Background: an optimization exercise with open tools, aiming at small area. Do not read the settings as production practice.
The RTL was checked by simulation tests, not by an equivalence proof against the original design.
Not every run is shown, and edits may drop behaviour that the tests do not exercise.
No activity file was given, so power comes from the tool's default toggle rates.

<file path="flow/config.mk">
export PLATFORM = sky130hd
export DESIGN_NAME = k580vi53
export DESIGN_NICKNAME = k580vi53
export VERILOG_FILES = /design/flow/design.v
export SDC_FILE = /design/flow/constraint.sdc
export NUM_CORES = 4
export LEC_CHECK = 0
export CAP_MARGIN = 20
export CORE_MARGIN = 2
export CORE_UTILIZATION = 40
export SLEW_MARGIN = 20
</file>
<file path="flow/constraint.sdc">
create_clock -name core_clock -period 10.0 [get_ports {clk_sys}]
set_input_delay 2.0000 -clock core_clock [delete_from_list [all_inputs] [get_ports {clk_sys}]]
set_output_delay 2.0000 -clock core_clock [all_outputs]
set_load 0.01 [all_outputs]
</file>
<file path="flow/design.v">
module k580vi53
(
	input        reset,
	input        clk_sys,
	input  [1:0] addr,
	input  [7:0] din,
	output [7:0] dout,
	input        wr,
	input        rd,
	input  [2:0] clk_timer,
	input  [2:0] gate,
	output [2:0] out,
	output [2:0] sound_active
);
wire	[7:0] dout0;
wire	[7:0]	dout1;
wire	[7:0]	dout2;
assign dout = (rd) ? dout0 & dout1 & dout2 : 8'hff;
timer t0(reset, clk_sys, clk_timer[0], din, dout0, wr && (addr == 3) && (din[7:6] == 0), wr && (addr == 0), rd && (addr == 0), gate[0], out[0], sound_active[0]);
timer t1(reset, clk_sys, clk_timer[1], din, dout1, wr && (addr == 3) && (din[7:6] == 1), wr && (addr == 1), rd && (addr == 1), gate[1], out[1], sound_active[1]);
timer t2(reset, clk_sys, clk_timer[2], din, dout2, wr && (addr == 3) && (din[7:6] == 2), wr && (addr == 2), rd && (addr == 2), gate[2], out[2], sound_active[2]);
endmodule
module timer
(
	input        reset,
	input        clk_sys,
	input	       clk_timer,
	input	 [7:0] din,
	output [7:0] dout,
	input	       wr_cw,
	input	       wr,
	input	       rd,
	input	       gate,
	output reg   out,
	output reg   sound_active
);
reg  [7:0] q;
reg  [7:0] cw;
reg [15:0] counter;
reg [15:0] ld_count;
reg  [7:0] load;
reg        pause;
reg        stop1;
assign dout = q;
	reg [15:0] l_counter;
	reg msbw, msbr;  
	reg latched;
	reg old_wr_cw, old_wr, old_rd;
always @(posedge clk_sys) begin
	old_wr_cw <= wr_cw;
	old_wr <= wr;
	old_rd <= rd;
	if(!old_wr_cw && wr_cw) begin
		msbw <=0;
		msbr <=0;
		if(!din[5:4]) begin
			if(!latched) begin 
				latched <=1;
				l_counter <= counter;
			end
		end else begin
			cw <= din;
			latched <=0;
			stop1 <=1;
			pause<=1;
		end
	end
	if(!old_wr && wr) begin
		case(cw[5:4]) 
			1: begin  
					ld_count[7:0]  <= check(din);
					ld_count[15:8] <= 0;
					stop1  <=0;
					load  <=load + 1'd1;
					pause <=0;
				end
			2: begin  
					ld_count[7:0]  <= 0;
					ld_count[15:8] <= check(din);
					stop1  <=0;
					load  <=load + 1'd1;
					pause <=0;
				end
			default: begin  
					if(msbw) ld_count[15:8] <= check(din);
						else  ld_count[7:0]  <= check(din);
					msbw  <= ~msbw;
					pause <= ~msbw;
					if(msbw) begin
						stop1  <=0;
						load  <=load + 1'd1;
					end
				end
		endcase
	end
	if(!old_rd && rd) begin
		casex({latched, msbr, cw[5:4]})
			4'b0X01: q <=counter[7:0];
			4'b0X10: q <=counter[15:8];
			4'b0011: q <=counter[7:0];
			4'b0111: q <=counter[15:8];
			4'b1X01: begin q <=l_counter[7:0];  latched <=0; end
			4'b1X10: begin q <=l_counter[15:8]; latched <=0; end
			4'b1011: q <=l_counter[7:0];
			4'b1111: begin q <=l_counter[15:8]; latched <=0; end
		endcase
		msbr <= ~msbr;
	end
	if(!rd || reset) q <= 255;
	if(reset) begin
		stop1 <=1;
		ld_count  <=0;
		cw <= 0;
		old_wr_cw <= 0;
		old_wr <= 0;
		old_rd <= 0;
		msbw <= 0;
		msbr <= 0;
		latched <= 0;
		l_counter <= 0;
		load <= 0;
		pause <= 0;
	end
end
function [15:0] minus1;
	input [15:0] value;
	begin
		if(!cw[0]) minus1 = value-1'd1;
		else begin
			minus1 = value;
			if(!minus1[3:0]) begin
				minus1[3:0] = 9;
				if(!minus1[7:4]) begin
					minus1[7:4] = 9;
					if(!minus1[11:8]) begin
						minus1[11:8] = 9;
						if(!minus1[15:12]) begin
							minus1[15:12] = 9;
						end else minus1[15:12] = minus1[15:12]-1'd1;
					end else minus1[11:8] = minus1[11:8]-1'd1;
				end else minus1[7:4] = minus1[7:4]-1'd1;
			end else minus1[3:0] = minus1[3:0]-1'd1;
		end
	end
endfunction
function [7:0] check;
	input [7:0] value;
	begin
		if(!cw[0]) check = value;
		else begin
			check[3:0] = (value[3:0]>9) ? 4'd9 : value[3:0];
			check[7:4] = (value[7:4]>9) ? 4'd9 : value[7:4];
		end;
	end
endfunction
reg  stop2;
wire stop = stop1 | stop2;
	reg  [7:0] old_load;
	reg        old_gate;
	reg start, count_en, m3state;
	reg  [7:0] stop_delay;
	reg        old_clk;
always @(posedge clk_sys) begin
	old_clk <= clk_timer;
	if(old_clk & ~clk_timer) begin
		stop2 <= stop1;
		old_load <= load;
		old_gate <= gate;
		start <= stop;
		sound_active <= (!cw[3:1] || (cw[2:1] == 2'b11)) && !stop;
		casex(cw[3:1])
			3'b000: 	if(stop) begin out <=0; count_en <=0; end
						else begin
							if(start || (old_load != load)) begin
								counter <= ld_count;
								out <=0;
								count_en <=1;
							end else if(!pause && gate) begin
								counter <= minus1(counter);
								if(counter == 1) begin 
									out <=1;
									count_en <=0;
								end
							end
						end
			3'b001: 	if(stop) begin out <=1; count_en <=0; end
						else begin
							if(!old_gate & gate) begin
								counter <= ld_count;
								out <=0;
								count_en <=1;
							end else begin
								counter <= minus1(counter);
								if((counter == 1) && count_en) begin 
									out <=1;
									count_en <=0;
								end
							end
						end
			3'bX10: 	if(stop || !gate) out <=1;
						else begin
							if(start || (!old_gate & gate) || (counter <= 1)) begin
								counter <=ld_count;
								out <=1;
							end else begin
								counter <= minus1(counter);
								if(counter == 2) out <=0;
							end
						end
			3'bX11: 	if(stop || !gate) begin out <=1; m3state <=1; end
						else begin
							if(start || (!old_gate & gate) || (counter <= 2)) begin
								counter <=ld_count;
								out <= m3state;
								m3state <= ~m3state;
							end else begin 
								counter <= !counter[0] ? minus1(minus1(counter)) : out ? minus1(counter) : minus1(minus1(minus1(counter)));
							end
						end
			3'b100: 	if(stop) begin out <=1; count_en <=0; end
						else begin
							out <=1;
							if(start) begin 
								counter  <=ld_count;
								count_en <=1;
							end else if(gate) begin
								counter <= minus1(counter);
								if((counter == 1) && count_en) begin 
									out <=0;
									count_en <=0;
								end
							end
						end
			3'b101: 	if(stop) begin out <=1; count_en <=0; end
						else begin
							out <=1;
							if(!old_gate & gate) begin
								counter <=ld_count;
								out <=1;
								count_en <=1;
							end else begin
								counter <= minus1(counter);
								if((counter == 1) && count_en) begin 
									out <=0;
									count_en <=0;
								end
							end
						end
		endcase
	end
	if(reset) begin
		old_clk <= 0;
		stop2 <= 1;
		old_load <= 0;
		old_gate <= 0;
		start <= 0;
		sound_active <= 0;
		counter <= 0;
		out <= 0;
		count_en <= 0;
		m3state <= 0;
	end
end
endmodule
</file>
<file path="flow/run.sh">
#!/bin/bash
# synth_recipe.tcl (not shown) runs the flow's synth.tcl, then flattens the netlist and writes it again
# the make line also repeats each setting of config.mk as NAME=value (left out here)
make -C /OpenROAD-flow-scripts/flow DESIGN_CONFIG=/design/flow/config.mk WORK_HOME=/design/flow/orfs CLKGATE_MAP_FILE= SYNTH_SCRIPT=/design/flow/synth_recipe.tcl finish
</file>
**Run 1: pin map**

The bar under the picture is 50 um long. Pins as bars across the die edge, other pins in gray.
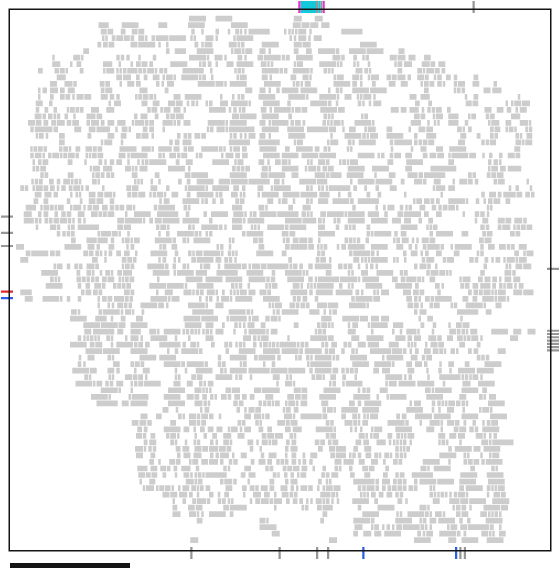
| color | port | pins | direction | edge |
|---|---|---|---|---|
| red | reset | 1 | input | left |
| blue | sound_active | 3 | output | 2 bottom, 1 left |
| magenta | addr | 2 | input | top |
| cyan | dout | 8 | output | top |

**Run 1: final layout**

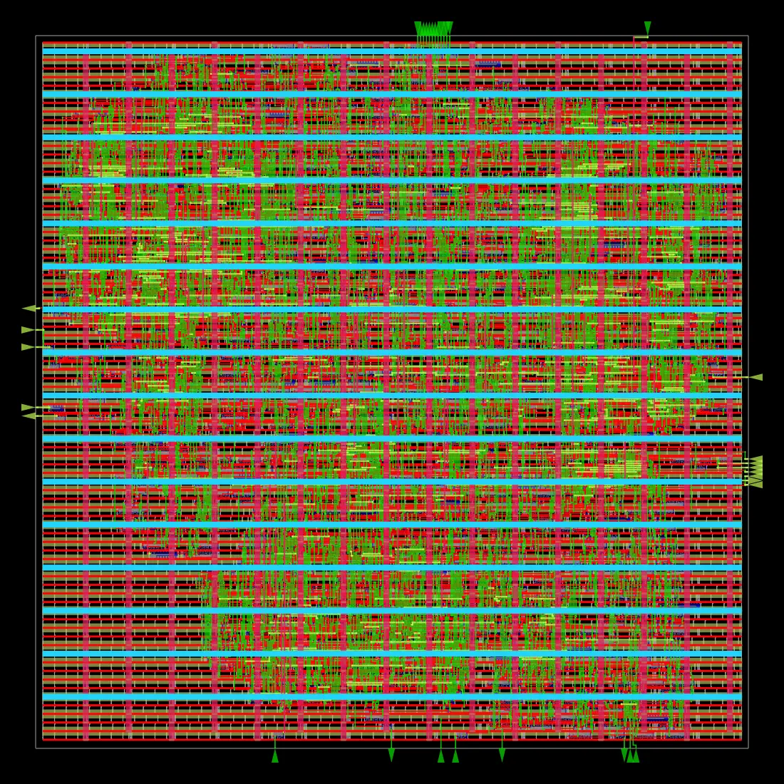
Design Area, Final: 21100 um2
fin cells: 3234
height of the chip: 225 um
row count: 81

==> impl_results.md, run 1 <==
* Status: timing/DRC/antenna clean
* Final count of hold timing violations at 0
* Post-layout min period at approximately 5.3 ns
* Global-route wire length before repair at about 100 mm
* Cell at the root of the clock tree: clkbuf_16
* Area growth from synthesis to layout at 7.83%
* Ports at 34
* Vias in the first global route at ~18000
* Via count at between 15000 and 20000
* Post-synthesis sequential area ratio at between 20% and 30%
* Tcrit/Tclk final at between 50% and 60%
* Critical Path Most Common Cell: o31ai_1
* Final #Nets at about 2600
* Post-DP HPWL at 46.2 mm
* Fin. max-slew vios at 0
* RSZ-0062 raised after global routing: no
* Skew final at 0.0246 ns
* R2R Setup Slk at around 4.7 ns
* Total Power at between 2 and 2.5 mW
* TritonCTS clock tree: done
* Syn Inst Count at between 2000 and 3000
* WL/cell at roughly 20 um
* Peak supply drop at around 0.00012 V
* Placed cell area at between 20000 and 25000 um2
* Remaining antenna violation count at 0
* Max incr delay on CP at 0.84 ns
* Mapped Avg Cell Area at 7.24 um2
* Post-Place Cells at 3179
* Setup TNS Final at 0 ns
* Initial antenna violation count at 0
* Clock sinks at between 200 and 300
* Most frequent cells in the layout: nand2_1 (395), dfxtp_1 (282), nor2_1 (263)
* Delay-heaviest family, CP: simple AND/OR/NAND/NOR gates
* CP Buf/Inv Count at 2
* FILL cells at 4929
* CTS HTree Levels at 1
* Yosys warning count at 1
* Pre-CTS setup slack at roughly 4.7 ns
* MaxCap Viol Count at 0
* Initial Utilization at 40.3%
* DIE AREA at roughly 50000 um2
* Most instantiated cells after synthesis: nand2_1 (395), dfxtp_1 (282), nor2_1 (263)
* Setup bufs post-CTS at 0
* Post-synth EDFFs at 0
* Leakage at around 7.2 nW
* Slew HR at between 20% and 30%
* Routed Wire Length at roughly 64 mm
* DRC Markers at 0
* Reg clk slew, reported paths at 0.07 ns
* Worst Tran Pin Value at 1.07 ns
* Layout cells sized above 1 at ~5.7%
* Crit start category: flip-flop
* CTS Hold Bufs at 0
* N_diodes at 0
* Final setup margin at approximately 4.7 ns
* Total GRT Usage at between 20% and 30%
* Critical Path AT at 5.79 ns
* Deepest clock path buffer count at 3
* Initial DRC Count at 1765
* Total grt overflow at 0
* TritonCTS Buffers at 31
* CP max stage cell: nor4b_2
* Core ar. at between 40000 and 50000 um2
* Most numerous cell in the Yosys netlist: nand2_1
* Most common cell after layout, fill and taps aside: nand2_1
* Leading area contributor after synthesis: dfxtp_1
* Post-CTS sizing at 0
* Final setup vio count at 0
* Yosys top cell area share at 28.8%
* WS Path Type: flip-flop to flip-flop
* Largest net degree at the start of global routing at roughly 90
* Hold crit path type: flip-flop to flip-flop
* CP Max Fanout at 35
* FFs w/ async S/R, synth at 0%
* Syn nets at 2762
* Crit end category: flip-flop
* Synthesized area at between 15000 and 20000 um2
* Final RePlAce weighted congestion at 0.943
* # port buffers at 33
* Flops & latches, synth at about 280
* Pwr per Cell Area at between 100 and 150 nW/um2
* Synth unique cells at 95
* Max Clk Rate at around 190 MHz
* Worst-Skew Late Latency at 0.59 ns
* Post-synth top flop: dfxtp_1
* Die X at 225 um
* Worst EP required at roughly 10 ns
* Drt first pass iters at 6
* Top cells by area, synth: dfxtp_1 (29%), nand2_1 (7.6%), a21oi_1 (6.1%), nor2_1 (5.0%), mux2i_1 (3.6%)
* Critical path cell sequence: buf_4 > inv_1 > ha_1 > and2_1 > o311a_1 > or4_4 > or4_1 > o31ai_1 > nand3_1 > nor4b_2 > nand2_1 > o211a_1 > o31ai_1 > a211oi_1
* Vias per cell at between 6 and 7
**Run 1: selected gate families**

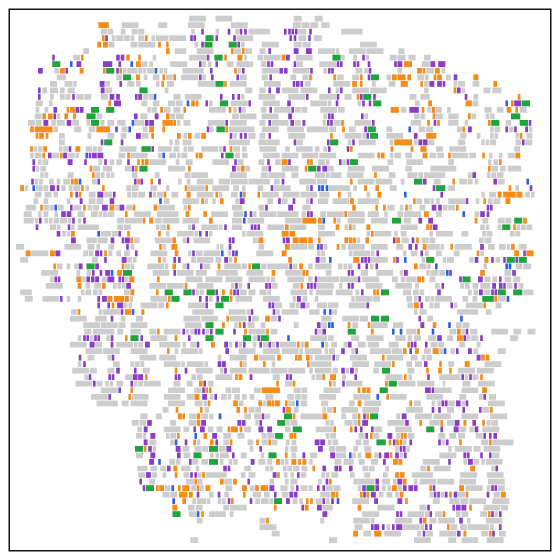
| color | family | cells | most used |
|---|---|---|---|
| blue | inv cells | 63 | inv_1 |
| orange | nor cells | 457 | nor2_1 |
| purple | nand cells | 584 | nand2_1 |
| green | mux cells | 82 | mux2i_1 |

==> run 1: flip-flops by register name, indices dropped and copies added (netlist names), 16 cells and up <==
| register | count |
|---|---|
| t2.counter | 16 |
| t2.l_counter | 16 |
| t0.l_counter | 16 |
| t1.ld_count | 16 |
| t0.ld_count | 16 |
| t1.counter | 16 |
| t2.ld_count | 16 |
| t1.l_counter | 16 |
| t0.counter | 16 |
==> run 1: cells by family after synthesis <==
kind of cell               synth area share (%)
AOI/OAI and AO/OA                          25.6
xor gates and xnor gates                   4.68
adders and majority gates                  2.43
buffers and inverters                      5.42
DFF                                        28.8
muxes                                      4.28
and+or+nand+nor                            28.7
==> run 1: cell type report <==
type | instances | area (um2) | area share [%]
clock buffers | 42 | 887 | 4.20
clock inverters | 13 | 130 | 0.616
flip-flops and latches | 282 | 5650 | 26.7
repair buffers | 61 | 544 | 2.58
well taps | 622 | 778 | 3.69
inverters | 63 | 236 | 1.12
multi-input cells | 2151 | 12900 | 61.1
==> run 1: path summary, 6_finish.rpt <==
check / to / depth (start not counted) / from
hold reg to reg: t1.ld_count[9]$_SDFFE_PP0P_ / 2 / t1.ld_count[9]$_SDFFE_PP0P_
setup reg to reg: t2.counter[13]$_SDFFE_PP0P_ / 14 / t2.counter[0]$_SDFFE_PP0P_
setup / recovery: t2.counter[13]$_SDFFE_PP0P_ / 14 / t2.counter[0]$_SDFFE_PP0P_
hold / removal: t1.ld_count[9]$_SDFFE_PP0P_ / 2 / t1.ld_count[9]$_SDFFE_PP0P_
==> run 1: through the flow <==
| stage | util (%) | hold WS, ns |
|---|---|---|
| 6_report | 43.4 | 0.454 |
| 4_1_cts | 43.4 | 0.457 |
| 3_5_place_dp | 41.3 | 0.449 |
| 5_1_grt | 43.4 | 0.476 |
| 2_1_floorplan | - | 0.425 |
| 3_3_place_gp | 41.3 | 0.441 |
==> run 1: where the power goes <==
part	leakage [nW]	switching, mW	internal [mW]
Clock	0.498	0.482	0.669
Combinational	4.44	0.126	0.0592
Sequential	2.28	0.0155	1.13
Total	7.22	0.623	1.86
==> run 1: per-layer routing <==
metal  part of all wire [%]  vias to the layer above  track usage, %
met5                      0                        -               0
met4                    2.3                        0            7.09
met3                    5.8                       99            2.23
met2                     47                      709            41.1
met1                     45                     9563            33.5
li1                       -                     9595               -
## Run 2: files that changed since run 1, shown whole
==> flow/design.v <==
module k580vi53
(
	input        reset,
	input        clk_sys,
	input  [1:0] addr,
	input  [7:0] din,
	output [7:0] dout,
	input        wr,
	input        rd,
	input  [2:0] clk_timer,
	input  [2:0] gate,
	output [2:0] out,
	output [2:0] sound_active
);
reg       old_wr, old_rd;
reg [1:0] old_addr, old_sel;
always @(posedge clk_sys) begin
	old_wr   <= wr & ~reset;
	old_rd   <= rd & ~reset;
	old_addr <= addr;
	old_sel  <= din[7:6];
end
wire old_wr_cw = old_wr && (old_addr == 3);
wire [2:0] cw_edge, wr_edge, rd_edge, rd_sel;
wire [7:0] val0, val1, val2;
genvar i;
generate
	for(i = 0; i < 3; i = i + 1) begin : ch
		assign cw_edge[i] = wr && (addr == 3) && (din[7:6] == i) && !(old_wr_cw && (old_sel == i));
		assign wr_edge[i] = wr && (addr == i) && !(old_wr && (old_addr == i));
		assign rd_edge[i] = rd && (addr == i) && !(old_rd && (old_addr == i));
	end
endgenerate
timer t0(reset, clk_sys, clk_timer[0], din, val0, rd_sel[0], cw_edge[0], wr_edge[0], rd_edge[0], gate[0], out[0], sound_active[0]);
timer t1(reset, clk_sys, clk_timer[1], din, val1, rd_sel[1], cw_edge[1], wr_edge[1], rd_edge[1], gate[1], out[1], sound_active[1]);
timer t2(reset, clk_sys, clk_timer[2], din, val2, rd_sel[2], cw_edge[2], wr_edge[2], rd_edge[2], gate[2], out[2], sound_active[2]);
reg [7:0] q;
assign dout = q;
always @(posedge clk_sys) begin
	if(reset || !rd || addr == 3) q <= 8'hff;
	else if(rd_edge[0]) q <= rd_sel[0] ? val0 : 8'hff;
	else if(rd_edge[1]) q <= rd_sel[1] ? val1 : 8'hff;
	else if(rd_edge[2]) q <= rd_sel[2] ? val2 : 8'hff;
end
endmodule
module timer
(
	input        reset,
	input        clk_sys,
	input        clk_timer,
	input  [7:0] din,
	output [7:0] val,
	output       val_ok,
	input        cw_edge,
	input        wr_edge,
	input        rd_edge,
	input        gate,
	output reg   out,
	output reg   sound_active
);
reg  [5:0] cw;
reg [15:0] counter;
reg [15:0] ld_count;
reg [15:0] l_counter;
reg  [7:0] ldiff;
reg        pause;
reg        stop1, stop2;
reg        msbw, msbr;
reg        latched;
wire [1:0] rw   = cw[5:4];
wire [2:0] mode = cw[3:1];
wire       bcd  = cw[0];
wire [7:0] chk;
assign chk[3:0] = (bcd && din[3:0] > 9) ? 4'd9 : din[3:0];
assign chk[7:4] = (bcd && din[7:4] > 9) ? 4'd9 : din[7:4];
wire ld_inc = wr_edge && ((rw[1] ^ rw[0]) || msbw);
wire [15:0] rsrc = latched ? l_counter : counter;
wire        rhi  = (rw == 2) || ((rw == 3) && msbr);
assign val    = rhi ? rsrc[15:8] : rsrc[7:0];
assign val_ok = (rw != 0);
always @(posedge clk_sys) begin
	if(cw_edge) begin
		msbw <= 0;
		msbr <= 0;
		if(!din[5:4]) begin
			if(!latched) begin
				latched   <= 1;
				l_counter <= counter;
			end
		end else begin
			cw      <= din[5:0];
			latched <= 0;
			stop1   <= 1;
			pause   <= 1;
		end
	end
	if(wr_edge) begin
		case(rw)
			1: begin
					ld_count <= {8'd0, chk};
					stop1 <= 0;
					pause <= 0;
				end
			2: begin
					ld_count <= {chk, 8'd0};
					stop1 <= 0;
					pause <= 0;
				end
			default: begin
					if(msbw) ld_count[15:8] <= chk;
						else  ld_count[7:0]  <= chk;
					msbw  <= ~msbw;
					pause <= ~msbw;
					if(msbw) stop1 <= 0;
				end
		endcase
	end
	if(rd_edge) begin
		if(latched && rw != 0 && (rw != 3 || msbr)) latched <= 0;
		msbr <= ~msbr;
	end
	if(reset) begin
		stop1   <= 1;
		cw      <= 0;
		msbw    <= 0;
		msbr    <= 0;
		latched <= 0;
		pause   <= 0;
	end
end
wire        m3   = (mode[1:0] == 2'b11);
wire  [1:0] k    = (m3 && counter[0]) ? (out ? 2'd1 : 2'd3) : (m3 ? 2'd2 : 2'd1);
wire  [4:0] lo   = {1'b0, counter[3:0]} - {3'b0, k};
wire  [3:0] d0   = (bcd && lo[4]) ? lo[3:0] - 4'd6 : lo[3:0];
wire        b1   = lo[4];
wire        b2   = b1 && (counter[7:4] == 0);
wire        b3   = b2 && (counter[11:8] == 0);
wire  [3:0] d1   = !b1 ? counter[7:4]   : (counter[7:4]   == 0) ? (bcd ? 4'd9 : 4'd15) : counter[7:4]   - 1'd1;
wire  [3:0] d2   = !b2 ? counter[11:8]  : (counter[11:8]  == 0) ? (bcd ? 4'd9 : 4'd15) : counter[11:8]  - 1'd1;
wire  [3:0] d3   = !b3 ? counter[15:12] : (counter[15:12] == 0) ? (bcd ? 4'd9 : 4'd15) : counter[15:12] - 1'd1;
wire [15:0] dec  = {d3, d2, d1, d0};
wire hi_zero = (counter[15:2] == 0);
wire c_eq1 = hi_zero && (counter[1:0] == 1);
wire c_eq2 = hi_zero && (counter[1:0] == 2);
wire c_le1 = hi_zero && !counter[1];
wire c_le2 = hi_zero && (counter[1:0] != 3);
wire stop = stop1 | stop2;
reg old_gate;
reg start, count_en, m3state;
reg old_clk;
wire tedge = old_clk & ~clk_timer;
wire grise = !old_gate & gate;
always @(posedge clk_sys) begin
	old_clk <= clk_timer;
	if(tedge) begin
		stop2 <= stop1;
		old_gate <= gate;
		start <= stop;
		sound_active <= (!mode || (mode[1:0] == 2'b11)) && !stop;
		casex(mode)
			3'b000: 	if(stop) begin out <=0; count_en <=0; end
						else begin
							if(start || ldiff != 0) begin
								counter <= ld_count;
								out <=0;
								count_en <=1;
							end else if(!pause && gate) begin
								counter <= dec;
								if(c_eq1) begin
									out <=1;
									count_en <=0;
								end
							end
						end
			3'b001: 	if(stop) begin out <=1; count_en <=0; end
						else begin
							if(grise) begin
								counter <= ld_count;
								out <=0;
								count_en <=1;
							end else begin
								counter <= dec;
								if(c_eq1 && count_en) begin
									out <=1;
									count_en <=0;
								end
							end
						end
			3'bX10: 	if(stop || !gate) out <=1;
						else begin
							if(start || grise || c_le1) begin
								counter <=ld_count;
								out <=1;
							end else begin
								counter <= dec;
								if(c_eq2) out <=0;
							end
						end
			3'bX11: 	if(stop || !gate) begin out <=1; m3state <=1; end
						else begin
							if(start || grise || c_le2) begin
								counter <=ld_count;
								out <= m3state;
								m3state <= ~m3state;
							end else begin
								counter <= dec;
							end
						end
			3'b100: 	if(stop) begin out <=1; count_en <=0; end
						else begin
							out <=1;
							if(start) begin
								counter  <=ld_count;
								count_en <=1;
							end else if(gate) begin
								counter <= dec;
								if(c_eq1 && count_en) begin
									out <=0;
									count_en <=0;
								end
							end
						end
			3'b101: 	if(stop) begin out <=1; count_en <=0; end
						else begin
							out <=1;
							if(grise) begin
								counter <=ld_count;
								count_en <=1;
							end else begin
								counter <= dec;
								if(c_eq1 && count_en) begin
									out <=0;
									count_en <=0;
								end
							end
						end
		endcase
	end
	ldiff <= (tedge ? 8'd0 : ldiff) + ld_inc;
	if(reset) begin
		old_clk <= 0;
		stop2 <= 1;
		old_gate <= 0;
		start <= 0;
		sound_active <= 0;
		counter <= 0;
		out <= 0;
		count_en <= 0;
		m3state <= 0;
		ldiff <= 0;
	end
end
endmodule
**Run 2: pin map**

The bar under the picture is 50 um long. Pins as bars across the die edge, other pins in gray.
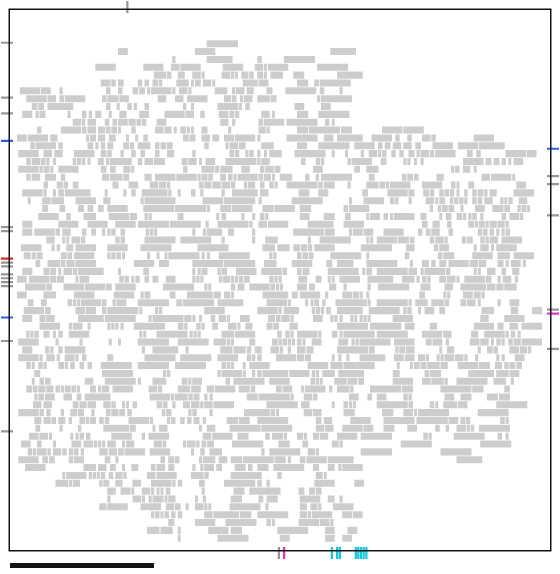
| color | port | pins | direction | edge |
|---|---|---|---|---|
| magenta | addr | 2 | input | 1 right, 1 bottom |
| red | reset | 1 | input | left |
| blue | sound_active | 3 | output | 2 left, 1 right |
| cyan | dout | 8 | output | bottom |

**Run 2: final layout**

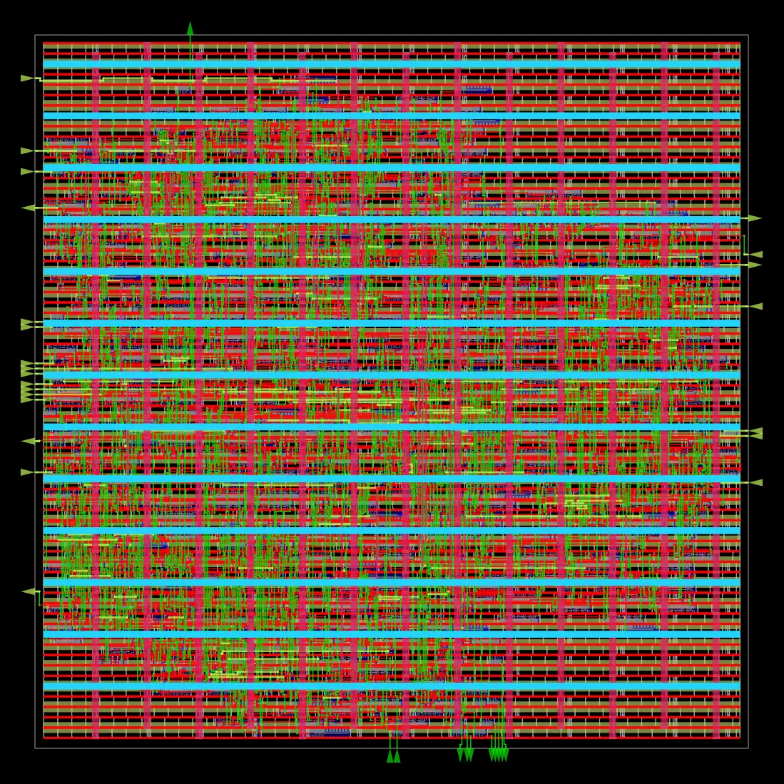
height of the chip: 187 um
fin cells: 1969
fin util: 45.1%
DIE AREA: 35000 um2
Ports: 34

==> impl_results.md, run 2 <==
* Pre-CTS setup slack at 4.96 ns (+0.251 ns)
* CTS HTree Levels at 1 (unchanged)
* Worst EP required at 10.47 ns (+0.02 ns)
* Yosys top cell area share at 21.5% (-7.3 points)
* Pwr per Cell Area at 148 nW/um2 (+26%)
* Fin. max-slew vios at 0 (unchanged)
* Initial antenna violation count at 0 (unchanged)
* Final count of hold timing violations at 0 (unchanged)
* Crit start category: input port
* TritonCTS Buffers at 28 (-9.7%)
* Hold Path Cell Cnt at 2 (unchanged)
* Slew HR at 27.6% (-0.20 points)
* Setup bufs post-CTS at 0 (unchanged)
* Worst path depth at 7 (-7)
* Total Power at 2.22 mW (-11%)
* Most frequent cells in the layout: nor2_1 (177), nand2_1 (172), dfxtp_1 (143)
* Core ar. at 33300 um2 (-32%)
* Reg clk slew, reported paths at 0.06 ns (about the same)
* Design Area, Final at 15000 um2 (-29%)
* Row count at 67 (-17%)
* Setup TNS Final at 0 ns (unchanged)
* MaxCap Viol Count at 0 (unchanged)
* Worst-Skew Late Latency at 0.56 ns (-0.03 ns)
* Cell at the root of the clock tree: clkbuf_16
* Status: timing/DRC/antenna clean
* Syn Inst Count at 1516 (-44%)
* Post-synthesis sequential area ratio at 42.8% (+14 points)
* Peak supply drop at 0.000148 V (+24%)
* Largest net degree at the start of global routing at 43 (-52%)
* Crit end category: flip-flop
* Max Clk Rate at 221 MHz (+18%)
* Max incr delay on CP at 0.77 ns (-0.07 ns)
* Most instantiated cells after synthesis: nor2_1 (178), nand2_1 (172), dfxtp_1 (143)
* Post-CTS sizing at 0 (unchanged)
* Global-route wire length before repair at 55.0 mm (-46%)
* Layout cells sized above 1 at 8.95% (+3.3 points)
* Critical Path AT at 4.99 ns (-0.80 ns)
* Hold slack at 0.477 ns (+0.0231 ns)
* Final #Nets at 1562 (-41%)
* TritonCTS clock tree: done
* Critical path cell sequence: clkdlybuf4s50_1 > nor4b_1 > o21ai_0 > a31oi_1 > o21a_1 > nand2_1 > o32ai_1
* Leakage at 5.50 nW (-24%)
* Post-DP HPWL at 24.3 mm (-47%)
* Clock sinks at 239 (-15%)
* Register Area at 5750 um2 (+1.8%)
* CP Buf/Inv Count at 1 (-1)
## run 2: cell count changes in the layout (fill, tap and decap cells not counted), moves of 28 or more
cell | before | now
a21oi_1 | 238 | 87
a221oi_1 | 47 | 4
dfxtp_1 | 282 | 143
edfxtp_1 | 0 | 96
nand2_1 | 395 | 172
nand3_1 | 99 | 39
nand4_1 | 42 | 14
nor2_1 | 263 | 177
nor3_1 | 104 | 45
o211ai_1 | 54 | 15
o21ai_0 | 137 | 76
xnor2_1 | 60 | 11
xor2_1 | 41 | 11
## run 2: cells by family after synthesis
logic type,count (synthesis),share of synthesized area [%]
buffers and inverters,158,4.76
AO/OA/AOI/OAI,346,17.2
AND/OR/NAND/NOR,621,22.8
flip-flops,239,42.8
multiplexers,86,6.74
adder cells (fa/ha/maj),44,4.27
XOR/XNOR,22,1.44
## run 2: metal layers
metal | global-route usage [%] | up-vias | share of wire [%]
met1 | 26.4 | 5230 | 46
li1 | - | 5451 | -
met2 | 30.8 | 241 | 46
met3 | 2.57 | 51 | 4.5
met4 | 6.32 | 0 | 3.1
met5 | 0 | - | 0
## run 2: path summary, 6_finish.rpt
| kind | startpoint | end | slack (ns) |
|---|---|---|---|
| setup / recovery | clk_timer[0] | t0.counter[5]$_SDFFE_PP0P_ | 5.48 |
| setup reg to reg | t0.cw[1]$_SDFFE_PP0P_ | t0.counter[9]$_SDFFE_PP0P_ | 6.75 |
| hold reg to reg | t2.count_en$_SDFFE_PP0P_ | t2.count_en$_SDFFE_PP0P_ | 0.48 |
| hold / removal | t2.count_en$_SDFFE_PP0P_ | t2.count_en$_SDFFE_PP0P_ | 0.48 |
## run 2: area by class of cell
class                   instances  area share (%)
clock buffers                  37            5.17
multi-input cells            1119            47.1
flip-flops and latches        239            38.3
inverters                      65            1.63
well taps                     448            3.74
diodes                          1          0.0167
repair buffers                 45            2.79
clock inverters                15            1.30
## run 2: worst register-to-register path, stage by stage, from the launching register on
cell and delay, ns:
dfxtp_1 0.72, nand2_1 0.21, a21oi_1 0.28, fa_1 0.32, nor3b_1 0.90, a21oi_1 0.16
a31oi_1 0.20, a21oi_1 0.06, a21oi_1 0.15, o22ai_1 0.09
## run 2: power by group
group          internal, mW  switching (mW)
registers              1.02          0.0123
clock network         0.650           0.412
logic                0.0438          0.0790
total                  1.72           0.503
==> inputs of run 3 (changes only) <==
--- a/flow/design.v
+++ b/flow/design.v
@@ -123,9 +123,7 @@
 		stop1   <= 1;
 		cw      <= 0;
 		msbw    <= 0;
-		msbr    <= 0;
 		latched <= 0;
-		pause   <= 0;
 	end
 end
 wire        m3   = (mode[1:0] == 2'b11);
@@ -240,14 +238,11 @@
 	if(reset) begin
 		old_clk <= 0;
 		stop2 <= 1;
-		old_gate <= 0;
-		start <= 0;
 		sound_active <= 0;
 		counter <= 0;
 		out <= 0;
 		count_en <= 0;
 		m3state <= 0;
-		ldiff <= 0;
 	end
 end
 endmodule
==> flow/flow/run.sh (new file) <==
#!/bin/bash
# Own layout flow: the standard synthesis, then the combinational logic
# between the (unchanged) registers is re-mapped by ABC for area, then the
# standard ORFS layout with a lighter clock tree and small port buffers.
set -euo pipefail
W=$PWD
F=$W/flow
R=$W/orfs/results/$FLOW_PLATFORM/k580vi53/base
O=$W/orfs/objects/$FLOW_PLATFORM/k580vi53/base
YOSYS=$(command -v yosys || echo /OpenROAD-flow-scripts/tools/install/yosys/bin/yosys)

# 1. standard synthesis (registers, their names and cell types come from here)
bash standard.sh synth > $W/log_synth_standard.log 2>&1
cp $R/1_2_yosys.v $W/netlist_standard.v

# 2. re-map the logic between the registers for area
export RESYN_LIB=$FLOW_HOME/platforms/$FLOW_PLATFORM/lib/sky130_fd_sc_hd__tt_025C_1v80.lib
export RESYN_DONT_USE="$(sed -n '/DONT_USE_CELLS/,/^$/p' $FLOW_HOME/platforms/$FLOW_PLATFORM/config.mk | grep -o 'sky130_fd_sc_hd__[a-z0-9_]*' | tr '\n' ' ')"
export RESYN_IN=$W/netlist_standard.v
export RESYN_OUT=$W/netlist_resyn.v
export RESYN_SCRIPT=$F/resyn.abc
export RESYN_CONSTR=$O/abc.constr
export RESYN_TOP=$FLOW_TOP
$YOSYS -c $F/resyn.tcl > $W/log_resyn.log 2>&1
cp $W/netlist_resyn.v $R/1_2_yosys.v
rm -f $R/1_synth.odb $R/1_synth.sdc

# 3. layout
export CTS_ARGS="-sink_clustering_enable -repair_clock_nets -dont_use_dummy_load -buf_list sky130_fd_sc_hd__clkbuf_4"
export BUFFER_PORTS_ARGS="-buffer_cell sky130_fd_sc_hd__buf_1"
bash standard.sh finish > $W/log_layout.log 2>&1
==> flow/flow/resyn.abc (new file) <==
strash
&get -n
&deepsyn -T 60
&put
dch -f
map -a
mfs2 -a
strash
dch -f
map -a
==> flow/flow/resyn.tcl (new file) <==
yosys -import
read_liberty -ignore_miss_func $::env(RESYN_LIB)
read_verilog $::env(RESYN_IN)
hierarchy -top $::env(RESYN_TOP)
# sequential cells stay as they are; everything else becomes plain logic
set seqs [list]
foreach c {dfxtp_1 dfxtp_2 dfxtp_4 edfxtp_1 dfrtp_1 dfrtp_2 dfrtp_4 dfstp_1 dfxbp_1 edfxbp_1 sdfxtp_1 sdfxbp_1 dfbbp_1 dfrbp_1 dfsbp_1 dlxtp_1 dlxtn_1} {
  lappend seqs sky130_fd_sc_hd__$c
}
blackbox {*}$seqs
flatten
opt_clean -purge
setundef -zero
set du [list]
foreach c $::env(RESYN_DONT_USE) { lappend du -dont_use $c }
abc -liberty $::env(RESYN_LIB) {*}$du -script $::env(RESYN_SCRIPT) -constr $::env(RESYN_CONSTR) -D 10000
opt_clean -purge
hilomap -singleton -hicell sky130_fd_sc_hd__conb_1 HI -locell sky130_fd_sc_hd__conb_1 LO
splitnets
opt_clean -purge
stat -liberty $::env(RESYN_LIB)
select $::env(RESYN_TOP)
write_verilog -noattr -noexpr -nohex -nodec -selected $::env(RESYN_OUT)
==> flow/standard.sh (new file) <==
#!/bin/bash
# synth_recipe.tcl (not shown) runs the flow's synth.tcl, then flattens the netlist and writes it again
# the make line also repeats each setting of config.mk as NAME=value (left out here)
make -C /OpenROAD-flow-scripts/flow DESIGN_CONFIG=/design/flow/config.mk WORK_HOME=/design/flow/orfs CLKGATE_MAP_FILE= SYNTH_SCRIPT=/design/flow/synth_recipe.tcl "${@:-finish}"
removed: flow/run.sh
**Run 3: selected gate families**

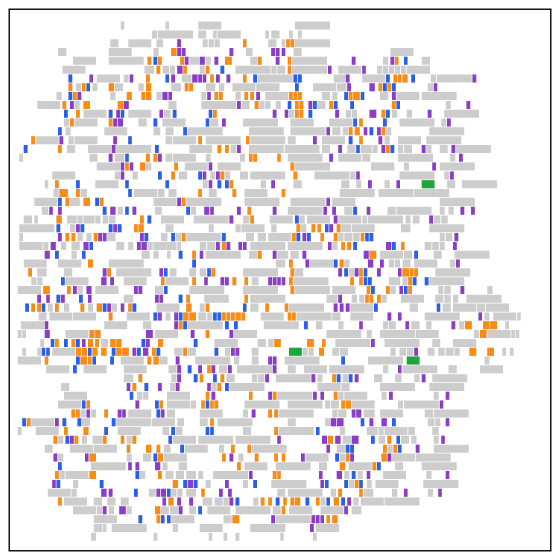
| color | family | cells | most used |
|---|---|---|---|
| blue | inv cells | 183 | clkinv_1 |
| green | mux cells | 3 | mux2_2 |
| orange | nor cells | 279 | nor2_1 |
| purple | nand cells | 270 | nand2_1 |

**Run 3: nets reached from selected ports**

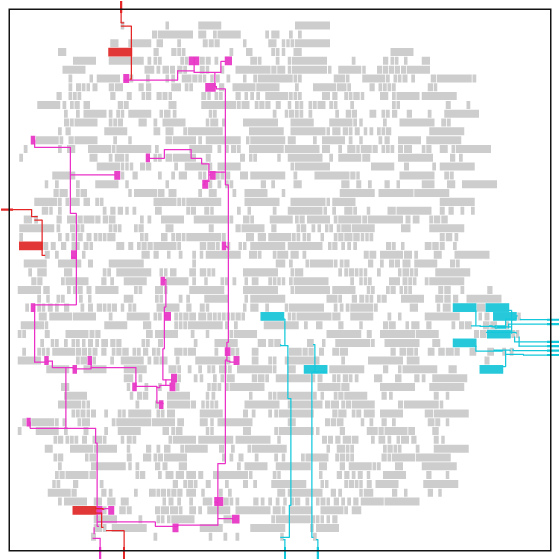
| color | port | direction | edge | end cells | buffers | wire |
|---|---|---|---|---|---|---|
| cyan | dout | output | 6 right, 2 bottom | 8 | 8 | 290 um |
| magenta | reset | input | bottom | 29 | 2 | 572 um |
| red | sound_active | output | 1 bottom, 1 top, 1 left | 3 | 3 | 69.7 um |

==> impl_results.md, run 3 <==
* Drt first pass iters at 8
* Final count of hold timing violations at 0 (unchanged)
* Worst EP required at 10.54 ns (+0.07 ns)
* Crit start category: input port
* Slew HR at 27.9% (+0.33 points)
* Die X at around 170 um
* Layout cells sized above 1 at 6.93% (-2.0 points)
* Crit end category: flip-flop
* Largest net degree at the start of global routing at 33 (-23%)
* Synthesized area at between 10000 and 15000 um2
* Tcrit/Tclk final at between 40% and 50%
* DIE AREA at 27800 um2 (-21%)
* Remaining antenna violation count at 0
* RSZ-0062 raised after global routing: no
* Max Clk Rate at 213 MHz (-3.5%)
* WL/cell at about 16 um
* Skew final at 0.0561 ns
* CTS Hold Bufs at 0
* Post-DP HPWL at 20.3 mm (-17%)
* Fin. max-slew vios at 0 (unchanged)
* Ports at 34 (unchanged)
* Pwr per Cell Area at 154 nW/um2 (+4.3%)
* Total grt overflow at 0
* Setup bufs post-CTS at 0 (unchanged)
* Placed cell area at between 10000 and 15000 um2
* Initial antenna violation count at 3 (+3)
* Final setup margin at 5.31 ns
* DRC Markers at 0
* Via count at roughly 9100
* Vias per cell at roughly 5.3
* Leakage at 4.25 nW (-23%)
* Mapped Avg Cell Area at roughly 8.3 um2
* Syn Inst Count at 1278 (-16%)
* Clock sinks at 239 (unchanged)
* TritonCTS Buffers at 67 (+140%)
* Setup TNS Final at 0 ns (unchanged)
* Total GRT Usage at approximately a fifth
* MaxCap Viol Count at 0 (unchanged)
* CTS HTree Levels at 3 (+2)
* Status: timing/DRC/antenna clean
* Fin util at 45.0% (-0.079 points)
* Worst-Skew Late Latency at 0.66 ns (+0.10 ns)
* Final #Nets at 1407 (-9.9%)
* Core ar. at 26000 um2 (-22%)
* CP Max Fanout at 7
* Design Area, Final at 11700 um2 (-22%)
* Initial Utilization at 40.7%
* TritonCTS clock tree: done
* Row count at 59 (-12%)
* WS Path Type: input port to flip-flop
* Global-route wire length before repair at 45.3 mm (-18%)
* Deepest clock path buffer count at 3
* Vias in the first global route at around 9000
* Pre-CTS setup slack at 4.80 ns (-0.157 ns)
* Post-layout min period at between 4 and 5 ns
* Post-CTS sizing at 0 (unchanged)
* Final setup vio count at 0
* Area growth from synthesis to layout at 10.5%
* Hold crit path type: flip-flop to flip-flop
* Yosys warning count at 2
* Syn nets at 1298
* Most frequent cells in the layout: nand2_1 (235), nor2_1 (215), clkinv_1 (183)
* # port buffers at 33
* Cell at the root of the clock tree: clkbuf_4
* Worst Tran Pin Value at 1.08 ns
* Height of the chip at 167 um (-11%)
* Final RePlAce weighted congestion at 0.904
* Hold slack at 0.430 ns (-0.0465 ns)
* Critical Path AT at 5.23 ns (+0.24 ns)
* Most common cell after layout, fill and taps aside: nand2_1
* Peak supply drop at 0.0000934 V (-37%)
* Routed Wire Length at between 20 and 30 mm
* Reg clk slew, reported paths at 0.05 ns (about the same)
* Initial DRC Count at just under 700
run 3: cell count changes in the layout (fill, tap and decap cells not counted), sizes merged, moves of 38 or more:
cell / delta
clkinv: +171
inv: -63
nand2: +63
o21ai: +54
mux2i: -51
ha: -41
nor2: +40
nor2b: -38
run 3: path summary, 6_finish.rpt:
path                                                    from  slack [ns]                           to  cells after the start
worst max-delay path                                 gate[0]        5.31  t0.counter[14]$_SDFFE_PP0P_                     18
worst max register to register           t0.stop1$_SDFF_PP1_        6.21  t0.counter[14]$_SDFFE_PP0P_                     18
worst min-delay path            t0.ld_count[3]$_SDFFCE_PN0P_        0.43   t0.counter[3]$_SDFFE_PP0P_                      2
worst min register to register  t0.ld_count[3]$_SDFFCE_PN0P_        0.43   t0.counter[3]$_SDFFE_PP0P_                      2
run 3: power by group:
part / total (mW) / switching, mW / internal, mW / leakage [nW]
Sequential: 1.06 / 0.0151 / 1.04 / 2.05
Clock: 0.658 / 0.354 / 0.304 / 0.308
Combinational: 0.0912 / 0.0648 / 0.0264 / 1.89
run 3: stage by stage:
step	std cells	total power, mW
2_1_floorplan	1278	1.13
3_3_place_gp	1652	1.17
3_5_place_dp	1652	1.17
4_1_cts	1719	1.83
5_1_grt	1721	1.89
6_report	1721	1.81
run 3: worst max-delay path, stage by stage:
cell      delay [ns]
buf_1           0.25
clkinv_1        0.21
a211oi_1        0.33
o21ai_0         0.18
a21oi_1         0.26
nand2_1         0.11
nor2_1          0.15
clkinv_1        0.10
nor2_1          0.26
clkinv_1        0.16
nor3_1          0.25
nand3_1         0.11
nor3_1          0.26
nand4_1         0.21
clkinv_1        0.12
nor2_1          0.04
o21ai_0         0.16
nand2_1         0.06
run 3: cell type report:
class / count / area, um2
Tap cell: 335 / 419
Timing Repair Buffer: 40 / 178
Antenna cell: 1 / 2.50
Fill cell: 2630 / 14300
Multi-Input combinational cell: 856 / 4040
Inverter: 183 / 687
Clock buffer: 67 / 503
Sequential cell: 239 / 5870
run 3: layer usage:
layer  global-route usage, %  vias to the layer above  share of wire, %
li1                        -                     4606                 -
met1                    28.1                     4091                47
met2                    30.9                      314                43
met3                    4.25                       75               6.4
met4                    8.28                        4               3.1
met5                       0                        -             0.097
==> inputs of run 4 (changes only) <==
--- a/flow/design.v
+++ b/flow/design.v
@@ -61,6 +61,7 @@
 reg  [5:0] cw;
 reg [15:0] counter;
 reg [15:0] ld_count;
+wire [15:0] ld_val = {ld_count[15:8] & {8{rw != 1}}, ld_count[7:0] & {8{rw != 2}}};
 reg [15:0] l_counter;
 reg  [7:0] ldiff;
 reg        pause;
@@ -97,12 +98,12 @@
 	if(wr_edge) begin
 		case(rw)
 			1: begin
-					ld_count <= {8'd0, chk};
+					ld_count[7:0] <= chk;
 					stop1 <= 0;
 					pause <= 0;
 				end
 			2: begin
-					ld_count <= {chk, 8'd0};
+					ld_count[15:8] <= chk;
 					stop1 <= 0;
 					pause <= 0;
 				end
@@ -159,7 +160,7 @@
 			3'b000: 	if(stop) begin out <=0; count_en <=0; end
 						else begin
 							if(start || ldiff != 0) begin
-								counter <= ld_count;
+								counter <= ld_val;
 								out <=0;
 								count_en <=1;
 							end else if(!pause && gate) begin
@@ -173,7 +174,7 @@
 			3'b001: 	if(stop) begin out <=1; count_en <=0; end
 						else begin
 							if(grise) begin
-								counter <= ld_count;
+								counter <= ld_val;
 								out <=0;
 								count_en <=1;
 							end else begin
@@ -187,7 +188,7 @@
 			3'bX10: 	if(stop || !gate) out <=1;
 						else begin
 							if(start || grise || c_le1) begin
-								counter <=ld_count;
+								counter <=ld_val;
 								out <=1;
 							end else begin
 								counter <= dec;
@@ -197,7 +198,7 @@
 			3'bX11: 	if(stop || !gate) begin out <=1; m3state <=1; end
 						else begin
 							if(start || grise || c_le2) begin
-								counter <=ld_count;
+								counter <=ld_val;
 								out <= m3state;
 								m3state <= ~m3state;
 							end else begin
@@ -208,7 +209,7 @@
 						else begin
 							out <=1;
 							if(start) begin
-								counter  <=ld_count;
+								counter  <=ld_val;
 								count_en <=1;
 							end else if(gate) begin
 								counter <= dec;
@@ -222,7 +223,7 @@
 						else begin
 							out <=1;
 							if(grise) begin
-								counter <=ld_count;
+								counter <=ld_val;
 								count_en <=1;
 							end else begin
 								counter <= dec;
--- a/flow/flow/run.sh
+++ b/flow/flow/run.sh
@@ -26,6 +26,6 @@
 rm -f $R/1_synth.odb $R/1_synth.sdc
 
 # 3. layout
-export CTS_ARGS="-sink_clustering_enable -repair_clock_nets -dont_use_dummy_load -buf_list sky130_fd_sc_hd__clkbuf_4"
+export CTS_ARGS="-sink_clustering_enable -repair_clock_nets -dont_use_dummy_load -buf_list sky130_fd_sc_hd__clkbuf_8 -sink_clustering_size 16 -sink_clustering_max_diameter 70"
 export BUFFER_PORTS_ARGS="-buffer_cell sky130_fd_sc_hd__buf_1"
 bash standard.sh finish > $W/log_layout.log 2>&1
**Run 4: final layout**

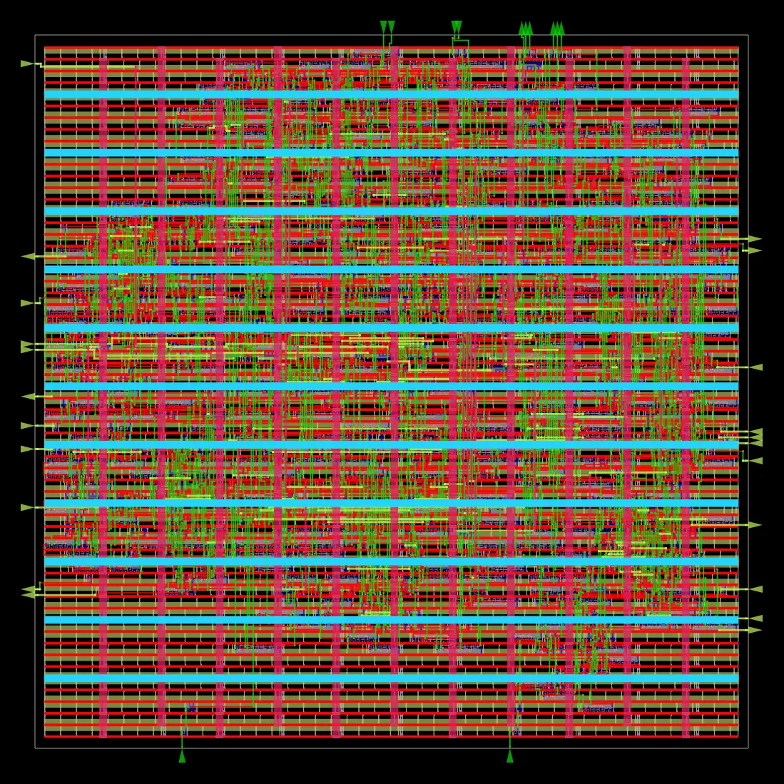
row count: 59
fin util: 43.9%
fin cells: 1636

**Run 4: selected gate families**

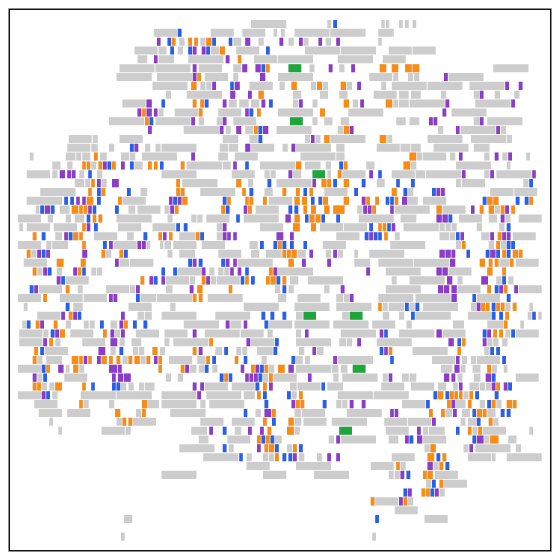
| color | family | cells | most used |
|---|---|---|---|
| blue | inv cells | 197 | clkinv_1 |
| purple | nand cells | 241 | nand2_1 |
| orange | nor cells | 252 | nor2_1 |
| green | mux cells | 7 | mux2_2 |

==> impl_results.md, run 4 <==
* Vias in the first global route at 8045 (-8.2%)
* Remaining antenna violation count at 0 (unchanged)
* Worst Tran Pin Value at 1.06 ns (-0.0170 ns)
* Deepest clock path buffer count at 3 (unchanged)
* Reg clk slew, reported paths at 0.11 ns (+0.06 ns)
* Slew HR at 28.5% (+0.59 points)
* R2R Setup Slk at 6.38 ns (+0.17 ns)
* Hold wc startpoint: t0.ld_count[3]$_DFFE_PP_
* Metal2 WL at 11.6 mm (-4.3%)
* Design Area, Final at 11400 um2 (-2.8%)
* Final setup margin at 5.31 ns (-0.00390 ns)
* Ports at 34 (unchanged)
* Area growth from synthesis to layout at 8.07%
* Total Power at 1.64 mW (-9.3%)
* Worst EP required at 10.47 ns (-0.07 ns)
* Initial antenna violation count at 0 (-3)
* Critical Path Start: gate[2]
* CTS HTree Levels at 1 (-2)
* Crit end category: flip-flop
* Setup TNS Final at 0 ns (unchanged)
* DIE AREA at 27600 um2 (-0.61%)
* Sw Pwr at 0.394 mW (-9.2%)
* Setup bufs post-CTS at 0 (unchanged)
* R2R Path End: t2.counter[14]$_SDFFE_PP0P_
* Peak supply drop at 0.000104 V (+12%)
* Hold crit path type: flip-flop to flip-flop
* RSZ-0062 raised after global routing: no
* Final RePlAce weighted congestion at 0.922 (+2.1%)
* Vias per cell at 5.31 (+0.55%)
* CP Max Fanout at 5 (-2)
* Initial Utilization at 40.6% (-0.14 points)
* TritonCTS clock tree: done
* Drt first pass iters at 5 (-3)
* Hold Path Cell Cnt at 2 (unchanged)
* Portion of total power attributed to sequential cells at 64.8% (+6.3 points)
* Largest net degree at the start of global routing at 33 (unchanged)
* WS Path Type: input port to flip-flop
* Sw frac at 24.1% (+0.036 points)
* Post-layout min period at 4.69 ns (+0.00390 ns)
* Status: timing/DRC/antenna clean
* CTS Hold Bufs at 0 (unchanged)
* Via count at 8689 (-4.4%)
* Cell at the root of the clock tree: clkbuf_8
* Clock sinks at 239 (unchanged)
* Worst-Skew Late Latency at 0.54 ns (-0.12 ns)
* Die X at 166 um (-0.31%)
* DRC Markers at 0 (unchanged)
* Reg2reg path depth at 20 (+2)
* # port buffers at 33 (unchanged)
* MaxCap Viol Count at 0 (unchanged)
* R2r startpoint: t2.stop1$_SDFF_PP1_
* Met3 routed WL at 1.41 mm (-21%)
* Final #Nets at 1323 (-6.0%)
* Core ar. at 25900 um2 (-0.28%)
* Height of the chip at 166 um (-0.31%)
* Final count of hold timing violations at 0 (unchanged)
* Cell Int Power at 1.24 mW (-9.4%)
* Max Clk Rate at 213 MHz (about the same)
* Yosys warning count at 2 (unchanged)
* Pre-CTS setup slack at 4.83 ns (+0.0260 ns)
* Clk pwr share at 29.4% (-7.0 points)
* Initial DRC Count at 885 (+31%)
* DR top layer: met4
* Combinational share of power at 5.8% (+0.8 points)
run 4: changes by cell type in the layout (fill, tap and decap cells not counted), moves of 9 or more:
cell / previous run / this run
nor3_1: 42 / 54
clkbuf_4: 67 / 0
nand2_1: 235 / 193
nand3_1: 30 / 39
nor2_1: 215 / 179
clkbuf_8: 0 / 19
clkinv_1: 183 / 197
a21oi_1: 60 / 81
o22ai_1: 39 / 24
run 4: per-layer routing:
layer	track usage [%]	up-vias
met1	26.7	4024
met5	0	-
met2	29.5	216
met3	2.69	52
li1	-	4397
met4	6.39	0
run 4: layout make-up:
type	instances	area, um2	share of cell area (%)
clock buffers	19	262	2.30
inverters	197	739	6.51
multi-input cells	808	3920	34.5
flip-flops and latches	239	5870	51.6
well taps	335	419	3.69
repair buffers	38	163	1.43
run 4: worst max path at each step:
stage                                   to  depth (start not counted)
2_1_floorplan  t2.counter[14]$_SDFFE_PP0P_                         20
3_3_place_gp   t2.counter[14]$_SDFFE_PP0P_                         21
3_5_place_dp   t2.counter[14]$_SDFFE_PP0P_                         21
4_1_cts        t2.counter[14]$_SDFFE_PP0P_                         21
5_1_grt        t2.counter[14]$_SDFFE_PP0P_                         21
6_report       t2.counter[14]$_SDFFE_PP0P_                         19
run 4: metrics by stage:
| step | std cells | hold WS [ns] |
|---|---|---|
| detailed placement | 1617 | 0.426 |
| floorplan | 1244 | 0.412 |
| global placement | 1617 | 0.430 |
| CTS | 1636 | 0.453 |
| global route | 1636 | 0.473 |
| finish | 1636 | 0.444 |
run 4: critical path, stage by stage:
cell,delay [ns]
buf_1,0.19
clkinv_1,0.17
or2_2,0.31
a21oi_1,0.16
clkinv_1,0.14
nor2_1,0.15
clkinv_1,0.10
nor2_1,0.14
clkinv_1,0.14
nor2_1,0.17
nand2_1,0.12
nor2_1,0.19
clkinv_1,0.16
nor2_1,0.17
and2_2,0.19
nand2_1,0.10
a311oi_1,0.27
o21ai_0,0.12
o21ai_0,0.19
run 4: power by group through the flow:
stage / Sequential (mW) / Clock (mW) / Combinational (mW)
4_1_cts: 1.06 / 0.494 / 0.0947
3_5_place_dp: 1.08 / 0 / 0.0942
6_report: 1.06 / 0.482 / 0.0947
5_1_grt: 1.06 / 0.526 / 0.107
3_3_place_gp: 1.08 / 0 / 0.0931
2_1_floorplan: 1.08 / 0 / 0.0608
==> inputs of run 5 (changes only) <==
--- a/flow/design.v
+++ b/flow/design.v
@@ -21,26 +21,34 @@
 	old_sel  <= din[7:6];
 end
 wire old_wr_cw = old_wr && (old_addr == 3);
-wire [2:0] cw_edge, wr_edge, rd_edge, rd_sel;
-wire [7:0] val0, val1, val2;
+wire [2:0] cw_edge, wr_edge;
+wire [2:0] asel;
+wire [15:0] cnt0, cnt1, cnt2, lat0, lat1, lat2;
+wire  [4:0] rs0, rs1, rs2;
 genvar i;
 generate
 	for(i = 0; i < 3; i = i + 1) begin : ch
+		assign asel[i]    = (addr == i);
 		assign cw_edge[i] = wr && (addr == 3) && (din[7:6] == i) && !(old_wr_cw && (old_sel == i));
-		assign wr_edge[i] = wr && (addr == i) && !(old_wr && (old_addr == i));
-		assign rd_edge[i] = rd && (addr == i) && !(old_rd && (old_addr == i));
+		assign wr_edge[i] = wr && asel[i] && !(old_wr && (old_addr == i));
 	end
 endgenerate
-timer t0(reset, clk_sys, clk_timer[0], din, val0, rd_sel[0], cw_edge[0], wr_edge[0], rd_edge[0], gate[0], out[0], sound_active[0]);
-timer t1(reset, clk_sys, clk_timer[1], din, val1, rd_sel[1], cw_edge[1], wr_edge[1], rd_edge[1], gate[1], out[1], sound_active[1]);
-timer t2(reset, clk_sys, clk_timer[2], din, val2, rd_sel[2], cw_edge[2], wr_edge[2], rd_edge[2], gate[2], out[2], sound_active[2]);
+wire rd_edge = rd && !(old_rd && (old_addr == addr));
+timer t0(reset, clk_sys, clk_timer[0], din, cnt0, lat0, rs0, cw_edge[0], wr_edge[0], rd_edge && asel[0], gate[0], out[0], sound_active[0]);
+timer t1(reset, clk_sys, clk_timer[1], din, cnt1, lat1, rs1, cw_edge[1], wr_edge[1], rd_edge && asel[1], gate[1], out[1], sound_active[1]);
+timer t2(reset, clk_sys, clk_timer[2], din, cnt2, lat2, rs2, cw_edge[2], wr_edge[2], rd_edge && asel[2], gate[2], out[2], sound_active[2]);
+wire [4:0] s0 = rs0 & {5{asel[0]}};
+wire [4:0] s1 = rs1 & {5{asel[1]}};
+wire [4:0] s2 = rs2 & {5{asel[2]}};
+wire [7:0] rv =
+	({8{s0[0]}} & cnt0[7:0]) | ({8{s0[1]}} & cnt0[15:8]) | ({8{s0[2]}} & lat0[7:0]) | ({8{s0[3]}} & lat0[15:8]) | {8{s0[4]}} |
+	({8{s1[0]}} & cnt1[7:0]) | ({8{s1[1]}} & cnt1[15:8]) | ({8{s1[2]}} & lat1[7:0]) | ({8{s1[3]}} & lat1[15:8]) | {8{s1[4]}} |
+	({8{s2[0]}} & cnt2[7:0]) | ({8{s2[1]}} & cnt2[15:8]) | ({8{s2[2]}} & lat2[7:0]) | ({8{s2[3]}} & lat2[15:8]) | {8{s2[4]}};
 reg [7:0] q;
 assign dout = q;
 always @(posedge clk_sys) begin
 	if(reset || !rd || addr == 3) q <= 8'hff;
-	else if(rd_edge[0]) q <= rd_sel[0] ? val0 : 8'hff;
-	else if(rd_edge[1]) q <= rd_sel[1] ? val1 : 8'hff;
-	else if(rd_edge[2]) q <= rd_sel[2] ? val2 : 8'hff;
+	else if(rd_edge) q <= rv;
 end
 endmodule
 module timer
@@ -49,8 +57,9 @@
 	input        clk_sys,
 	input        clk_timer,
 	input  [7:0] din,
-	output [7:0] val,
-	output       val_ok,
+	output [15:0] cnt,
+	output [15:0] lat,
+	output  [4:0] rsel,
 	input        cw_edge,
 	input        wr_edge,
 	input        rd_edge,
@@ -75,10 +84,11 @@
 assign chk[3:0] = (bcd && din[3:0] > 9) ? 4'd9 : din[3:0];
 assign chk[7:4] = (bcd && din[7:4] > 9) ? 4'd9 : din[7:4];
 wire ld_inc = wr_edge && ((rw[1] ^ rw[0]) || msbw);
-wire [15:0] rsrc = latched ? l_counter : counter;
 wire        rhi  = (rw == 2) || ((rw == 3) && msbr);
-assign val    = rhi ? rsrc[15:8] : rsrc[7:0];
-assign val_ok = (rw != 0);
+wire        rok  = (rw != 0);
+assign cnt  = counter;
+assign lat  = l_counter;
+assign rsel = {!rok, rok && latched && rhi, rok && latched && !rhi, rok && !latched && rhi, rok && !latched && !rhi};
 always @(posedge clk_sys) begin
 	if(cw_edge) begin
 		msbw <= 0;
==> flow/flow/resyn.abc (replaced) <==
strash
&get -n
&deepsyn -T 60
&st
&dch -f
&nf -p -R 1000 -C 32 -F 8
&put
**Run 5: nets reached from selected ports**

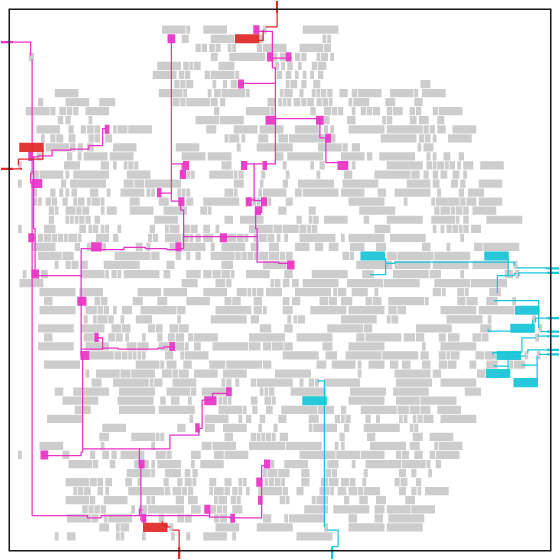
| color | port | direction | edge | end cells | buffers | wire |
|---|---|---|---|---|---|---|
| magenta | reset | input | left | 43 | 2 | 804 um |
| cyan | dout | output | 7 right, 1 bottom | 8 | 8 | 247 um |
| red | sound_active | output | 1 bottom, 1 top, 1 left | 3 | 3 | 39.0 um |

**Run 5: final layout**

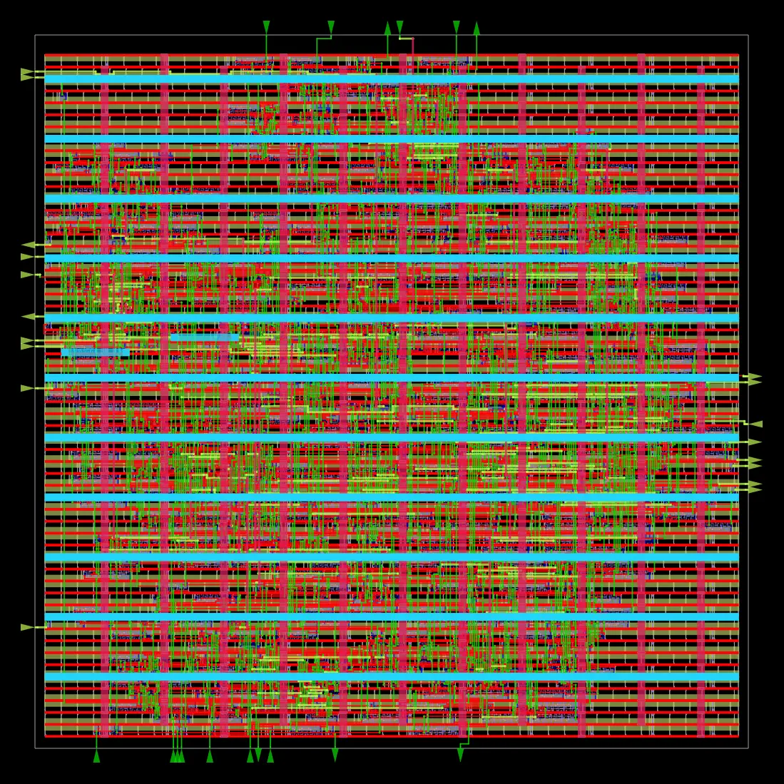
DIE AREA: 26400 um2
fin cells: 1367
row count: 57
fin util: 44.7%

==> impl_results.md, run 5 <==
* Initial DRC Count at 796 (-10%)
* Hold Path Cell Cnt at 2 (unchanged)
* CTS Hold Bufs at 0 (unchanged)
* Status: timing/DRC/antenna clean
* MaxCap Viol Count at 0 (unchanged)
* Hold crit path type: flip-flop to flip-flop
* Via count at 7954 (-8.5%)
* DRC Markers at 0 (unchanged)
* Slew HR at 31.1% (+2.6 points)
* Max Clk Rate at 194 MHz (-9.1%)
* Hold wc startpoint: t0.stop2$_SDFFE_PP1P_
* Reg2reg path depth at 19 (-5.0%)
* Pwr per Cell Area at 147 nW/um2
* Final #Nets at 1064 (-20%)
* Final count of hold timing violations at 0 (unchanged)
* TritonCTS clock tree: done
* Delay-heaviest family, CP: simple AND/OR/NAND/NOR gates
* Area growth from synthesis to layout at 9.11%
* CTS HTree Levels at 1 (unchanged)
* Largest net degree at the start of global routing at 39 (+18%)
* Worst EP required at 10.42 ns (-0.05 ns)
* WS Path Type: input port to flip-flop
* Clock sinks at 239 (unchanged)
* # port buffers at 33 (unchanged)
* Vias per cell at 5.82 (+9.6%)
* RSZ-0062 raised after global routing: no
* Crit end category: flip-flop
* Vias in the first global route at 7380 (-8.3%)
* Worst Tran Pin Value at 1.03 ns (-0.0329 ns)
* R2R Setup Slk at 5.58 ns (-0.80 ns)
* Cell at the root of the clock tree: clkbuf_8
* Total Power at 1.61 mW (-1.9%)
* Setup bufs post-CTS at 0 (unchanged)
* Remaining antenna violation count at 0 (unchanged)
* Yosys warning count at 2 (unchanged)
* Reg clk slew, reported paths at 0.10 ns (about the same)
* Height of the chip at 162 um (-2.3%)
* Worst-Skew Late Latency at 0.54 ns (about the same)
* Max incr delay on CP at 0.54 ns (+0.23 ns)
* CP Buf/Inv Count at 2 (-4)
* Syn nets at about 1000
* Setup TNS Final at 0 ns (unchanged)
* CP Max Fanout at 10 (+5)
* Core ar. at 24500 um2 (-5.6%)
* Post-layout min period at 5.16 ns (+0.467 ns)
* Final RePlAce weighted congestion at 0.902 (-2.2%)
* Critical path cell sequence: buf_1 > nand2b_1 > clkinv_1 > nand4_1 > nand2b_1 > or2_0 > nand2b_1 > nor3_1 > nand2_1 > or2_0 > nor4_1 > nand2_1 > nor2_1 > a21oi_1 > o21ai_0 > nand2_1
* Deepest clock path buffer count at 3 (unchanged)
* Drt first pass iters at 5 (unchanged)
* Initial antenna violation count at 4 (+4)
* Die X at 162 um (-2.3%)
* CP max stage cell: nor4_1
* Post-Place Cells at 1347 (-17%)
* Peak supply drop at 0.0000714 V (-32%)
* R2R Path End: t1.counter[15]$_SDFFE_PP0P_
* Routed Wire Length at roughly 27 mm
[run 5: worst min-delay path: cells and delay by family, from the launching register on]
kind             cells  cell delay [ns]
and+or+nand+nor      2             0.09
DFF                  1             0.32
[run 5: routing by layer]
metal	wire length [um]	share of wire [%]	GRT usage [%]	vias to the layer above
met5	27	0.099	0	-
met4	738	2.7	5.39	4
met3	1800	6.6	2.72	55
met2	12000	44	31.7	284
met1	12700	46	30.5	3797
li1	-	-	-	3814
[run 5: worst max-delay path by stage]
stage	slack, ns	cells after the start	endpoint	start
finish	4.84	16	t1.counter[15]$_SDFFE_PP0P_	clk_timer[1]
global route	4.42	16	t1.counter[15]$_SDFFE_PP0P_	clk_timer[1]
detailed placement	4.36	16	t1.counter[15]$_SDFFE_PP0P_	clk_timer[1]
CTS	4.91	16	t1.counter[15]$_SDFFE_PP0P_	clk_timer[1]
global placement	4.50	16	t1.counter[15]$_SDFFE_PP0P_	clk_timer[1]
floorplan	4.98	15	t1.counter[15]$_SDFFE_PP0P_	clk_timer[1]
[run 5: through the flow]
stage,setup slack (ns),hold slack [ns],util [%]
2_1_floorplan,4.98,0.408,-
3_3_place_gp,4.50,0.426,43.6
3_5_place_dp,4.36,0.432,43.6
4_1_cts,4.91,0.445,44.7
5_1_grt,4.42,0.462,44.7
6_report,4.84,0.446,44.7
[run 5: report_power, final]
group	internal (mW)	switching, mW
Sequential	1.04	0.0133
Clock	0.172	0.303
Combinational	0.0256	0.0570
[run 5: final cells by class]
cell class / instances / area (um2) / area share (%)
diodes: 1 / 2.50 / 0.0229
clock buffers: 19 / 262 / 2.39
inverters: 22 / 82.6 / 0.755
multi-input cells: 716 / 4100 / 37.5
flip-flops and latches: 239 / 5870 / 53.6
well taps: 324 / 405 / 3.70
repair buffers: 46 / 223 / 2.04
==> inputs of run 6 (changes only) <==
--- a/flow/design.v
+++ b/flow/design.v
@@ -99,7 +99,7 @@
 				l_counter <= counter;
 			end
 		end else begin
-			cw      <= din[5:0];
+			cw      <= {din[5:4], din[3] & ~din[2], din[2:0]};
 			latched <= 0;
 			stop1   <= 1;
 			pause   <= 1;
==> flow/flow/resyn.abc (replaced) <==
strash
&get -n
&deepsyn -T 60
&st
&dch -f
&nf -p -R 1000 -C 32 -F 8
&put
mfs2 -a
strash
&get -n
&st
&dch -f
&nf -p -R 1000 -C 32 -F 8
&put
**Run 6: routed metal per tile**

32 x 32 tiles, from dark purple (low) to yellow (high), scaled to the fullest tile. Values are wire area over tile area, all layers added.
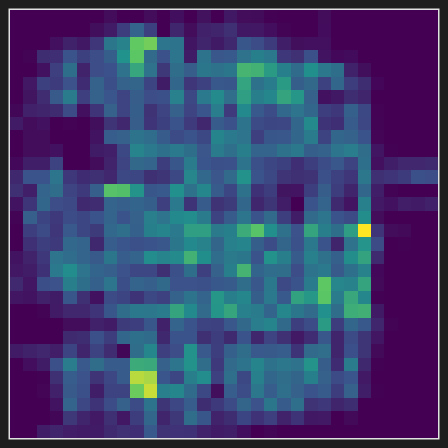
densest ninth of the die: center
emptiest ninth of the die: upper right
mean over tiles: 0.15

**Run 6: selected gate families**

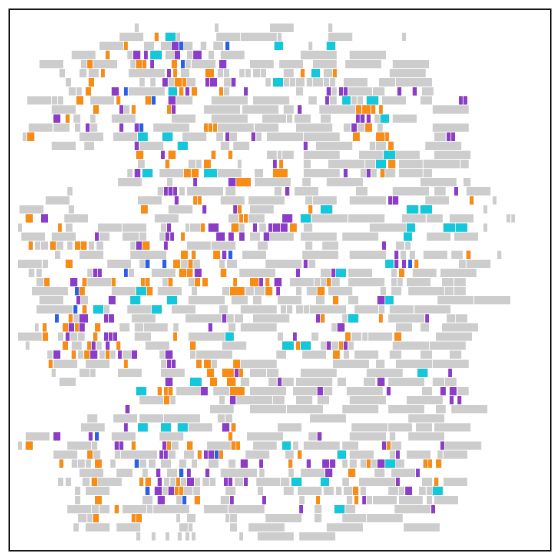
| color | family | cells | most used |
|---|---|---|---|
| cyan | non-inverting ao/oa cells | 50 | a22o_1 |
| orange | nor cells | 176 | nor2_1 |
| blue | inv cells | 20 | clkinv_1 |
| purple | nand cells | 174 | nand2_1 |

==> impl_results.md, run 6 <==
* Worst Tran Pin Value at 1.13 ns (+0.0958 ns)
* Reg clk slew, reported paths at 0.10 ns (about the same)
* Yosys warning count at 2 (unchanged)
* DRC Markers at 0 (unchanged)
* Global-route wire length before repair at between 30 and 40 mm
* Reg2reg path depth at 14 (-5)
* R2R Path End: t1.counter[14]$_SDFFE_PP0P_
* Mapped Avg Cell Area at around 10 um2
* Clock sinks at 239 (unchanged)
* Total Power at 1.62 mW (+0.62%)
* Core ar. at 24400 um2 (-0.29%)
* Via count at 7746 (-2.6%)
* Layout cells sized above 1 at about 3.2%
* Largest net degree at the start of global routing at 47 (+21%)
* Worst Hold Endpoint: t0.stop2$_SDFFE_PP1P_
* TritonCTS clock tree: done
* CP Max Fanout at 9 (-1)
* Fin cells at 1346 (-1.5%)
* TritonCTS Buffers at 19
* Peak supply drop at 0.0000951 V (+33%)
* Hold wc startpoint: t0.stop2$_SDFFE_PP1P_
* CP Buf/Inv Count at 2 (unchanged)
* Most common cell after layout, fill and taps aside: dfxtp_1
* Final RePlAce weighted congestion at 0.857 (-5.0%)
* Height of the chip at 162 um (-0.38%)
* # port buffers at 33 (unchanged)
* Final #Nets at 1044 (-1.9%)
* Pre-CTS setup slack at 4.08 ns (-0.286 ns)
* Design Area, Final at about 11000 um2
* Slew HR at 24.7% (-6.4 points)
* Vias in the first global route at 7152 (-3.1%)
* Drt first pass iters at 8 (+3)
* Setup TNS Final at 0 ns (unchanged)
* Initial Utilization at around two fifths
* Syn nets at 982 (-1.5%)
* Remaining antenna violation count at 0 (unchanged)
* Critical path cell sequence: buf_1 > nand2b_1 > clkinv_1 > nand2_1 > a211o_1 > o21bai_1 > nand2b_1 > or2_0 > or3_1 > or4_1 > or2_0 > nor3_1 > nand2_1 > nor3_1 > xor2_1 > a22o_1
* CTS HTree Levels at 1 (unchanged)
* CP max stage cell: or4_1
* Fin util at 44.4% (-0.33 points)
* Critical Path Start: clk_timer[1]
* CTS Hold Bufs at 0 (unchanged)
* Pwr per Cell Area at 149 nW/um2 (+1.7%)
* Row count at 57 (unchanged)
* R2R Setup Slk at 5.75 ns (+0.17 ns)
* Deepest clock path buffer count at 3 (unchanged)
* Hold Path Cell Cnt at 2 (unchanged)
* Routed Wire Length at 25.0 mm (-8.1%)
* Total grt overflow at 0
* Max incr delay on CP at 0.46 ns (-0.08 ns)
* Area growth from synthesis to layout at 8.85%
* DIE AREA at 26200 um2 (-0.76%)
* Critical Path AT at 5.85 ns
* WS Path Type: input port to flip-flop
* Final count of hold timing violations at 0 (unchanged)
* Final setup margin at 4.56 ns (-0.281 ns)
* Initial antenna violation count at 1 (-3)
* Post-Place Cells at 1327 (-1.5%)
* Initial DRC Count at 862 (+8.3%)
* Status: timing/DRC/antenna clean
* Setup bufs post-CTS at 0 (unchanged)
* Crit end category: flip-flop
* Vias per cell at 5.75 (-1.1%)
* Die X at 162 um (-0.38%)
* Max Clk Rate at 184 MHz (-5.2%)
* FILL cells at 2365
* Worst-Skew Late Latency at 0.52 ns (-0.02 ns)
* Placed cell area at 10600 um2
* Worst EP required at 10.41 ns (about the same)
* N_diodes at 0 (-1)
* Delay-heaviest family, CP: simple AND/OR/NAND/NOR gates
* Fin. max-slew vios at 0
* RSZ-0062 raised after global routing: no
* Cell at the root of the clock tree: clkbuf_8
* Hold slack at 0.438 ns (-0.00727 ns)
* Post-layout min period at 5.44 ns (+0.281 ns)
* MaxCap Viol Count at 0 (unchanged)
* Hold crit path type: flip-flop to flip-flop
==> run 6: cell type report <==
cell class / instances / area, um2 / area share, %
clock buffer: 19 / 262 / 2.41
multi-input combinational: 703 / 4040 / 37.3
tap: 324 / 405 / 3.74
sequential: 239 / 5870 / 54.2
inverter: 20 / 75.1 / 0.693
timing repair buffer: 41 / 185 / 1.71
==> run 6: worst min-delay path, cell delays in order, from the launching register on <==
cell and delay [ns]:
dfxtp_1 0.32, nand2_1 0.05, nand2_1 0.04
==> run 6: metal layers <==
metal	wire (um)	global-route usage, %
met2	11400	30.6
met5	11	0
met3	1470	2.58
met1	11600	27.4
met4	523	4.91
==> run 6: report_power, final <==
group | internal [mW] | total [mW] | switching, mW | leakage [nW]
combinational | 0.0290 | 0.0880 | 0.0590 | 1.47
clock | 0.172 | 0.468 | 0.297 | 0.137
sequential | 1.04 | 1.06 | 0.0171 | 2.10
total | 1.24 | 1.62 | 0.373 | 3.70
==> run 6: worst max-delay path by stage <==
stage               depth (start not counted)                     endpoint
global placement                           16  t1.counter[14]$_SDFFE_PP0P_
finish                                     16  t1.counter[14]$_SDFFE_PP0P_
floorplan                                  15  t1.counter[14]$_SDFFE_PP0P_
global route                               16  t1.counter[15]$_SDFFE_PP0P_
detailed placement                         16  t1.counter[14]$_SDFFE_PP0P_
CTS                                        16  t1.counter[14]$_SDFFE_PP0P_
==> inputs of run 7 (changes only) <==
--- a/flow/design.v
+++ b/flow/design.v
@@ -164,7 +164,7 @@
 	if(tedge) begin
 		stop2 <= stop1;
 		old_gate <= gate;
-		start <= stop;
+		start <= stop2;
 		sound_active <= (!mode || (mode[1:0] == 2'b11)) && !stop;
 		casex(mode)
 			3'b000: 	if(stop) begin out <=0; count_en <=0; end
--- a/flow/config.mk
+++ b/flow/config.mk
@@ -7,5 +7,5 @@
 export LEC_CHECK = 0
 export CAP_MARGIN = 20
 export CORE_MARGIN = 2
-export CORE_UTILIZATION = 40
+export CORE_UTILIZATION = 65
 export SLEW_MARGIN = 20
**Run 7: final layout**

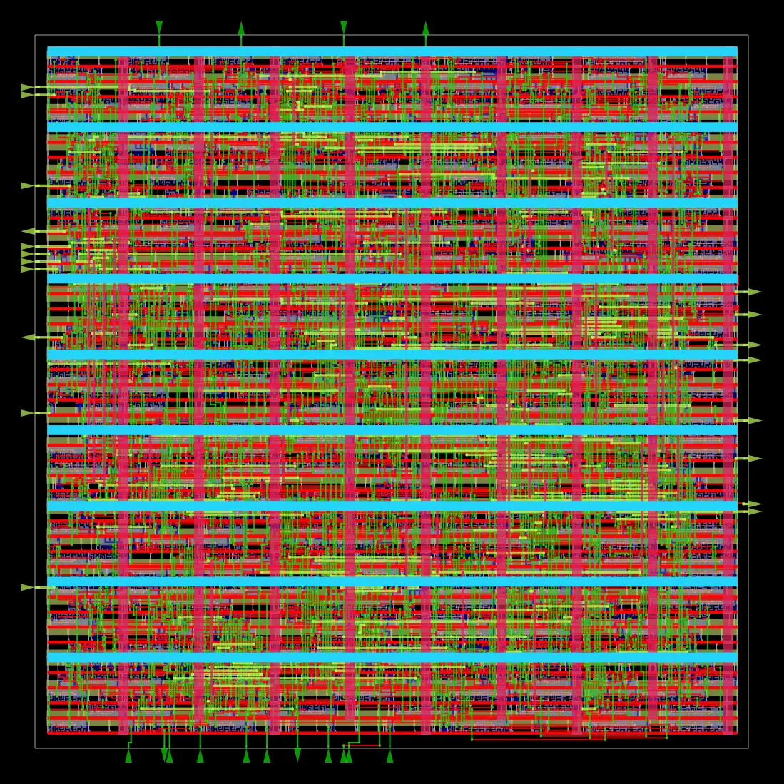
row count: 45
fin util: 70.6%
Design Area, Final: 10700 um2
height of the chip: 128 um

**Run 7: selected gate families**

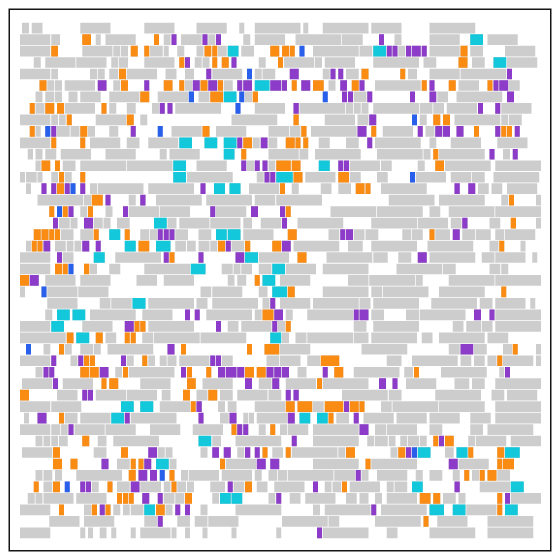
| color | family | cells | most used | where |
|---|---|---|---|---|
| purple | nand cells | 181 | nand2_1 | spread over the die |
| blue | inv cells | 18 | clkinv_1 | spread over the die |
| cyan | non-inverting ao/oa cells | 52 | a22o_1 | spread over the die |
| orange | nor cells | 190 | nor2_1 | spread over the die |

==> impl_results.md, run 7 <==
* CTS Hold Bufs at 0 (unchanged)
* Core ar. at 15100 um2 (-38%)
* Vias in the first global route at 7425 (+3.8%)
* Syn nets at 997 (+1.5%)
* Status: timing/DRC/antenna clean
* Synthesized area at approximately 10000 um2
* Largest net degree at the start of global routing at 45 (-4.3%)
* Drt first pass iters at 8 (unchanged)
* Vias per cell at 6.61 (+15%)
* Critical Path AT at 6.24 ns (+0.39 ns)
* Most common cell after layout, fill and taps aside: dfxtp_1
* CTS HTree Levels at 1 (unchanged)
* Setup bufs post-CTS at 0 (unchanged)
* Initial DRC Count at 786 (-8.8%)
* Skew final at approximately 0.04 ns
* Final RePlAce weighted congestion at 0.925 (+8.0%)
* Max Clk Rate at 175 MHz (-5.1%)
* Reg clk slew, reported paths at 0.11 ns (about the same)
* Via count at 8090 (+4.4%)
* Most frequent cells in the layout: dfxtp_1 (131), nand2_1 (120), edfxtp_1 (108)
* Worst Tran Pin Value at 1.03 ns (-0.100 ns)
* Hold slack at 0.437 ns (-0.00158 ns)
* CP Max Fanout at 12 (+3)
* N_diodes at 0 (unchanged)
* Portion of total power attributed to sequential cells at 65.6% (about the same)
* Crit start category: input port
* RSZ-0062 raised after global routing: no
* Tcrit/Tclk final at 57.3%
* Post-CTS sizing at 0
* Final #Nets at 1058 (+1.3%)
* Syn Inst Count at approximately 980
* Worst-Skew Late Latency at 0.55 ns (+0.03 ns)
* DRC Markers at 0 (unchanged)
* TritonCTS clock tree: done
* # port buffers at 33 (unchanged)
* Deepest clock path buffer count at 3 (unchanged)
* Total GRT Usage at a little under a third
* Cell at the root of the clock tree: clkbuf_8
* Layout cells sized above 1 at 3.09% (-0.14 points)
* Yosys warning count at 2 (unchanged)
* Setup TNS Final at 0 ns (unchanged)
* Peak supply drop at 0.000136 V (+43%)
* Final count of hold timing violations at 0 (unchanged)
* Routed Wire Length at 25.0 mm (about the same)
* Cell Int Power at 1.24 mW (-0.46%)
* Post-DP HPWL at about 17 mm
* Sw frac at 23.7% (+0.60 points)
* Clock sinks at 239 (unchanged)
* Initial Utilization at 66.0% (+25 points)
* Combinational share of power at 6.0% (+0.6 points)
* Fin. max-slew vios at 0 (unchanged)
* Ports at 34
* MaxCap Viol Count at 0 (unchanged)
* Pwr per Cell Area at 152 nW/um2 (+1.6%)
* Initial antenna violation count at 0 (-1)
* Slew HR at 31.5% (+6.8 points)
* Crit end category: flip-flop
* Die X at 128 um (-21%)
* Worst EP required at 10.51 ns (+0.10 ns)
* Clk pwr share at 28.4% (-0.6 points)
* TritonCTS Buffers at 18 (-1)
* Final setup vio count at 0
* Global-route wire length before repair at 39.7 mm (+0.11%)
* WL/cell at just over 20 um
* Total grt overflow at 0 (unchanged)
* Post-layout min period at 5.73 ns (+0.292 ns)
* Remaining antenna violation count at 0 (unchanged)
* WS Path Type: input port to flip-flop
* Mapped Avg Cell Area at 10.2 um2 (-1.0%)
* Area growth from synthesis to layout at 6.94%
* DIE AREA at 16400 um2 (-37%)
* Leakage at 3.75 nW
* Sw Pwr at 0.384 mW (+2.9%)
* Total Power at 1.62 mW (+0.32%)
* Hold crit path type: flip-flop to flip-flop
## run 7: path summary, 6_finish.rpt
| check | startpoint | end | slack, ns | depth (start not counted) |
|---|---|---|---|---|
| setup / recovery | clk_timer[2] | t2.counter[15]$_SDFFE_PP0P_ | 4.27 | 17 |
| hold / removal | t2.ld_count[15]$_DFFE_PP_ | t2.counter[15]$_SDFFE_PP0P_ | 0.44 | 1 |
| setup reg to reg | t2.cw[2]$_SDFFE_PP0P_ | t2.counter[15]$_SDFFE_PP0P_ | 5.43 | 16 |
| hold reg to reg | t2.ld_count[15]$_DFFE_PP_ | t2.counter[15]$_SDFFE_PP0P_ | 0.44 | 1 |
## run 7: layer usage
metal  wire [um]  global-route usage, %
met2       11100                   47.4
met5           0                      0
met3        2130                   4.88
met4         728                   10.1
met1       11100                   45.8
## run 7: through the flow
| step | cells | instance area [um2] | setup slack (ns) |
|---|---|---|---|
| 3_5_place_dp | 1206 | 10500 | 3.80 |
| 2_1_floorplan | 977 | 10000 | 4.36 |
| 3_3_place_gp | 1206 | 10400 | 3.96 |
| 5_1_grt | 1224 | 10700 | 3.98 |
| 4_1_cts | 1224 | 10700 | 4.36 |
| 6_report | 1224 | 10700 | 4.27 |
## run 7: layout make-up
cell class                 instances  area, um2
timing repair buffer              41        185
tap                              188        235
clock buffer                      18        248
inverter                          18       67.6
fill                            1177       4450
multi-input combinational        720       4100
sequential                       239       5870
## run 7: critical path: stages
cell	delay, ns
buf_1	0.07
nand2b_1	0.31
a41oi_1	0.30
o21ai_0	0.19
o31ai_1	0.19
nand2_1	0.19
or3_1	0.38
or2_0	0.28
or3_1	0.40
nor3_1	0.31
nand2b_1	0.15
or3_1	0.39
or3_1	0.40
nor3_1	0.29
o21ai_0	0.12
a21oi_1	0.17
a21o_1	0.09
## run 7: power groups by stage
stage | logic (mW) | clock network (mW) | registers [mW]
floorplan | 0.0594 | 0 | 1.08
CTS | 0.0956 | 0.462 | 1.06
finish | 0.0965 | 0.461 | 1.06
global placement | 0.0933 | 0 | 1.09
global route | 0.107 | 0.496 | 1.07
detailed placement | 0.0949 | 0 | 1.09
==> inputs of run 8 (changes only) <==
--- a/flow/design.v
+++ b/flow/design.v
@@ -23,8 +23,8 @@
 wire old_wr_cw = old_wr && (old_addr == 3);
 wire [2:0] cw_edge, wr_edge;
 wire [2:0] asel;
-wire [15:0] cnt0, cnt1, cnt2, lat0, lat1, lat2;
-wire  [4:0] rs0, rs1, rs2;
+wire [15:0] lat0, lat1, lat2;
+wire  [1:0] rs0, rs1, rs2;
 genvar i;
 generate
 	for(i = 0; i < 3; i = i + 1) begin : ch
@@ -34,22 +34,14 @@
 	end
 endgenerate
 wire rd_edge = rd && !(old_rd && (old_addr == addr));
-timer t0(reset, clk_sys, clk_timer[0], din, cnt0, lat0, rs0, cw_edge[0], wr_edge[0], rd_edge && asel[0], gate[0], out[0], sound_active[0]);
-timer t1(reset, clk_sys, clk_timer[1], din, cnt1, lat1, rs1, cw_edge[1], wr_edge[1], rd_edge && asel[1], gate[1], out[1], sound_active[1]);
-timer t2(reset, clk_sys, clk_timer[2], din, cnt2, lat2, rs2, cw_edge[2], wr_edge[2], rd_edge && asel[2], gate[2], out[2], sound_active[2]);
-wire [4:0] s0 = rs0 & {5{asel[0]}};
-wire [4:0] s1 = rs1 & {5{asel[1]}};
-wire [4:0] s2 = rs2 & {5{asel[2]}};
-wire [7:0] rv =
-	({8{s0[0]}} & cnt0[7:0]) | ({8{s0[1]}} & cnt0[15:8]) | ({8{s0[2]}} & lat0[7:0]) | ({8{s0[3]}} & lat0[15:8]) | {8{s0[4]}} |
-	({8{s1[0]}} & cnt1[7:0]) | ({8{s1[1]}} & cnt1[15:8]) | ({8{s1[2]}} & lat1[7:0]) | ({8{s1[3]}} & lat1[15:8]) | {8{s1[4]}} |
-	({8{s2[0]}} & cnt2[7:0]) | ({8{s2[1]}} & cnt2[15:8]) | ({8{s2[2]}} & lat2[7:0]) | ({8{s2[3]}} & lat2[15:8]) | {8{s2[4]}};
-reg [7:0] q;
-assign dout = q;
-always @(posedge clk_sys) begin
-	if(reset || !rd || addr == 3) q <= 8'hff;
-	else if(rd_edge) q <= rv;
-end
+timer t0(reset, clk_sys, clk_timer[0], din, lat0, rs0, cw_edge[0], wr_edge[0], rd_edge && asel[0], gate[0], out[0], sound_active[0]);
+timer t1(reset, clk_sys, clk_timer[1], din, lat1, rs1, cw_edge[1], wr_edge[1], rd_edge && asel[1], gate[1], out[1], sound_active[1]);
+timer t2(reset, clk_sys, clk_timer[2], din, lat2, rs2, cw_edge[2], wr_edge[2], rd_edge && asel[2], gate[2], out[2], sound_active[2]);
+reg qv;
+always @(posedge clk_sys) qv <= !reset && rd && (addr != 3);
+wire [1:0] rsq  = (old_addr == 0) ? rs0 : (old_addr == 1) ? rs1 : rs2;
+wire [15:0] lq  = (old_addr == 0) ? lat0 : (old_addr == 1) ? lat1 : lat2;
+assign dout = (!qv || rsq[1]) ? 8'hff : rsq[0] ? lq[15:8] : lq[7:0];
 endmodule
 module timer
 (
@@ -57,9 +49,8 @@
 	input        clk_sys,
 	input        clk_timer,
 	input  [7:0] din,
-	output [15:0] cnt,
 	output [15:0] lat,
-	output  [4:0] rsel,
+	output  [1:0] rsel,
 	input        cw_edge,
 	input        wr_edge,
 	input        rd_edge,
@@ -84,11 +75,8 @@
 assign chk[3:0] = (bcd && din[3:0] > 9) ? 4'd9 : din[3:0];
 assign chk[7:4] = (bcd && din[7:4] > 9) ? 4'd9 : din[7:4];
 wire ld_inc = wr_edge && ((rw[1] ^ rw[0]) || msbw);
-wire        rhi  = (rw == 2) || ((rw == 3) && msbr);
-wire        rok  = (rw != 0);
-assign cnt  = counter;
 assign lat  = l_counter;
-assign rsel = {!rok, rok && latched && rhi, rok && latched && !rhi, rok && !latched && rhi, rok && !latched && !rhi};
+assign rsel = {rw == 0, (rw == 2) || ((rw == 3) && !msbr)};
 always @(posedge clk_sys) begin
 	if(cw_edge) begin
 		msbw <= 0;
@@ -127,6 +115,7 @@
 		endcase
 	end
 	if(rd_edge) begin
+		if(!latched) l_counter <= counter;
 		if(latched && rw != 0 && (rw != 3 || msbr)) latched <= 0;
 		msbr <= ~msbr;
 	end
--- a/flow/flow/run.sh
+++ b/flow/flow/run.sh
@@ -17,12 +17,22 @@
 export RESYN_LIB=$FLOW_HOME/platforms/$FLOW_PLATFORM/lib/sky130_fd_sc_hd__tt_025C_1v80.lib
 export RESYN_DONT_USE="$(sed -n '/DONT_USE_CELLS/,/^$/p' $FLOW_HOME/platforms/$FLOW_PLATFORM/config.mk | grep -o 'sky130_fd_sc_hd__[a-z0-9_]*' | tr '\n' ' ')"
 export RESYN_IN=$W/netlist_standard.v
-export RESYN_OUT=$W/netlist_resyn.v
-export RESYN_SCRIPT=$F/resyn.abc
 export RESYN_CONSTR=$O/abc.constr
 export RESYN_TOP=$FLOW_TOP
-$YOSYS -c $F/resyn.tcl > $W/log_resyn.log 2>&1
-cp $W/netlist_resyn.v $R/1_2_yosys.v
+# deepsyn is a randomised search: run it with four seeds and keep the smallest
+for s in 1 2 3 4; do
+  sed "s/&deepsyn -T 60/\&deepsyn -T 60 -S $s/" $F/resyn.abc > $W/resyn_$s.abc
+  RESYN_SCRIPT=$W/resyn_$s.abc RESYN_OUT=$W/netlist_resyn_$s.v $YOSYS -c $F/resyn.tcl > $W/log_resyn_$s.log 2>&1 &
+done
+wait
+best=$(for s in 1 2 3 4; do
+  a=$(grep "Chip area" $W/log_resyn_$s.log | awk '{print $NF}')
+  if [[ -n "$a" && -s $W/netlist_resyn_$s.v ]]; then echo "$a $s"; fi
+done | sort -g | head -1 | awk '{print $2}')
+echo "resyn areas:" > $W/log_resyn_pick.log
+grep -H "Chip area" $W/log_resyn_*.log >> $W/log_resyn_pick.log || true
+echo "picked seed $best" >> $W/log_resyn_pick.log
+cp $W/netlist_resyn_$best.v $R/1_2_yosys.v
 rm -f $R/1_synth.odb $R/1_synth.sdc
 
 # 3. layout
**Run 8: routed metal per tile**

26 x 26 tiles, from dark purple (low) to yellow (high), scaled to the fullest tile. Values are wire area over tile area, all layers added.
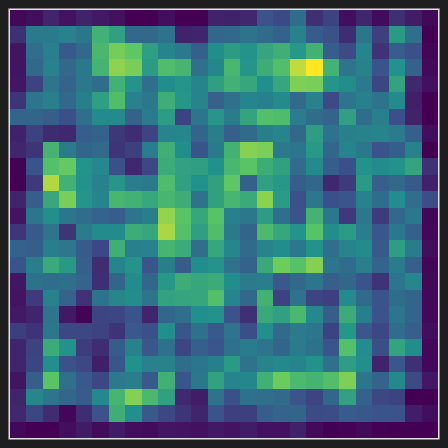
tiles over half the peak: 24%
fullest tile: 0.64
densest ninth of the die: center
nearly empty tiles: 3.7%
mean over tiles: 0.23

**Run 8: final layout**

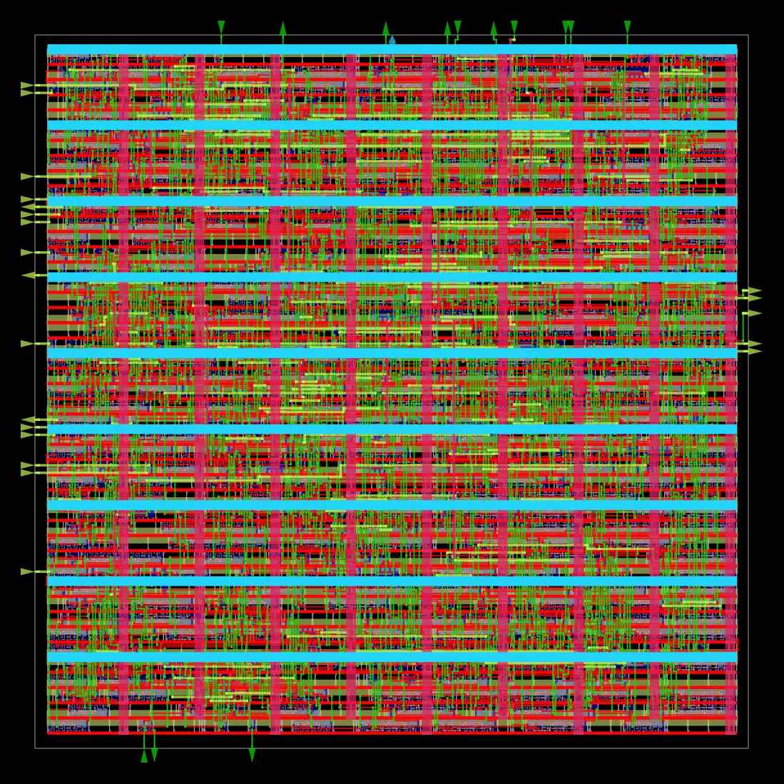
fin cells: 1208
Routed Wire Length: 23.5 mm

==> impl_results.md, run 8 <==
* Crit end category: flip-flop
* R2r startpoint: t2.cw[2]$_SDFFE_PP0P_
* TritonCTS clock tree: done
* Worst EP required at 10.37 ns (-0.14 ns)
* Pwr per Cell Area at 153 nW/um2 (+0.74%)
* Initial antenna violation count at 0 (unchanged)
* Final setup margin at 4.89 ns (+0.616 ns)
* Deepest clock path buffer count at 3 (unchanged)
* Crit start category: input port
* Core ar. at 15100 um2 (-0.37%)
* Syn Inst Count at 965 (-1.2%)
* Final #Nets at 1042 (-1.5%)
* Post-DP HPWL at 16.5 mm (-4.9%)
* M2 GR Usage at 44.6% (-2.8 points)
* Clk pwr share at 27.8% (-0.6 points)
* Most Used Layer, Global Route: met1
* Clock sinks at 232 (-2.9%)
* Portion of total power attributed to sequential cells at 65.4% (-0.2 points)
* Most common cell after layout, fill and taps aside: nand2_1
* Worst Hold Endpoint: t2.counter[3]$_SDFFE_PP0P_
* Fin util at 70.1% (-0.51 points)
* Post-layout min period at 5.11 ns (-0.616 ns)
* Remaining antenna violation count at 0 (unchanged)
* # port buffers at 33 (unchanged)
* Row count at 45 (unchanged)
* Worst Tran Pin Value at 1.09 ns (+0.0622 ns)
* Placed cell area at 10300 um2 (-1.1%)
* GR Util met3 at 4.88% (unchanged)
* Critical Path AT at 5.48 ns (-0.76 ns)
* WL/cell at 19.4 um (-4.9%)
* Total GRT Usage at 29.2% (-1.8 points)
* TritonCTS Buffers at 18 (unchanged)
* Delay-heaviest family, CP: simple AND/OR/NAND/NOR gates
* Sw frac at 24.0% (+0.30 points)
* Global-route wire length before repair at 38.3 mm (-3.7%)
* Synthesized area at 9940 um2 (-0.63%)
* Final setup vio count at 0 (unchanged)
* Total grt overflow at 0 (unchanged)
* Sw Pwr at 0.387 mW (+0.91%)
* Critical path cell sequence: buf_1 > nand2b_1 > clkinv_1 > nand2_1 > nor2_1 > o21ai_0 > nand2b_1 > or2_0 > nand2b_1 > nor3_1 > nand2_1 > nor3_1 > nand2_1 > nor3_1 > xnor2_1 > o21ai_0
* Area growth from synthesis to layout at 6.44%
* Setup TNS Final at 0 ns (unchanged)
* Height of the chip at 128 um (-0.30%)
* Leakage at 3.74 nW (-0.17%)
* DIE AREA at 16300 um2 (-0.61%)
* Skew final at 0.0321 ns (-0.00783 ns)
* Reg clk slew, reported paths at 0.10 ns (about the same)
* Die X at 128 um (-0.30%)
* Setup bufs post-CTS at 0 (unchanged)
* FILL cells at 1198 (+1.8%)
* Met1 global-route usage at 45.0% (-0.81 points)
* Vias per cell at 6.51 (-1.6%)
* Peak supply drop at 0.000116 V (-15%)
* Fin. max-slew vios at 0 (unchanged)
* Drt first pass iters at 7 (-1)
* Worst-Skew Late Latency at 0.51 ns (-0.04 ns)
* Mapped Avg Cell Area at 10.3 um2 (+0.61%)
* Yosys warning count at 2 (unchanged)
* Total Power at 1.62 mW (-0.36%)
* Most frequent cells in the layout: nand2_1 (125), dfxtp_1 (124), edfxtp_1 (108)
* Syn nets at 985 (-1.2%)
* CP Buf/Inv Count at 2 (+1)
* R2R Path End: t2.counter[15]$_SDFFE_PP0P_
* CP max stage cell: nor3_1
* Max Clk Rate at 196 MHz (+12%)
* Largest net degree at the start of global routing at 47 (+4.4%)
* CTS Hold Bufs at 0 (unchanged)
* DRC Markers at 0 (unchanged)
* Reg2reg path depth at 15 (-1)
* Design Area, Final at 10600 um2 (-1.1%)
* Max incr delay on CP at 0.42 ns (+0.02 ns)
* Slew HR at 27.2% (-4.3 points)
* Status: timing/DRC/antenna clean
* Post-Place Cells at 1190 (-1.3%)
* Hold Path Cell Cnt at 1 (unchanged)
* Hold slack at 0.452 ns (+0.0155 ns)
==> run 8: worst max-delay path by stage <==
stage	start	to	depth (start not counted)	slack (ns)
after floorplan	clk_timer[2]	t2.counter[15]$_SDFFE_PP0P_	14	5.07
after global placement	clk_timer[2]	t2.counter[15]$_SDFFE_PP0P_	16	4.58
after detailed placement	clk_timer[2]	t2.counter[15]$_SDFFE_PP0P_	16	4.45
after CTS	clk_timer[2]	t2.counter[15]$_SDFFE_PP0P_	15	4.99
after global routing	clk_timer[2]	t2.counter[14]$_SDFFE_PP0P_	16	4.46
final	clk_timer[2]	t2.counter[15]$_SDFFE_PP0P_	16	4.89
==> run 8: metal layers <==
| metal | wire length [um] | part of all wire [%] |
|---|---|---|
| met4 | 272 | 1.2 |
| met5 | 0 | 0 |
| met1 | 10800 | 46 |
| met3 | 1810 | 7.7 |
| met2 | 10500 | 45 |
==> run 8: power groups by stage <==
stage | registers [mW] | logic [mW] | clock network, mW
after floorplan | 1.07 | 0.0725 | 0
after global placement | 1.08 | 0.106 | 0
after detailed placement | 1.08 | 0.108 | 0
after CTS | 1.06 | 0.109 | 0.454
after global routing | 1.06 | 0.124 | 0.489
final | 1.06 | 0.110 | 0.449
==> run 8: area by class of cell <==
class,instances,area (um2),area share (%)
Clock buffer,18,248,2.34
Inverter,18,67.6,0.639
Multi-Input combinational cell,715,4150,39.2
Sequential cell,232,5730,54.1
Tap cell,188,235,2.22
Timing Repair Buffer,37,155,1.47
==> run 8: worst register-to-register path, stage by stage (launching register included) <==
cell and delay (ns):
dfxtp_1 0.57, or3_1 0.20, nand2_1 0.07, a31oi_1 0.29, nor2b_1 0.16, o21ai_0 0.16, nand2b_1 0.24, or2_0 0.27
nand2b_1 0.24, nor3_1 0.40, nand2_1 0.25, nor3_1 0.42, nand2_1 0.14, nor3_1 0.27, xnor2_1 0.16, o21ai_0 0.08
==> inputs of run 9 (changes only) <==
--- a/flow/design.v
+++ b/flow/design.v
@@ -37,8 +37,7 @@
 timer t0(reset, clk_sys, clk_timer[0], din, lat0, rs0, cw_edge[0], wr_edge[0], rd_edge && asel[0], gate[0], out[0], sound_active[0]);
 timer t1(reset, clk_sys, clk_timer[1], din, lat1, rs1, cw_edge[1], wr_edge[1], rd_edge && asel[1], gate[1], out[1], sound_active[1]);
 timer t2(reset, clk_sys, clk_timer[2], din, lat2, rs2, cw_edge[2], wr_edge[2], rd_edge && asel[2], gate[2], out[2], sound_active[2]);
-reg qv;
-always @(posedge clk_sys) qv <= !reset && rd && (addr != 3);
+wire qv = old_rd && (old_addr != 3);
 wire [1:0] rsq  = (old_addr == 0) ? rs0 : (old_addr == 1) ? rs1 : rs2;
 wire [15:0] lq  = (old_addr == 0) ? lat0 : (old_addr == 1) ? lat1 : lat2;
 assign dout = (!qv || rsq[1]) ? 8'hff : rsq[0] ? lq[15:8] : lq[7:0];
**Run 9: selected gate families**

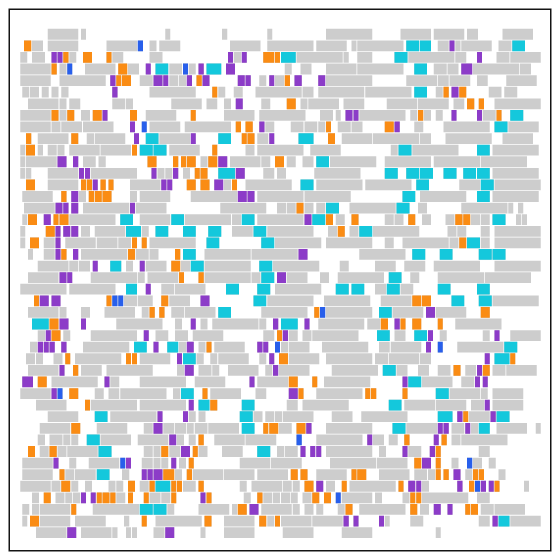
| color | family | cells | most used |
|---|---|---|---|
| orange | nor cells | 176 | nor2_1 |
| cyan | non-inverting ao/oa cells | 101 | a22o_1 |
| purple | nand cells | 153 | nand2_1 |
| blue | inv cells | 15 | clkinv_1 |

**Run 9: routed metal per tile**

25 x 25 tiles, from dark purple (low) to yellow (high), scaled to the fullest tile. Values are wire area over tile area, all layers added.
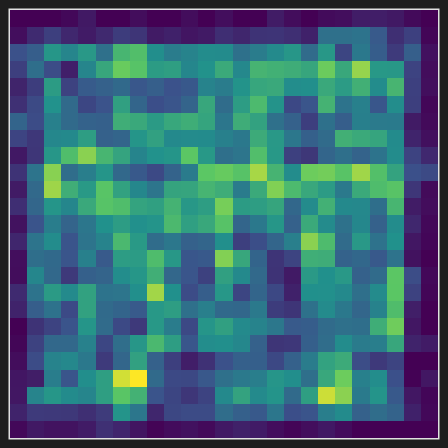
mean over tiles: 0.25
nearly empty tiles: 5.1%
densest ninth of the die: center

==> impl_results.md, run 9 <==
* Status: timing/DRC/antenna clean
* Clk pwr share at 28.4% (+0.6 points)
* Mapped Avg Cell Area at 10.5 um2 (+1.5%)
* Crit end category: flip-flop
* Critical Path AT at 5.45 ns (-0.03 ns)
* Vias per cell at 6.73 (+3.4%)
* FILL cells at 1084 (-9.5%)
* Drt first pass iters at 5 (-2)
* Area growth from synthesis to layout at 6.56%
* Final count of hold timing violations at 0
* Final setup vio count at 0 (unchanged)
* Most common cell after layout, fill and taps aside: dfxtp_1
* Worst EP required at 10.47 ns (+0.10 ns)
* Sw frac at 23.6% (-0.36 points)
* TritonCTS clock tree: done
* Most frequent cells in the layout: dfxtp_1 (123), edfxtp_1 (108), nand2_1 (106)
* Final #Nets at 1014 (-2.7%)
* Routed Wire Length at 24.3 mm (+3.7%)
* DRC Markers at 0 (unchanged)
* Clock sinks at 231 (-0.43%)
* Pwr per Cell Area at 152 nW/um2 (-0.52%)
* Skew final at 0.0320 ns (-0.000116 ns)
* Cell Int Power at 1.21 mW
* Area of the multi-input gates at 4030 um2 (-2.9%)
* Deepest clock path buffer count at 3 (unchanged)
* Total grt overflow at 0 (unchanged)
* Setup bufs post-CTS at 0 (unchanged)
* Worst setup path end: t1.counter[14]$_SDFFE_PP0P_
* Peak supply drop at 0.000140 V (+21%)
* Combinational share of power at under 10%
* Remaining antenna violation count at 0 (unchanged)
* Critical path cell sequence: buf_1 > nand2b_1 > a21oi_1 > o211ai_1 > nand2b_1 > or2_0 > nor3_1 > nand3_1 > nor3_1 > nand2_1 > or2_0 > nor2_1 > xor2_1 > a22o_1
* Post-DP HPWL at 17.5 mm (+6.1%)
* MaxCap Viol Count at 0
* Final setup margin at 5.02 ns (+0.130 ns)
* Max incr delay on CP at 0.55 ns (+0.13 ns)
* Row count at 44 (-2.2%)
* Synthesized area at 9790 um2 (-1.5%)
* Fin cells at 1176 (-2.6%)
* Height of the chip at 127 um (-0.73%)
* Worst-Skew Late Latency at 0.52 ns (about the same)
* Portion of total power attributed to sequential cells at 65.7% (+0.3 points)
* Initial antenna violation count at 0 (unchanged)
* Vias in the first global route at around 7300
* CTS Hold Bufs at 0 (unchanged)
* Yosys warning count at 2 (unchanged)
* CP max stage cell: nor3_1
* DIE AREA at 16100 um2 (-1.5%)
* Largest net degree at the start of global routing at 51 (+8.5%)
* Crit start category: input port
* Die X at 127 um (-0.73%)
* Total Power at 1.58 mW (-1.9%)
* Setup TNS Final at 0 ns (unchanged)
* Max Clk Rate at 201 MHz (+2.6%)
* N_diodes at 0
* Critical Path Start: clk_timer[1]
* Leakage at 3.74 nW (-0.15%)
* Post-layout min period at 4.98 ns (-0.130 ns)
* R2R Path End: t1.counter[14]$_SDFFE_PP0P_
* RSZ-0062 raised after global routing: no
* Register Area at 5710 um2 (-0.35%)
* Tcrit/Tclk final at between 40% and 50%
* Core ar. at 14600 um2 (-3.0%)
* Syn nets at 956 (-2.9%)
* Syn Inst Count at 936 (-3.0%)
* R2r startpoint: t1.cw[2]$_SDFFE_PP0P_
* TritonCTS Buffers at 18 (unchanged)
* Reg2reg path depth at 16 (+1)
* WL/cell at 20.7 um (+6.5%)
* Slew HR at 25.7% (-1.5 points)
* Sw Pwr at 0.374 mW (-3.4%)
* Fin. max-slew vios at 0 (unchanged)
* Worst Tran Pin Value at 1.11 ns (+0.0169 ns)
* Global-route wire length before repair at 38.6 mm (+0.86%)
* Total GRT Usage at 30.1% (+0.92 points)
* Pre-CTS setup slack at about 4.6 ns
* Reg clk slew, reported paths at 0.11 ns (about the same)
* Post-Place Cells at 1157 (-2.8%)
* CP Max Fanout at 9
* # port buffers at 33 (unchanged)
==> run 9: power by group through the flow <==
stage	Combinational [mW]	Sequential, mW	Clock (mW)
floorplan	0.0583	1.05	0
global placement	0.0879	1.06	0
detailed placement	0.0913	1.06	0
CTS	0.0921	1.04	0.452
global route	0.103	1.05	0.480
finish	0.0941	1.04	0.450
==> run 9: layout make-up <==
type,count,area share (%)
Tap cell,184,2.21
Sequential cell,231,54.7
Clock buffer,18,2.37
Multi-Input combinational cell,690,38.6
Timing Repair Buffer,38,1.56
Inverter,15,0.540
==> run 9: per-stage QoR <==
| stage | util [%] | instance area [um2] | hold slack, ns |
|---|---|---|---|
| after detailed placement | 69.5 | 10200 | 0.436 |
| after global routing | 71.2 | 10400 | 0.481 |
| after global placement | 69.5 | 10200 | 0.427 |
| final | 71.2 | 10400 | 0.449 |
| after floorplan | - | 9790 | 0.408 |
| after CTS | 71.2 | 10400 | 0.456 |
==> run 9: worst min-delay path by stage <==
| stage | start | endpoint | slack [ns] | depth (start not counted) |
|---|---|---|---|---|
| after global placement | t1.ld_count[11]$_DFFE_PP_ | t1.counter[11]$_SDFFE_PP0P_ | 0.43 | 1 |
| after CTS | t1.stop2$_SDFFE_PP1P_ | t1.stop2$_SDFFE_PP1P_ | 0.46 | 2 |
| after floorplan | t2.ld_count[5]$_DFFE_PP_ | t2.counter[5]$_SDFFE_PP0P_ | 0.41 | 2 |
| final | t2.ld_count[0]$_DFFE_PP_ | t2.counter[0]$_SDFFE_PP0P_ | 0.45 | 2 |
| after global routing | t2.ld_count[0]$_DFFE_PP_ | t2.counter[0]$_SDFFE_PP0P_ | 0.48 | 2 |
| after detailed placement | t1.ld_count[11]$_DFFE_PP_ | t1.counter[11]$_SDFFE_PP0P_ | 0.44 | 1 |
==> run 9: metal layers <==
layer / vias to the layer above / GRT usage (%) / share of wire, %
li1: 3670 / - / -
met4: 0 / 7.30 / 2.5
met2: 416 / 47.2 / 45
met5: - / 0 / 0
met3: 55 / 4.26 / 9.1
met1: 3770 / 44.9 / 44
==> run 9: worst max-delay path: cells and delay by family <==
kind	cells	cell delay, ns
buffers and inverters	1	0.08
and+or+nand+nor	9	2.60
AOI/OAI and AO/OA	3	0.55
xor gates and xnor gates	1	0.22
==> inputs of run 10 (changes only) <==
--- a/flow/flow/run.sh
+++ b/flow/flow/run.sh
@@ -19,13 +19,16 @@
 export RESYN_IN=$W/netlist_standard.v
 export RESYN_CONSTR=$O/abc.constr
 export RESYN_TOP=$FLOW_TOP
-# deepsyn is a randomised search: run it with four seeds and keep the smallest
-for s in 1 2 3 4; do
+# deepsyn is a randomised search: run it with twelve seeds, four at a time,
+# and keep the smallest result
+SEEDS="1 2 3 4 5 6 7 8 9 10 11 12"
+for s in $SEEDS; do
   sed "s/&deepsyn -T 60/\&deepsyn -T 60 -S $s/" $F/resyn.abc > $W/resyn_$s.abc
   RESYN_SCRIPT=$W/resyn_$s.abc RESYN_OUT=$W/netlist_resyn_$s.v $YOSYS -c $F/resyn.tcl > $W/log_resyn_$s.log 2>&1 &
+  if (( s % 4 == 0 )); then wait; fi
 done
 wait
-best=$(for s in 1 2 3 4; do
+best=$(for s in $SEEDS; do
   a=$(grep "Chip area" $W/log_resyn_$s.log | awk '{print $NF}')
   if [[ -n "$a" && -s $W/netlist_resyn_$s.v ]]; then echo "$a $s"; fi
 done | sort -g | head -1 | awk '{print $2}')
**Run 10: nets reached from selected ports**

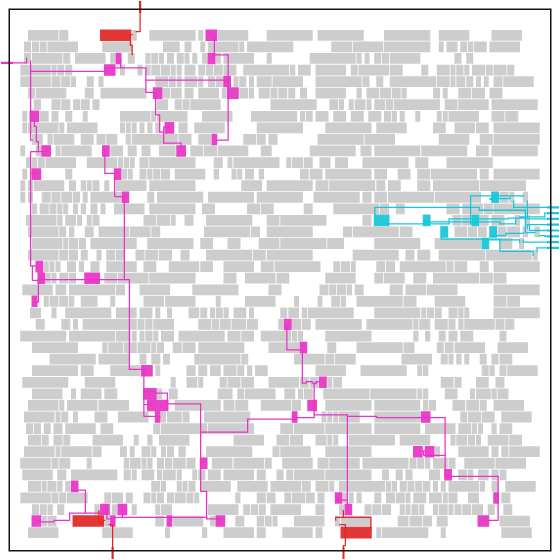
| color | port | direction | edge | end cells | buffers | wire |
|---|---|---|---|---|---|---|
| magenta | reset | input | left | 47 | 2 | 564 um |
| red | sound_active | output | 2 bottom, 1 top | 3 | 3 | 44.0 um |
| cyan | dout | output | right | 8 | 8 | 226 um |

**Run 10: pin map**

The bar under the picture is 50 um long. Pins as bars across the die edge, other pins in gray.
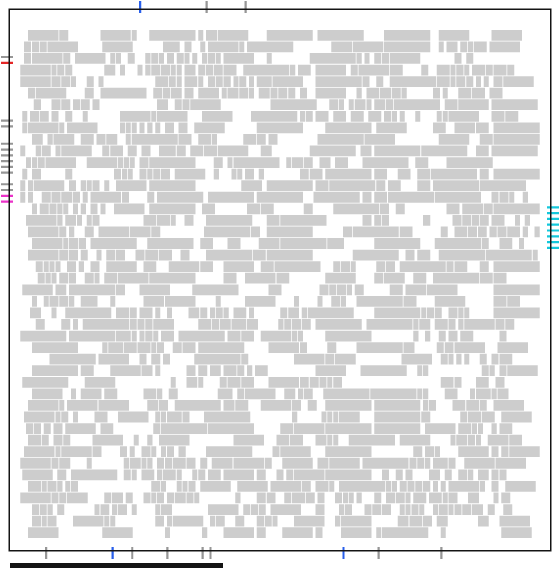
| color | port | pins | direction | edge |
|---|---|---|---|---|
| magenta | addr | 2 | input | left |
| red | reset | 1 | input | left |
| blue | sound_active | 3 | output | 2 bottom, 1 top |
| cyan | dout | 8 | output | right |

==> impl_results.md, run 10 <==
* Area growth from synthesis to layout at 6.43%
* Post-layout min period at 5.05 ns (+0.0694 ns)
* Worst-Skew Late Latency at 0.53 ns (about the same)
* Deepest clock path buffer count at 3 (unchanged)
* Hold crit path type: flip-flop to flip-flop
* Vias per cell at 6.73 (about the same)
* Max incr delay on CP at 0.57 ns (+0.02 ns)
* Clock sinks at 231 (unchanged)
* Critical Path AT at 5.47 ns (+0.02 ns)
* Critical path cell sequence: buf_1 > nand2b_1 > a21oi_1 > nand3_1 > or3_1 > nor4b_1 > nand2_1 > nor3_1 > nand2_1 > nor4_1 > nand2_1 > a22o_1
* RSZ-0062 raised after global routing: no
* Total grt overflow at 0 (unchanged)
* Peak supply drop at 0.000149 V (+6.2%)
* DRC Markers at 0 (unchanged)
* Via count at approximately 8000
* # port buffers at 33 (unchanged)
* Skew final at 0.0381 ns (+0.00607 ns)
* Max Clk Rate at 198 MHz (-1.4%)
* Post-CTS sizing at 0
* Height of the chip at 127 um (+0.21%)
* WS Path Type: input port to flip-flop
* Portion of total power attributed to sequential cells at 66.0% (+0.3 points)
* Final RePlAce weighted congestion at around 0.93
* Die X at 127 um (+0.21%)
* Final setup margin at 4.95 ns (-0.0694 ns)
* Mapped Avg Cell Area at 10.4 um2 (-0.73%)
* Status: timing/DRC/antenna clean
* Slew HR at 28.4% (+2.8 points)
* Sw Pwr at 0.367 mW (-2.0%)
* Post-DP HPWL at 17.3 mm (-1.4%)
* Combinational share of power at 5.7% (-0.2 points)
* Syn nets at 967 (+1.2%)
* Initial antenna violation count at 0 (unchanged)
* Drt first pass iters at 6 (+1)
* Global-route wire length before repair at 38.1 mm (-1.3%)
* Setup TNS Final at 0 ns (unchanged)
* Total Power at 1.57 mW (-0.61%)
* Initial DRC Count at roughly 760
* Most common cell after layout, fill and taps aside: dfxtp_1
* DIE AREA at 16100 um2 (+0.42%)
* Ports at 34
* TritonCTS Buffers at 18 (unchanged)
* Fin. max-slew vios at 0 (unchanged)
* Routed Wire Length at 23.8 mm (-2.1%)
* Crit end category: flip-flop
* Initial Utilization at 67.1%
* Critical Path Most Common Cell: nand2_1
* N_diodes at 0 (unchanged)
* FILL cells at 1060 (-2.2%)
* Fin util at 71.5% (+0.22 points)
* Worst Tran Pin Value at 1.07 ns (-0.0335 ns)
* Worst EP required at 10.41 ns (-0.06 ns)
* Hold Path Cell Cnt at 1 (-1)
* Hold slack at 0.440 ns (-0.00878 ns)
* Clk pwr share at 28.3% (about the same)
* Cell at the root of the clock tree: clkbuf_8
* Largest net degree at the start of global routing at 38 (-25%)
* Syn Inst Count at 947 (+1.2%)
* Area of the multi-input gates at 4060 um2 (+0.81%)
* Vias in the first global route at 7322 (-0.26%)
* Layout cells sized above 1 at approximately 2.4%
* CP Max Fanout at 9 (unchanged)
* Reg2reg path depth at 14 (-2)
* Pwr per Cell Area at 150 nW/um2 (-0.92%)
* Setup bufs post-CTS at 0 (unchanged)
* Most frequent cells in the layout: dfxtp_1 (123), nand2_1 (111), edfxtp_1 (108)
* Total GRT Usage at 29.6% (-0.51 points)
* Tcrit/Tclk final at 50.5% (+0.69 points)
* TritonCTS clock tree: done
* Cell Int Power at 1.21 mW (-0.18%)
* CTS HTree Levels at 1
* Sw frac at 23.3% (-0.33 points)
* Row count at 44 (unchanged)
* Yosys warning count at 2 (unchanged)
* Pre-CTS setup slack at 4.54 ns (-0.0370 ns)
* Remaining antenna violation count at 0 (unchanged)
* Crit start category: input port
* Final setup vio count at 0 (unchanged)
* Register Area at 5710 um2 (unchanged)
* CTS Hold Bufs at 0 (unchanged)
* Synthesized area at 9830 um2 (+0.43%)
* Reg clk slew, reported paths at 0.10 ns (about the same)
* Final #Nets at 1023 (+0.89%)
* MaxCap Viol Count at 0 (unchanged)
* Core ar. at 14600 um2 (unchanged)
* Final count of hold timing violations at 0 (unchanged)
* WL/cell at 20.1 um (-2.8%)
* CP max stage cell: nor4b_1
* Leakage at 3.69 nW (-1.2%)
==> run 10: final cells by class <==
class | instances | area share (%)
Sequential cell | 231 | 54.5
Multi-Input combinational cell | 697 | 38.8
Clock buffer | 18 | 2.37
Tap cell | 184 | 2.20
Timing Repair Buffer | 36 | 1.41
Inverter | 19 | 0.681
==> run 10: power groups by stage <==
| stage | Sequential [mW] | Combinational [mW] | Clock (mW) |
|---|---|---|---|
| final | 1.04 | 0.0897 | 0.446 |
| after global routing | 1.04 | 0.0992 | 0.481 |
| after CTS | 1.04 | 0.0878 | 0.449 |
| after detailed placement | 1.06 | 0.0874 | 0 |
| after global placement | 1.06 | 0.0831 | 0 |
| after floorplan | 1.05 | 0.0556 | 0 |
==> run 10: metrics by stage <==
stage / instance area (um2) / std cells
after global placement: 10200 / 1166
after floorplan: 9830 / 947
after global routing: 10500 / 1185
final: 10500 / 1185
after detailed placement: 10200 / 1166
after CTS: 10500 / 1184
==> run 10: worst paths after layout <==
kind,endpoint,slack [ns],startpoint
max,t1.counter[15]$_SDFFE_PP0P_,4.95,clk_timer[1]
min reg2reg,t1.counter[11]$_SDFFE_PP0P_,0.44,t1.ld_count[11]$_DFFE_PP_
min,t1.counter[11]$_SDFFE_PP0P_,0.44,t1.ld_count[11]$_DFFE_PP_
max reg2reg,t1.counter[15]$_SDFFE_PP0P_,5.70,t1.ldiff[6]$_DFF_P_
==> run 10: metal layers <==
layer  GRT usage (%)  share of wire [%]  up-vias
met5               0                  0        -
met4            8.21                2.5        0
met3            4.44                8.6       63
met2            45.8                 45      420
met1            44.2                 44     3810
li1                -                  -     3685
==> run 10: worst max-delay path: cells and delay by family <==
| family | cells | cell delay, ns |
|---|---|---|
| and+or+nand+nor | 9 | 2.93 |
| AOI/OAI and AO/OA | 2 | 0.47 |
| buffers and inverters | 1 | 0.07 |

[separate check: timing with driven ports]
How much do the figures lean on ideal ports? The routed layouts below were timed once more, with nothing changed but the port constraints. Step 1: set_driving_cell puts a clkbuf_16 on clk_sys and a buf_2 on each other input, an assumption about the parent block. Step 2 adds t to the input delays and takes it off the output delays; t is the mean of the earliest and latest rising clock arrival at the registers after step 1. Input paths then give back, and output paths get back, about the clock's delay inside the block. Three values: no drivers, after step 1, after step 2; two values: the first two.
run	t, ns	setup WS [ns]	cell pins on the clock port's net
run 1	0.635	4.660 / 4.660 / 4.614	1
run 2	0.589	5.479 / 5.507 / 4.918	1
run 3	0.674	5.315 / 5.335 / 4.661	1
run 4	0.568	5.311 / 5.332 / 4.764	1
run 5	0.566	4.844 / 4.868 / 4.302	1
run 6	0.530	4.563 / 4.581 / 4.051	1
run 7	0.568	4.270 / 4.288 / 3.720	1
run 8	0.533	4.886 / 4.903 / 4.370	1
run 9	0.550	5.016 / 5.041 / 4.491	1
run 10	0.551	4.947 / 4.965 / 4.414	1
After both steps setup and hold are still met in every run listed. The setup slack of run 3, which loses most, moves by +0.020 ns with the drivers and by -0.654 ns with both steps.
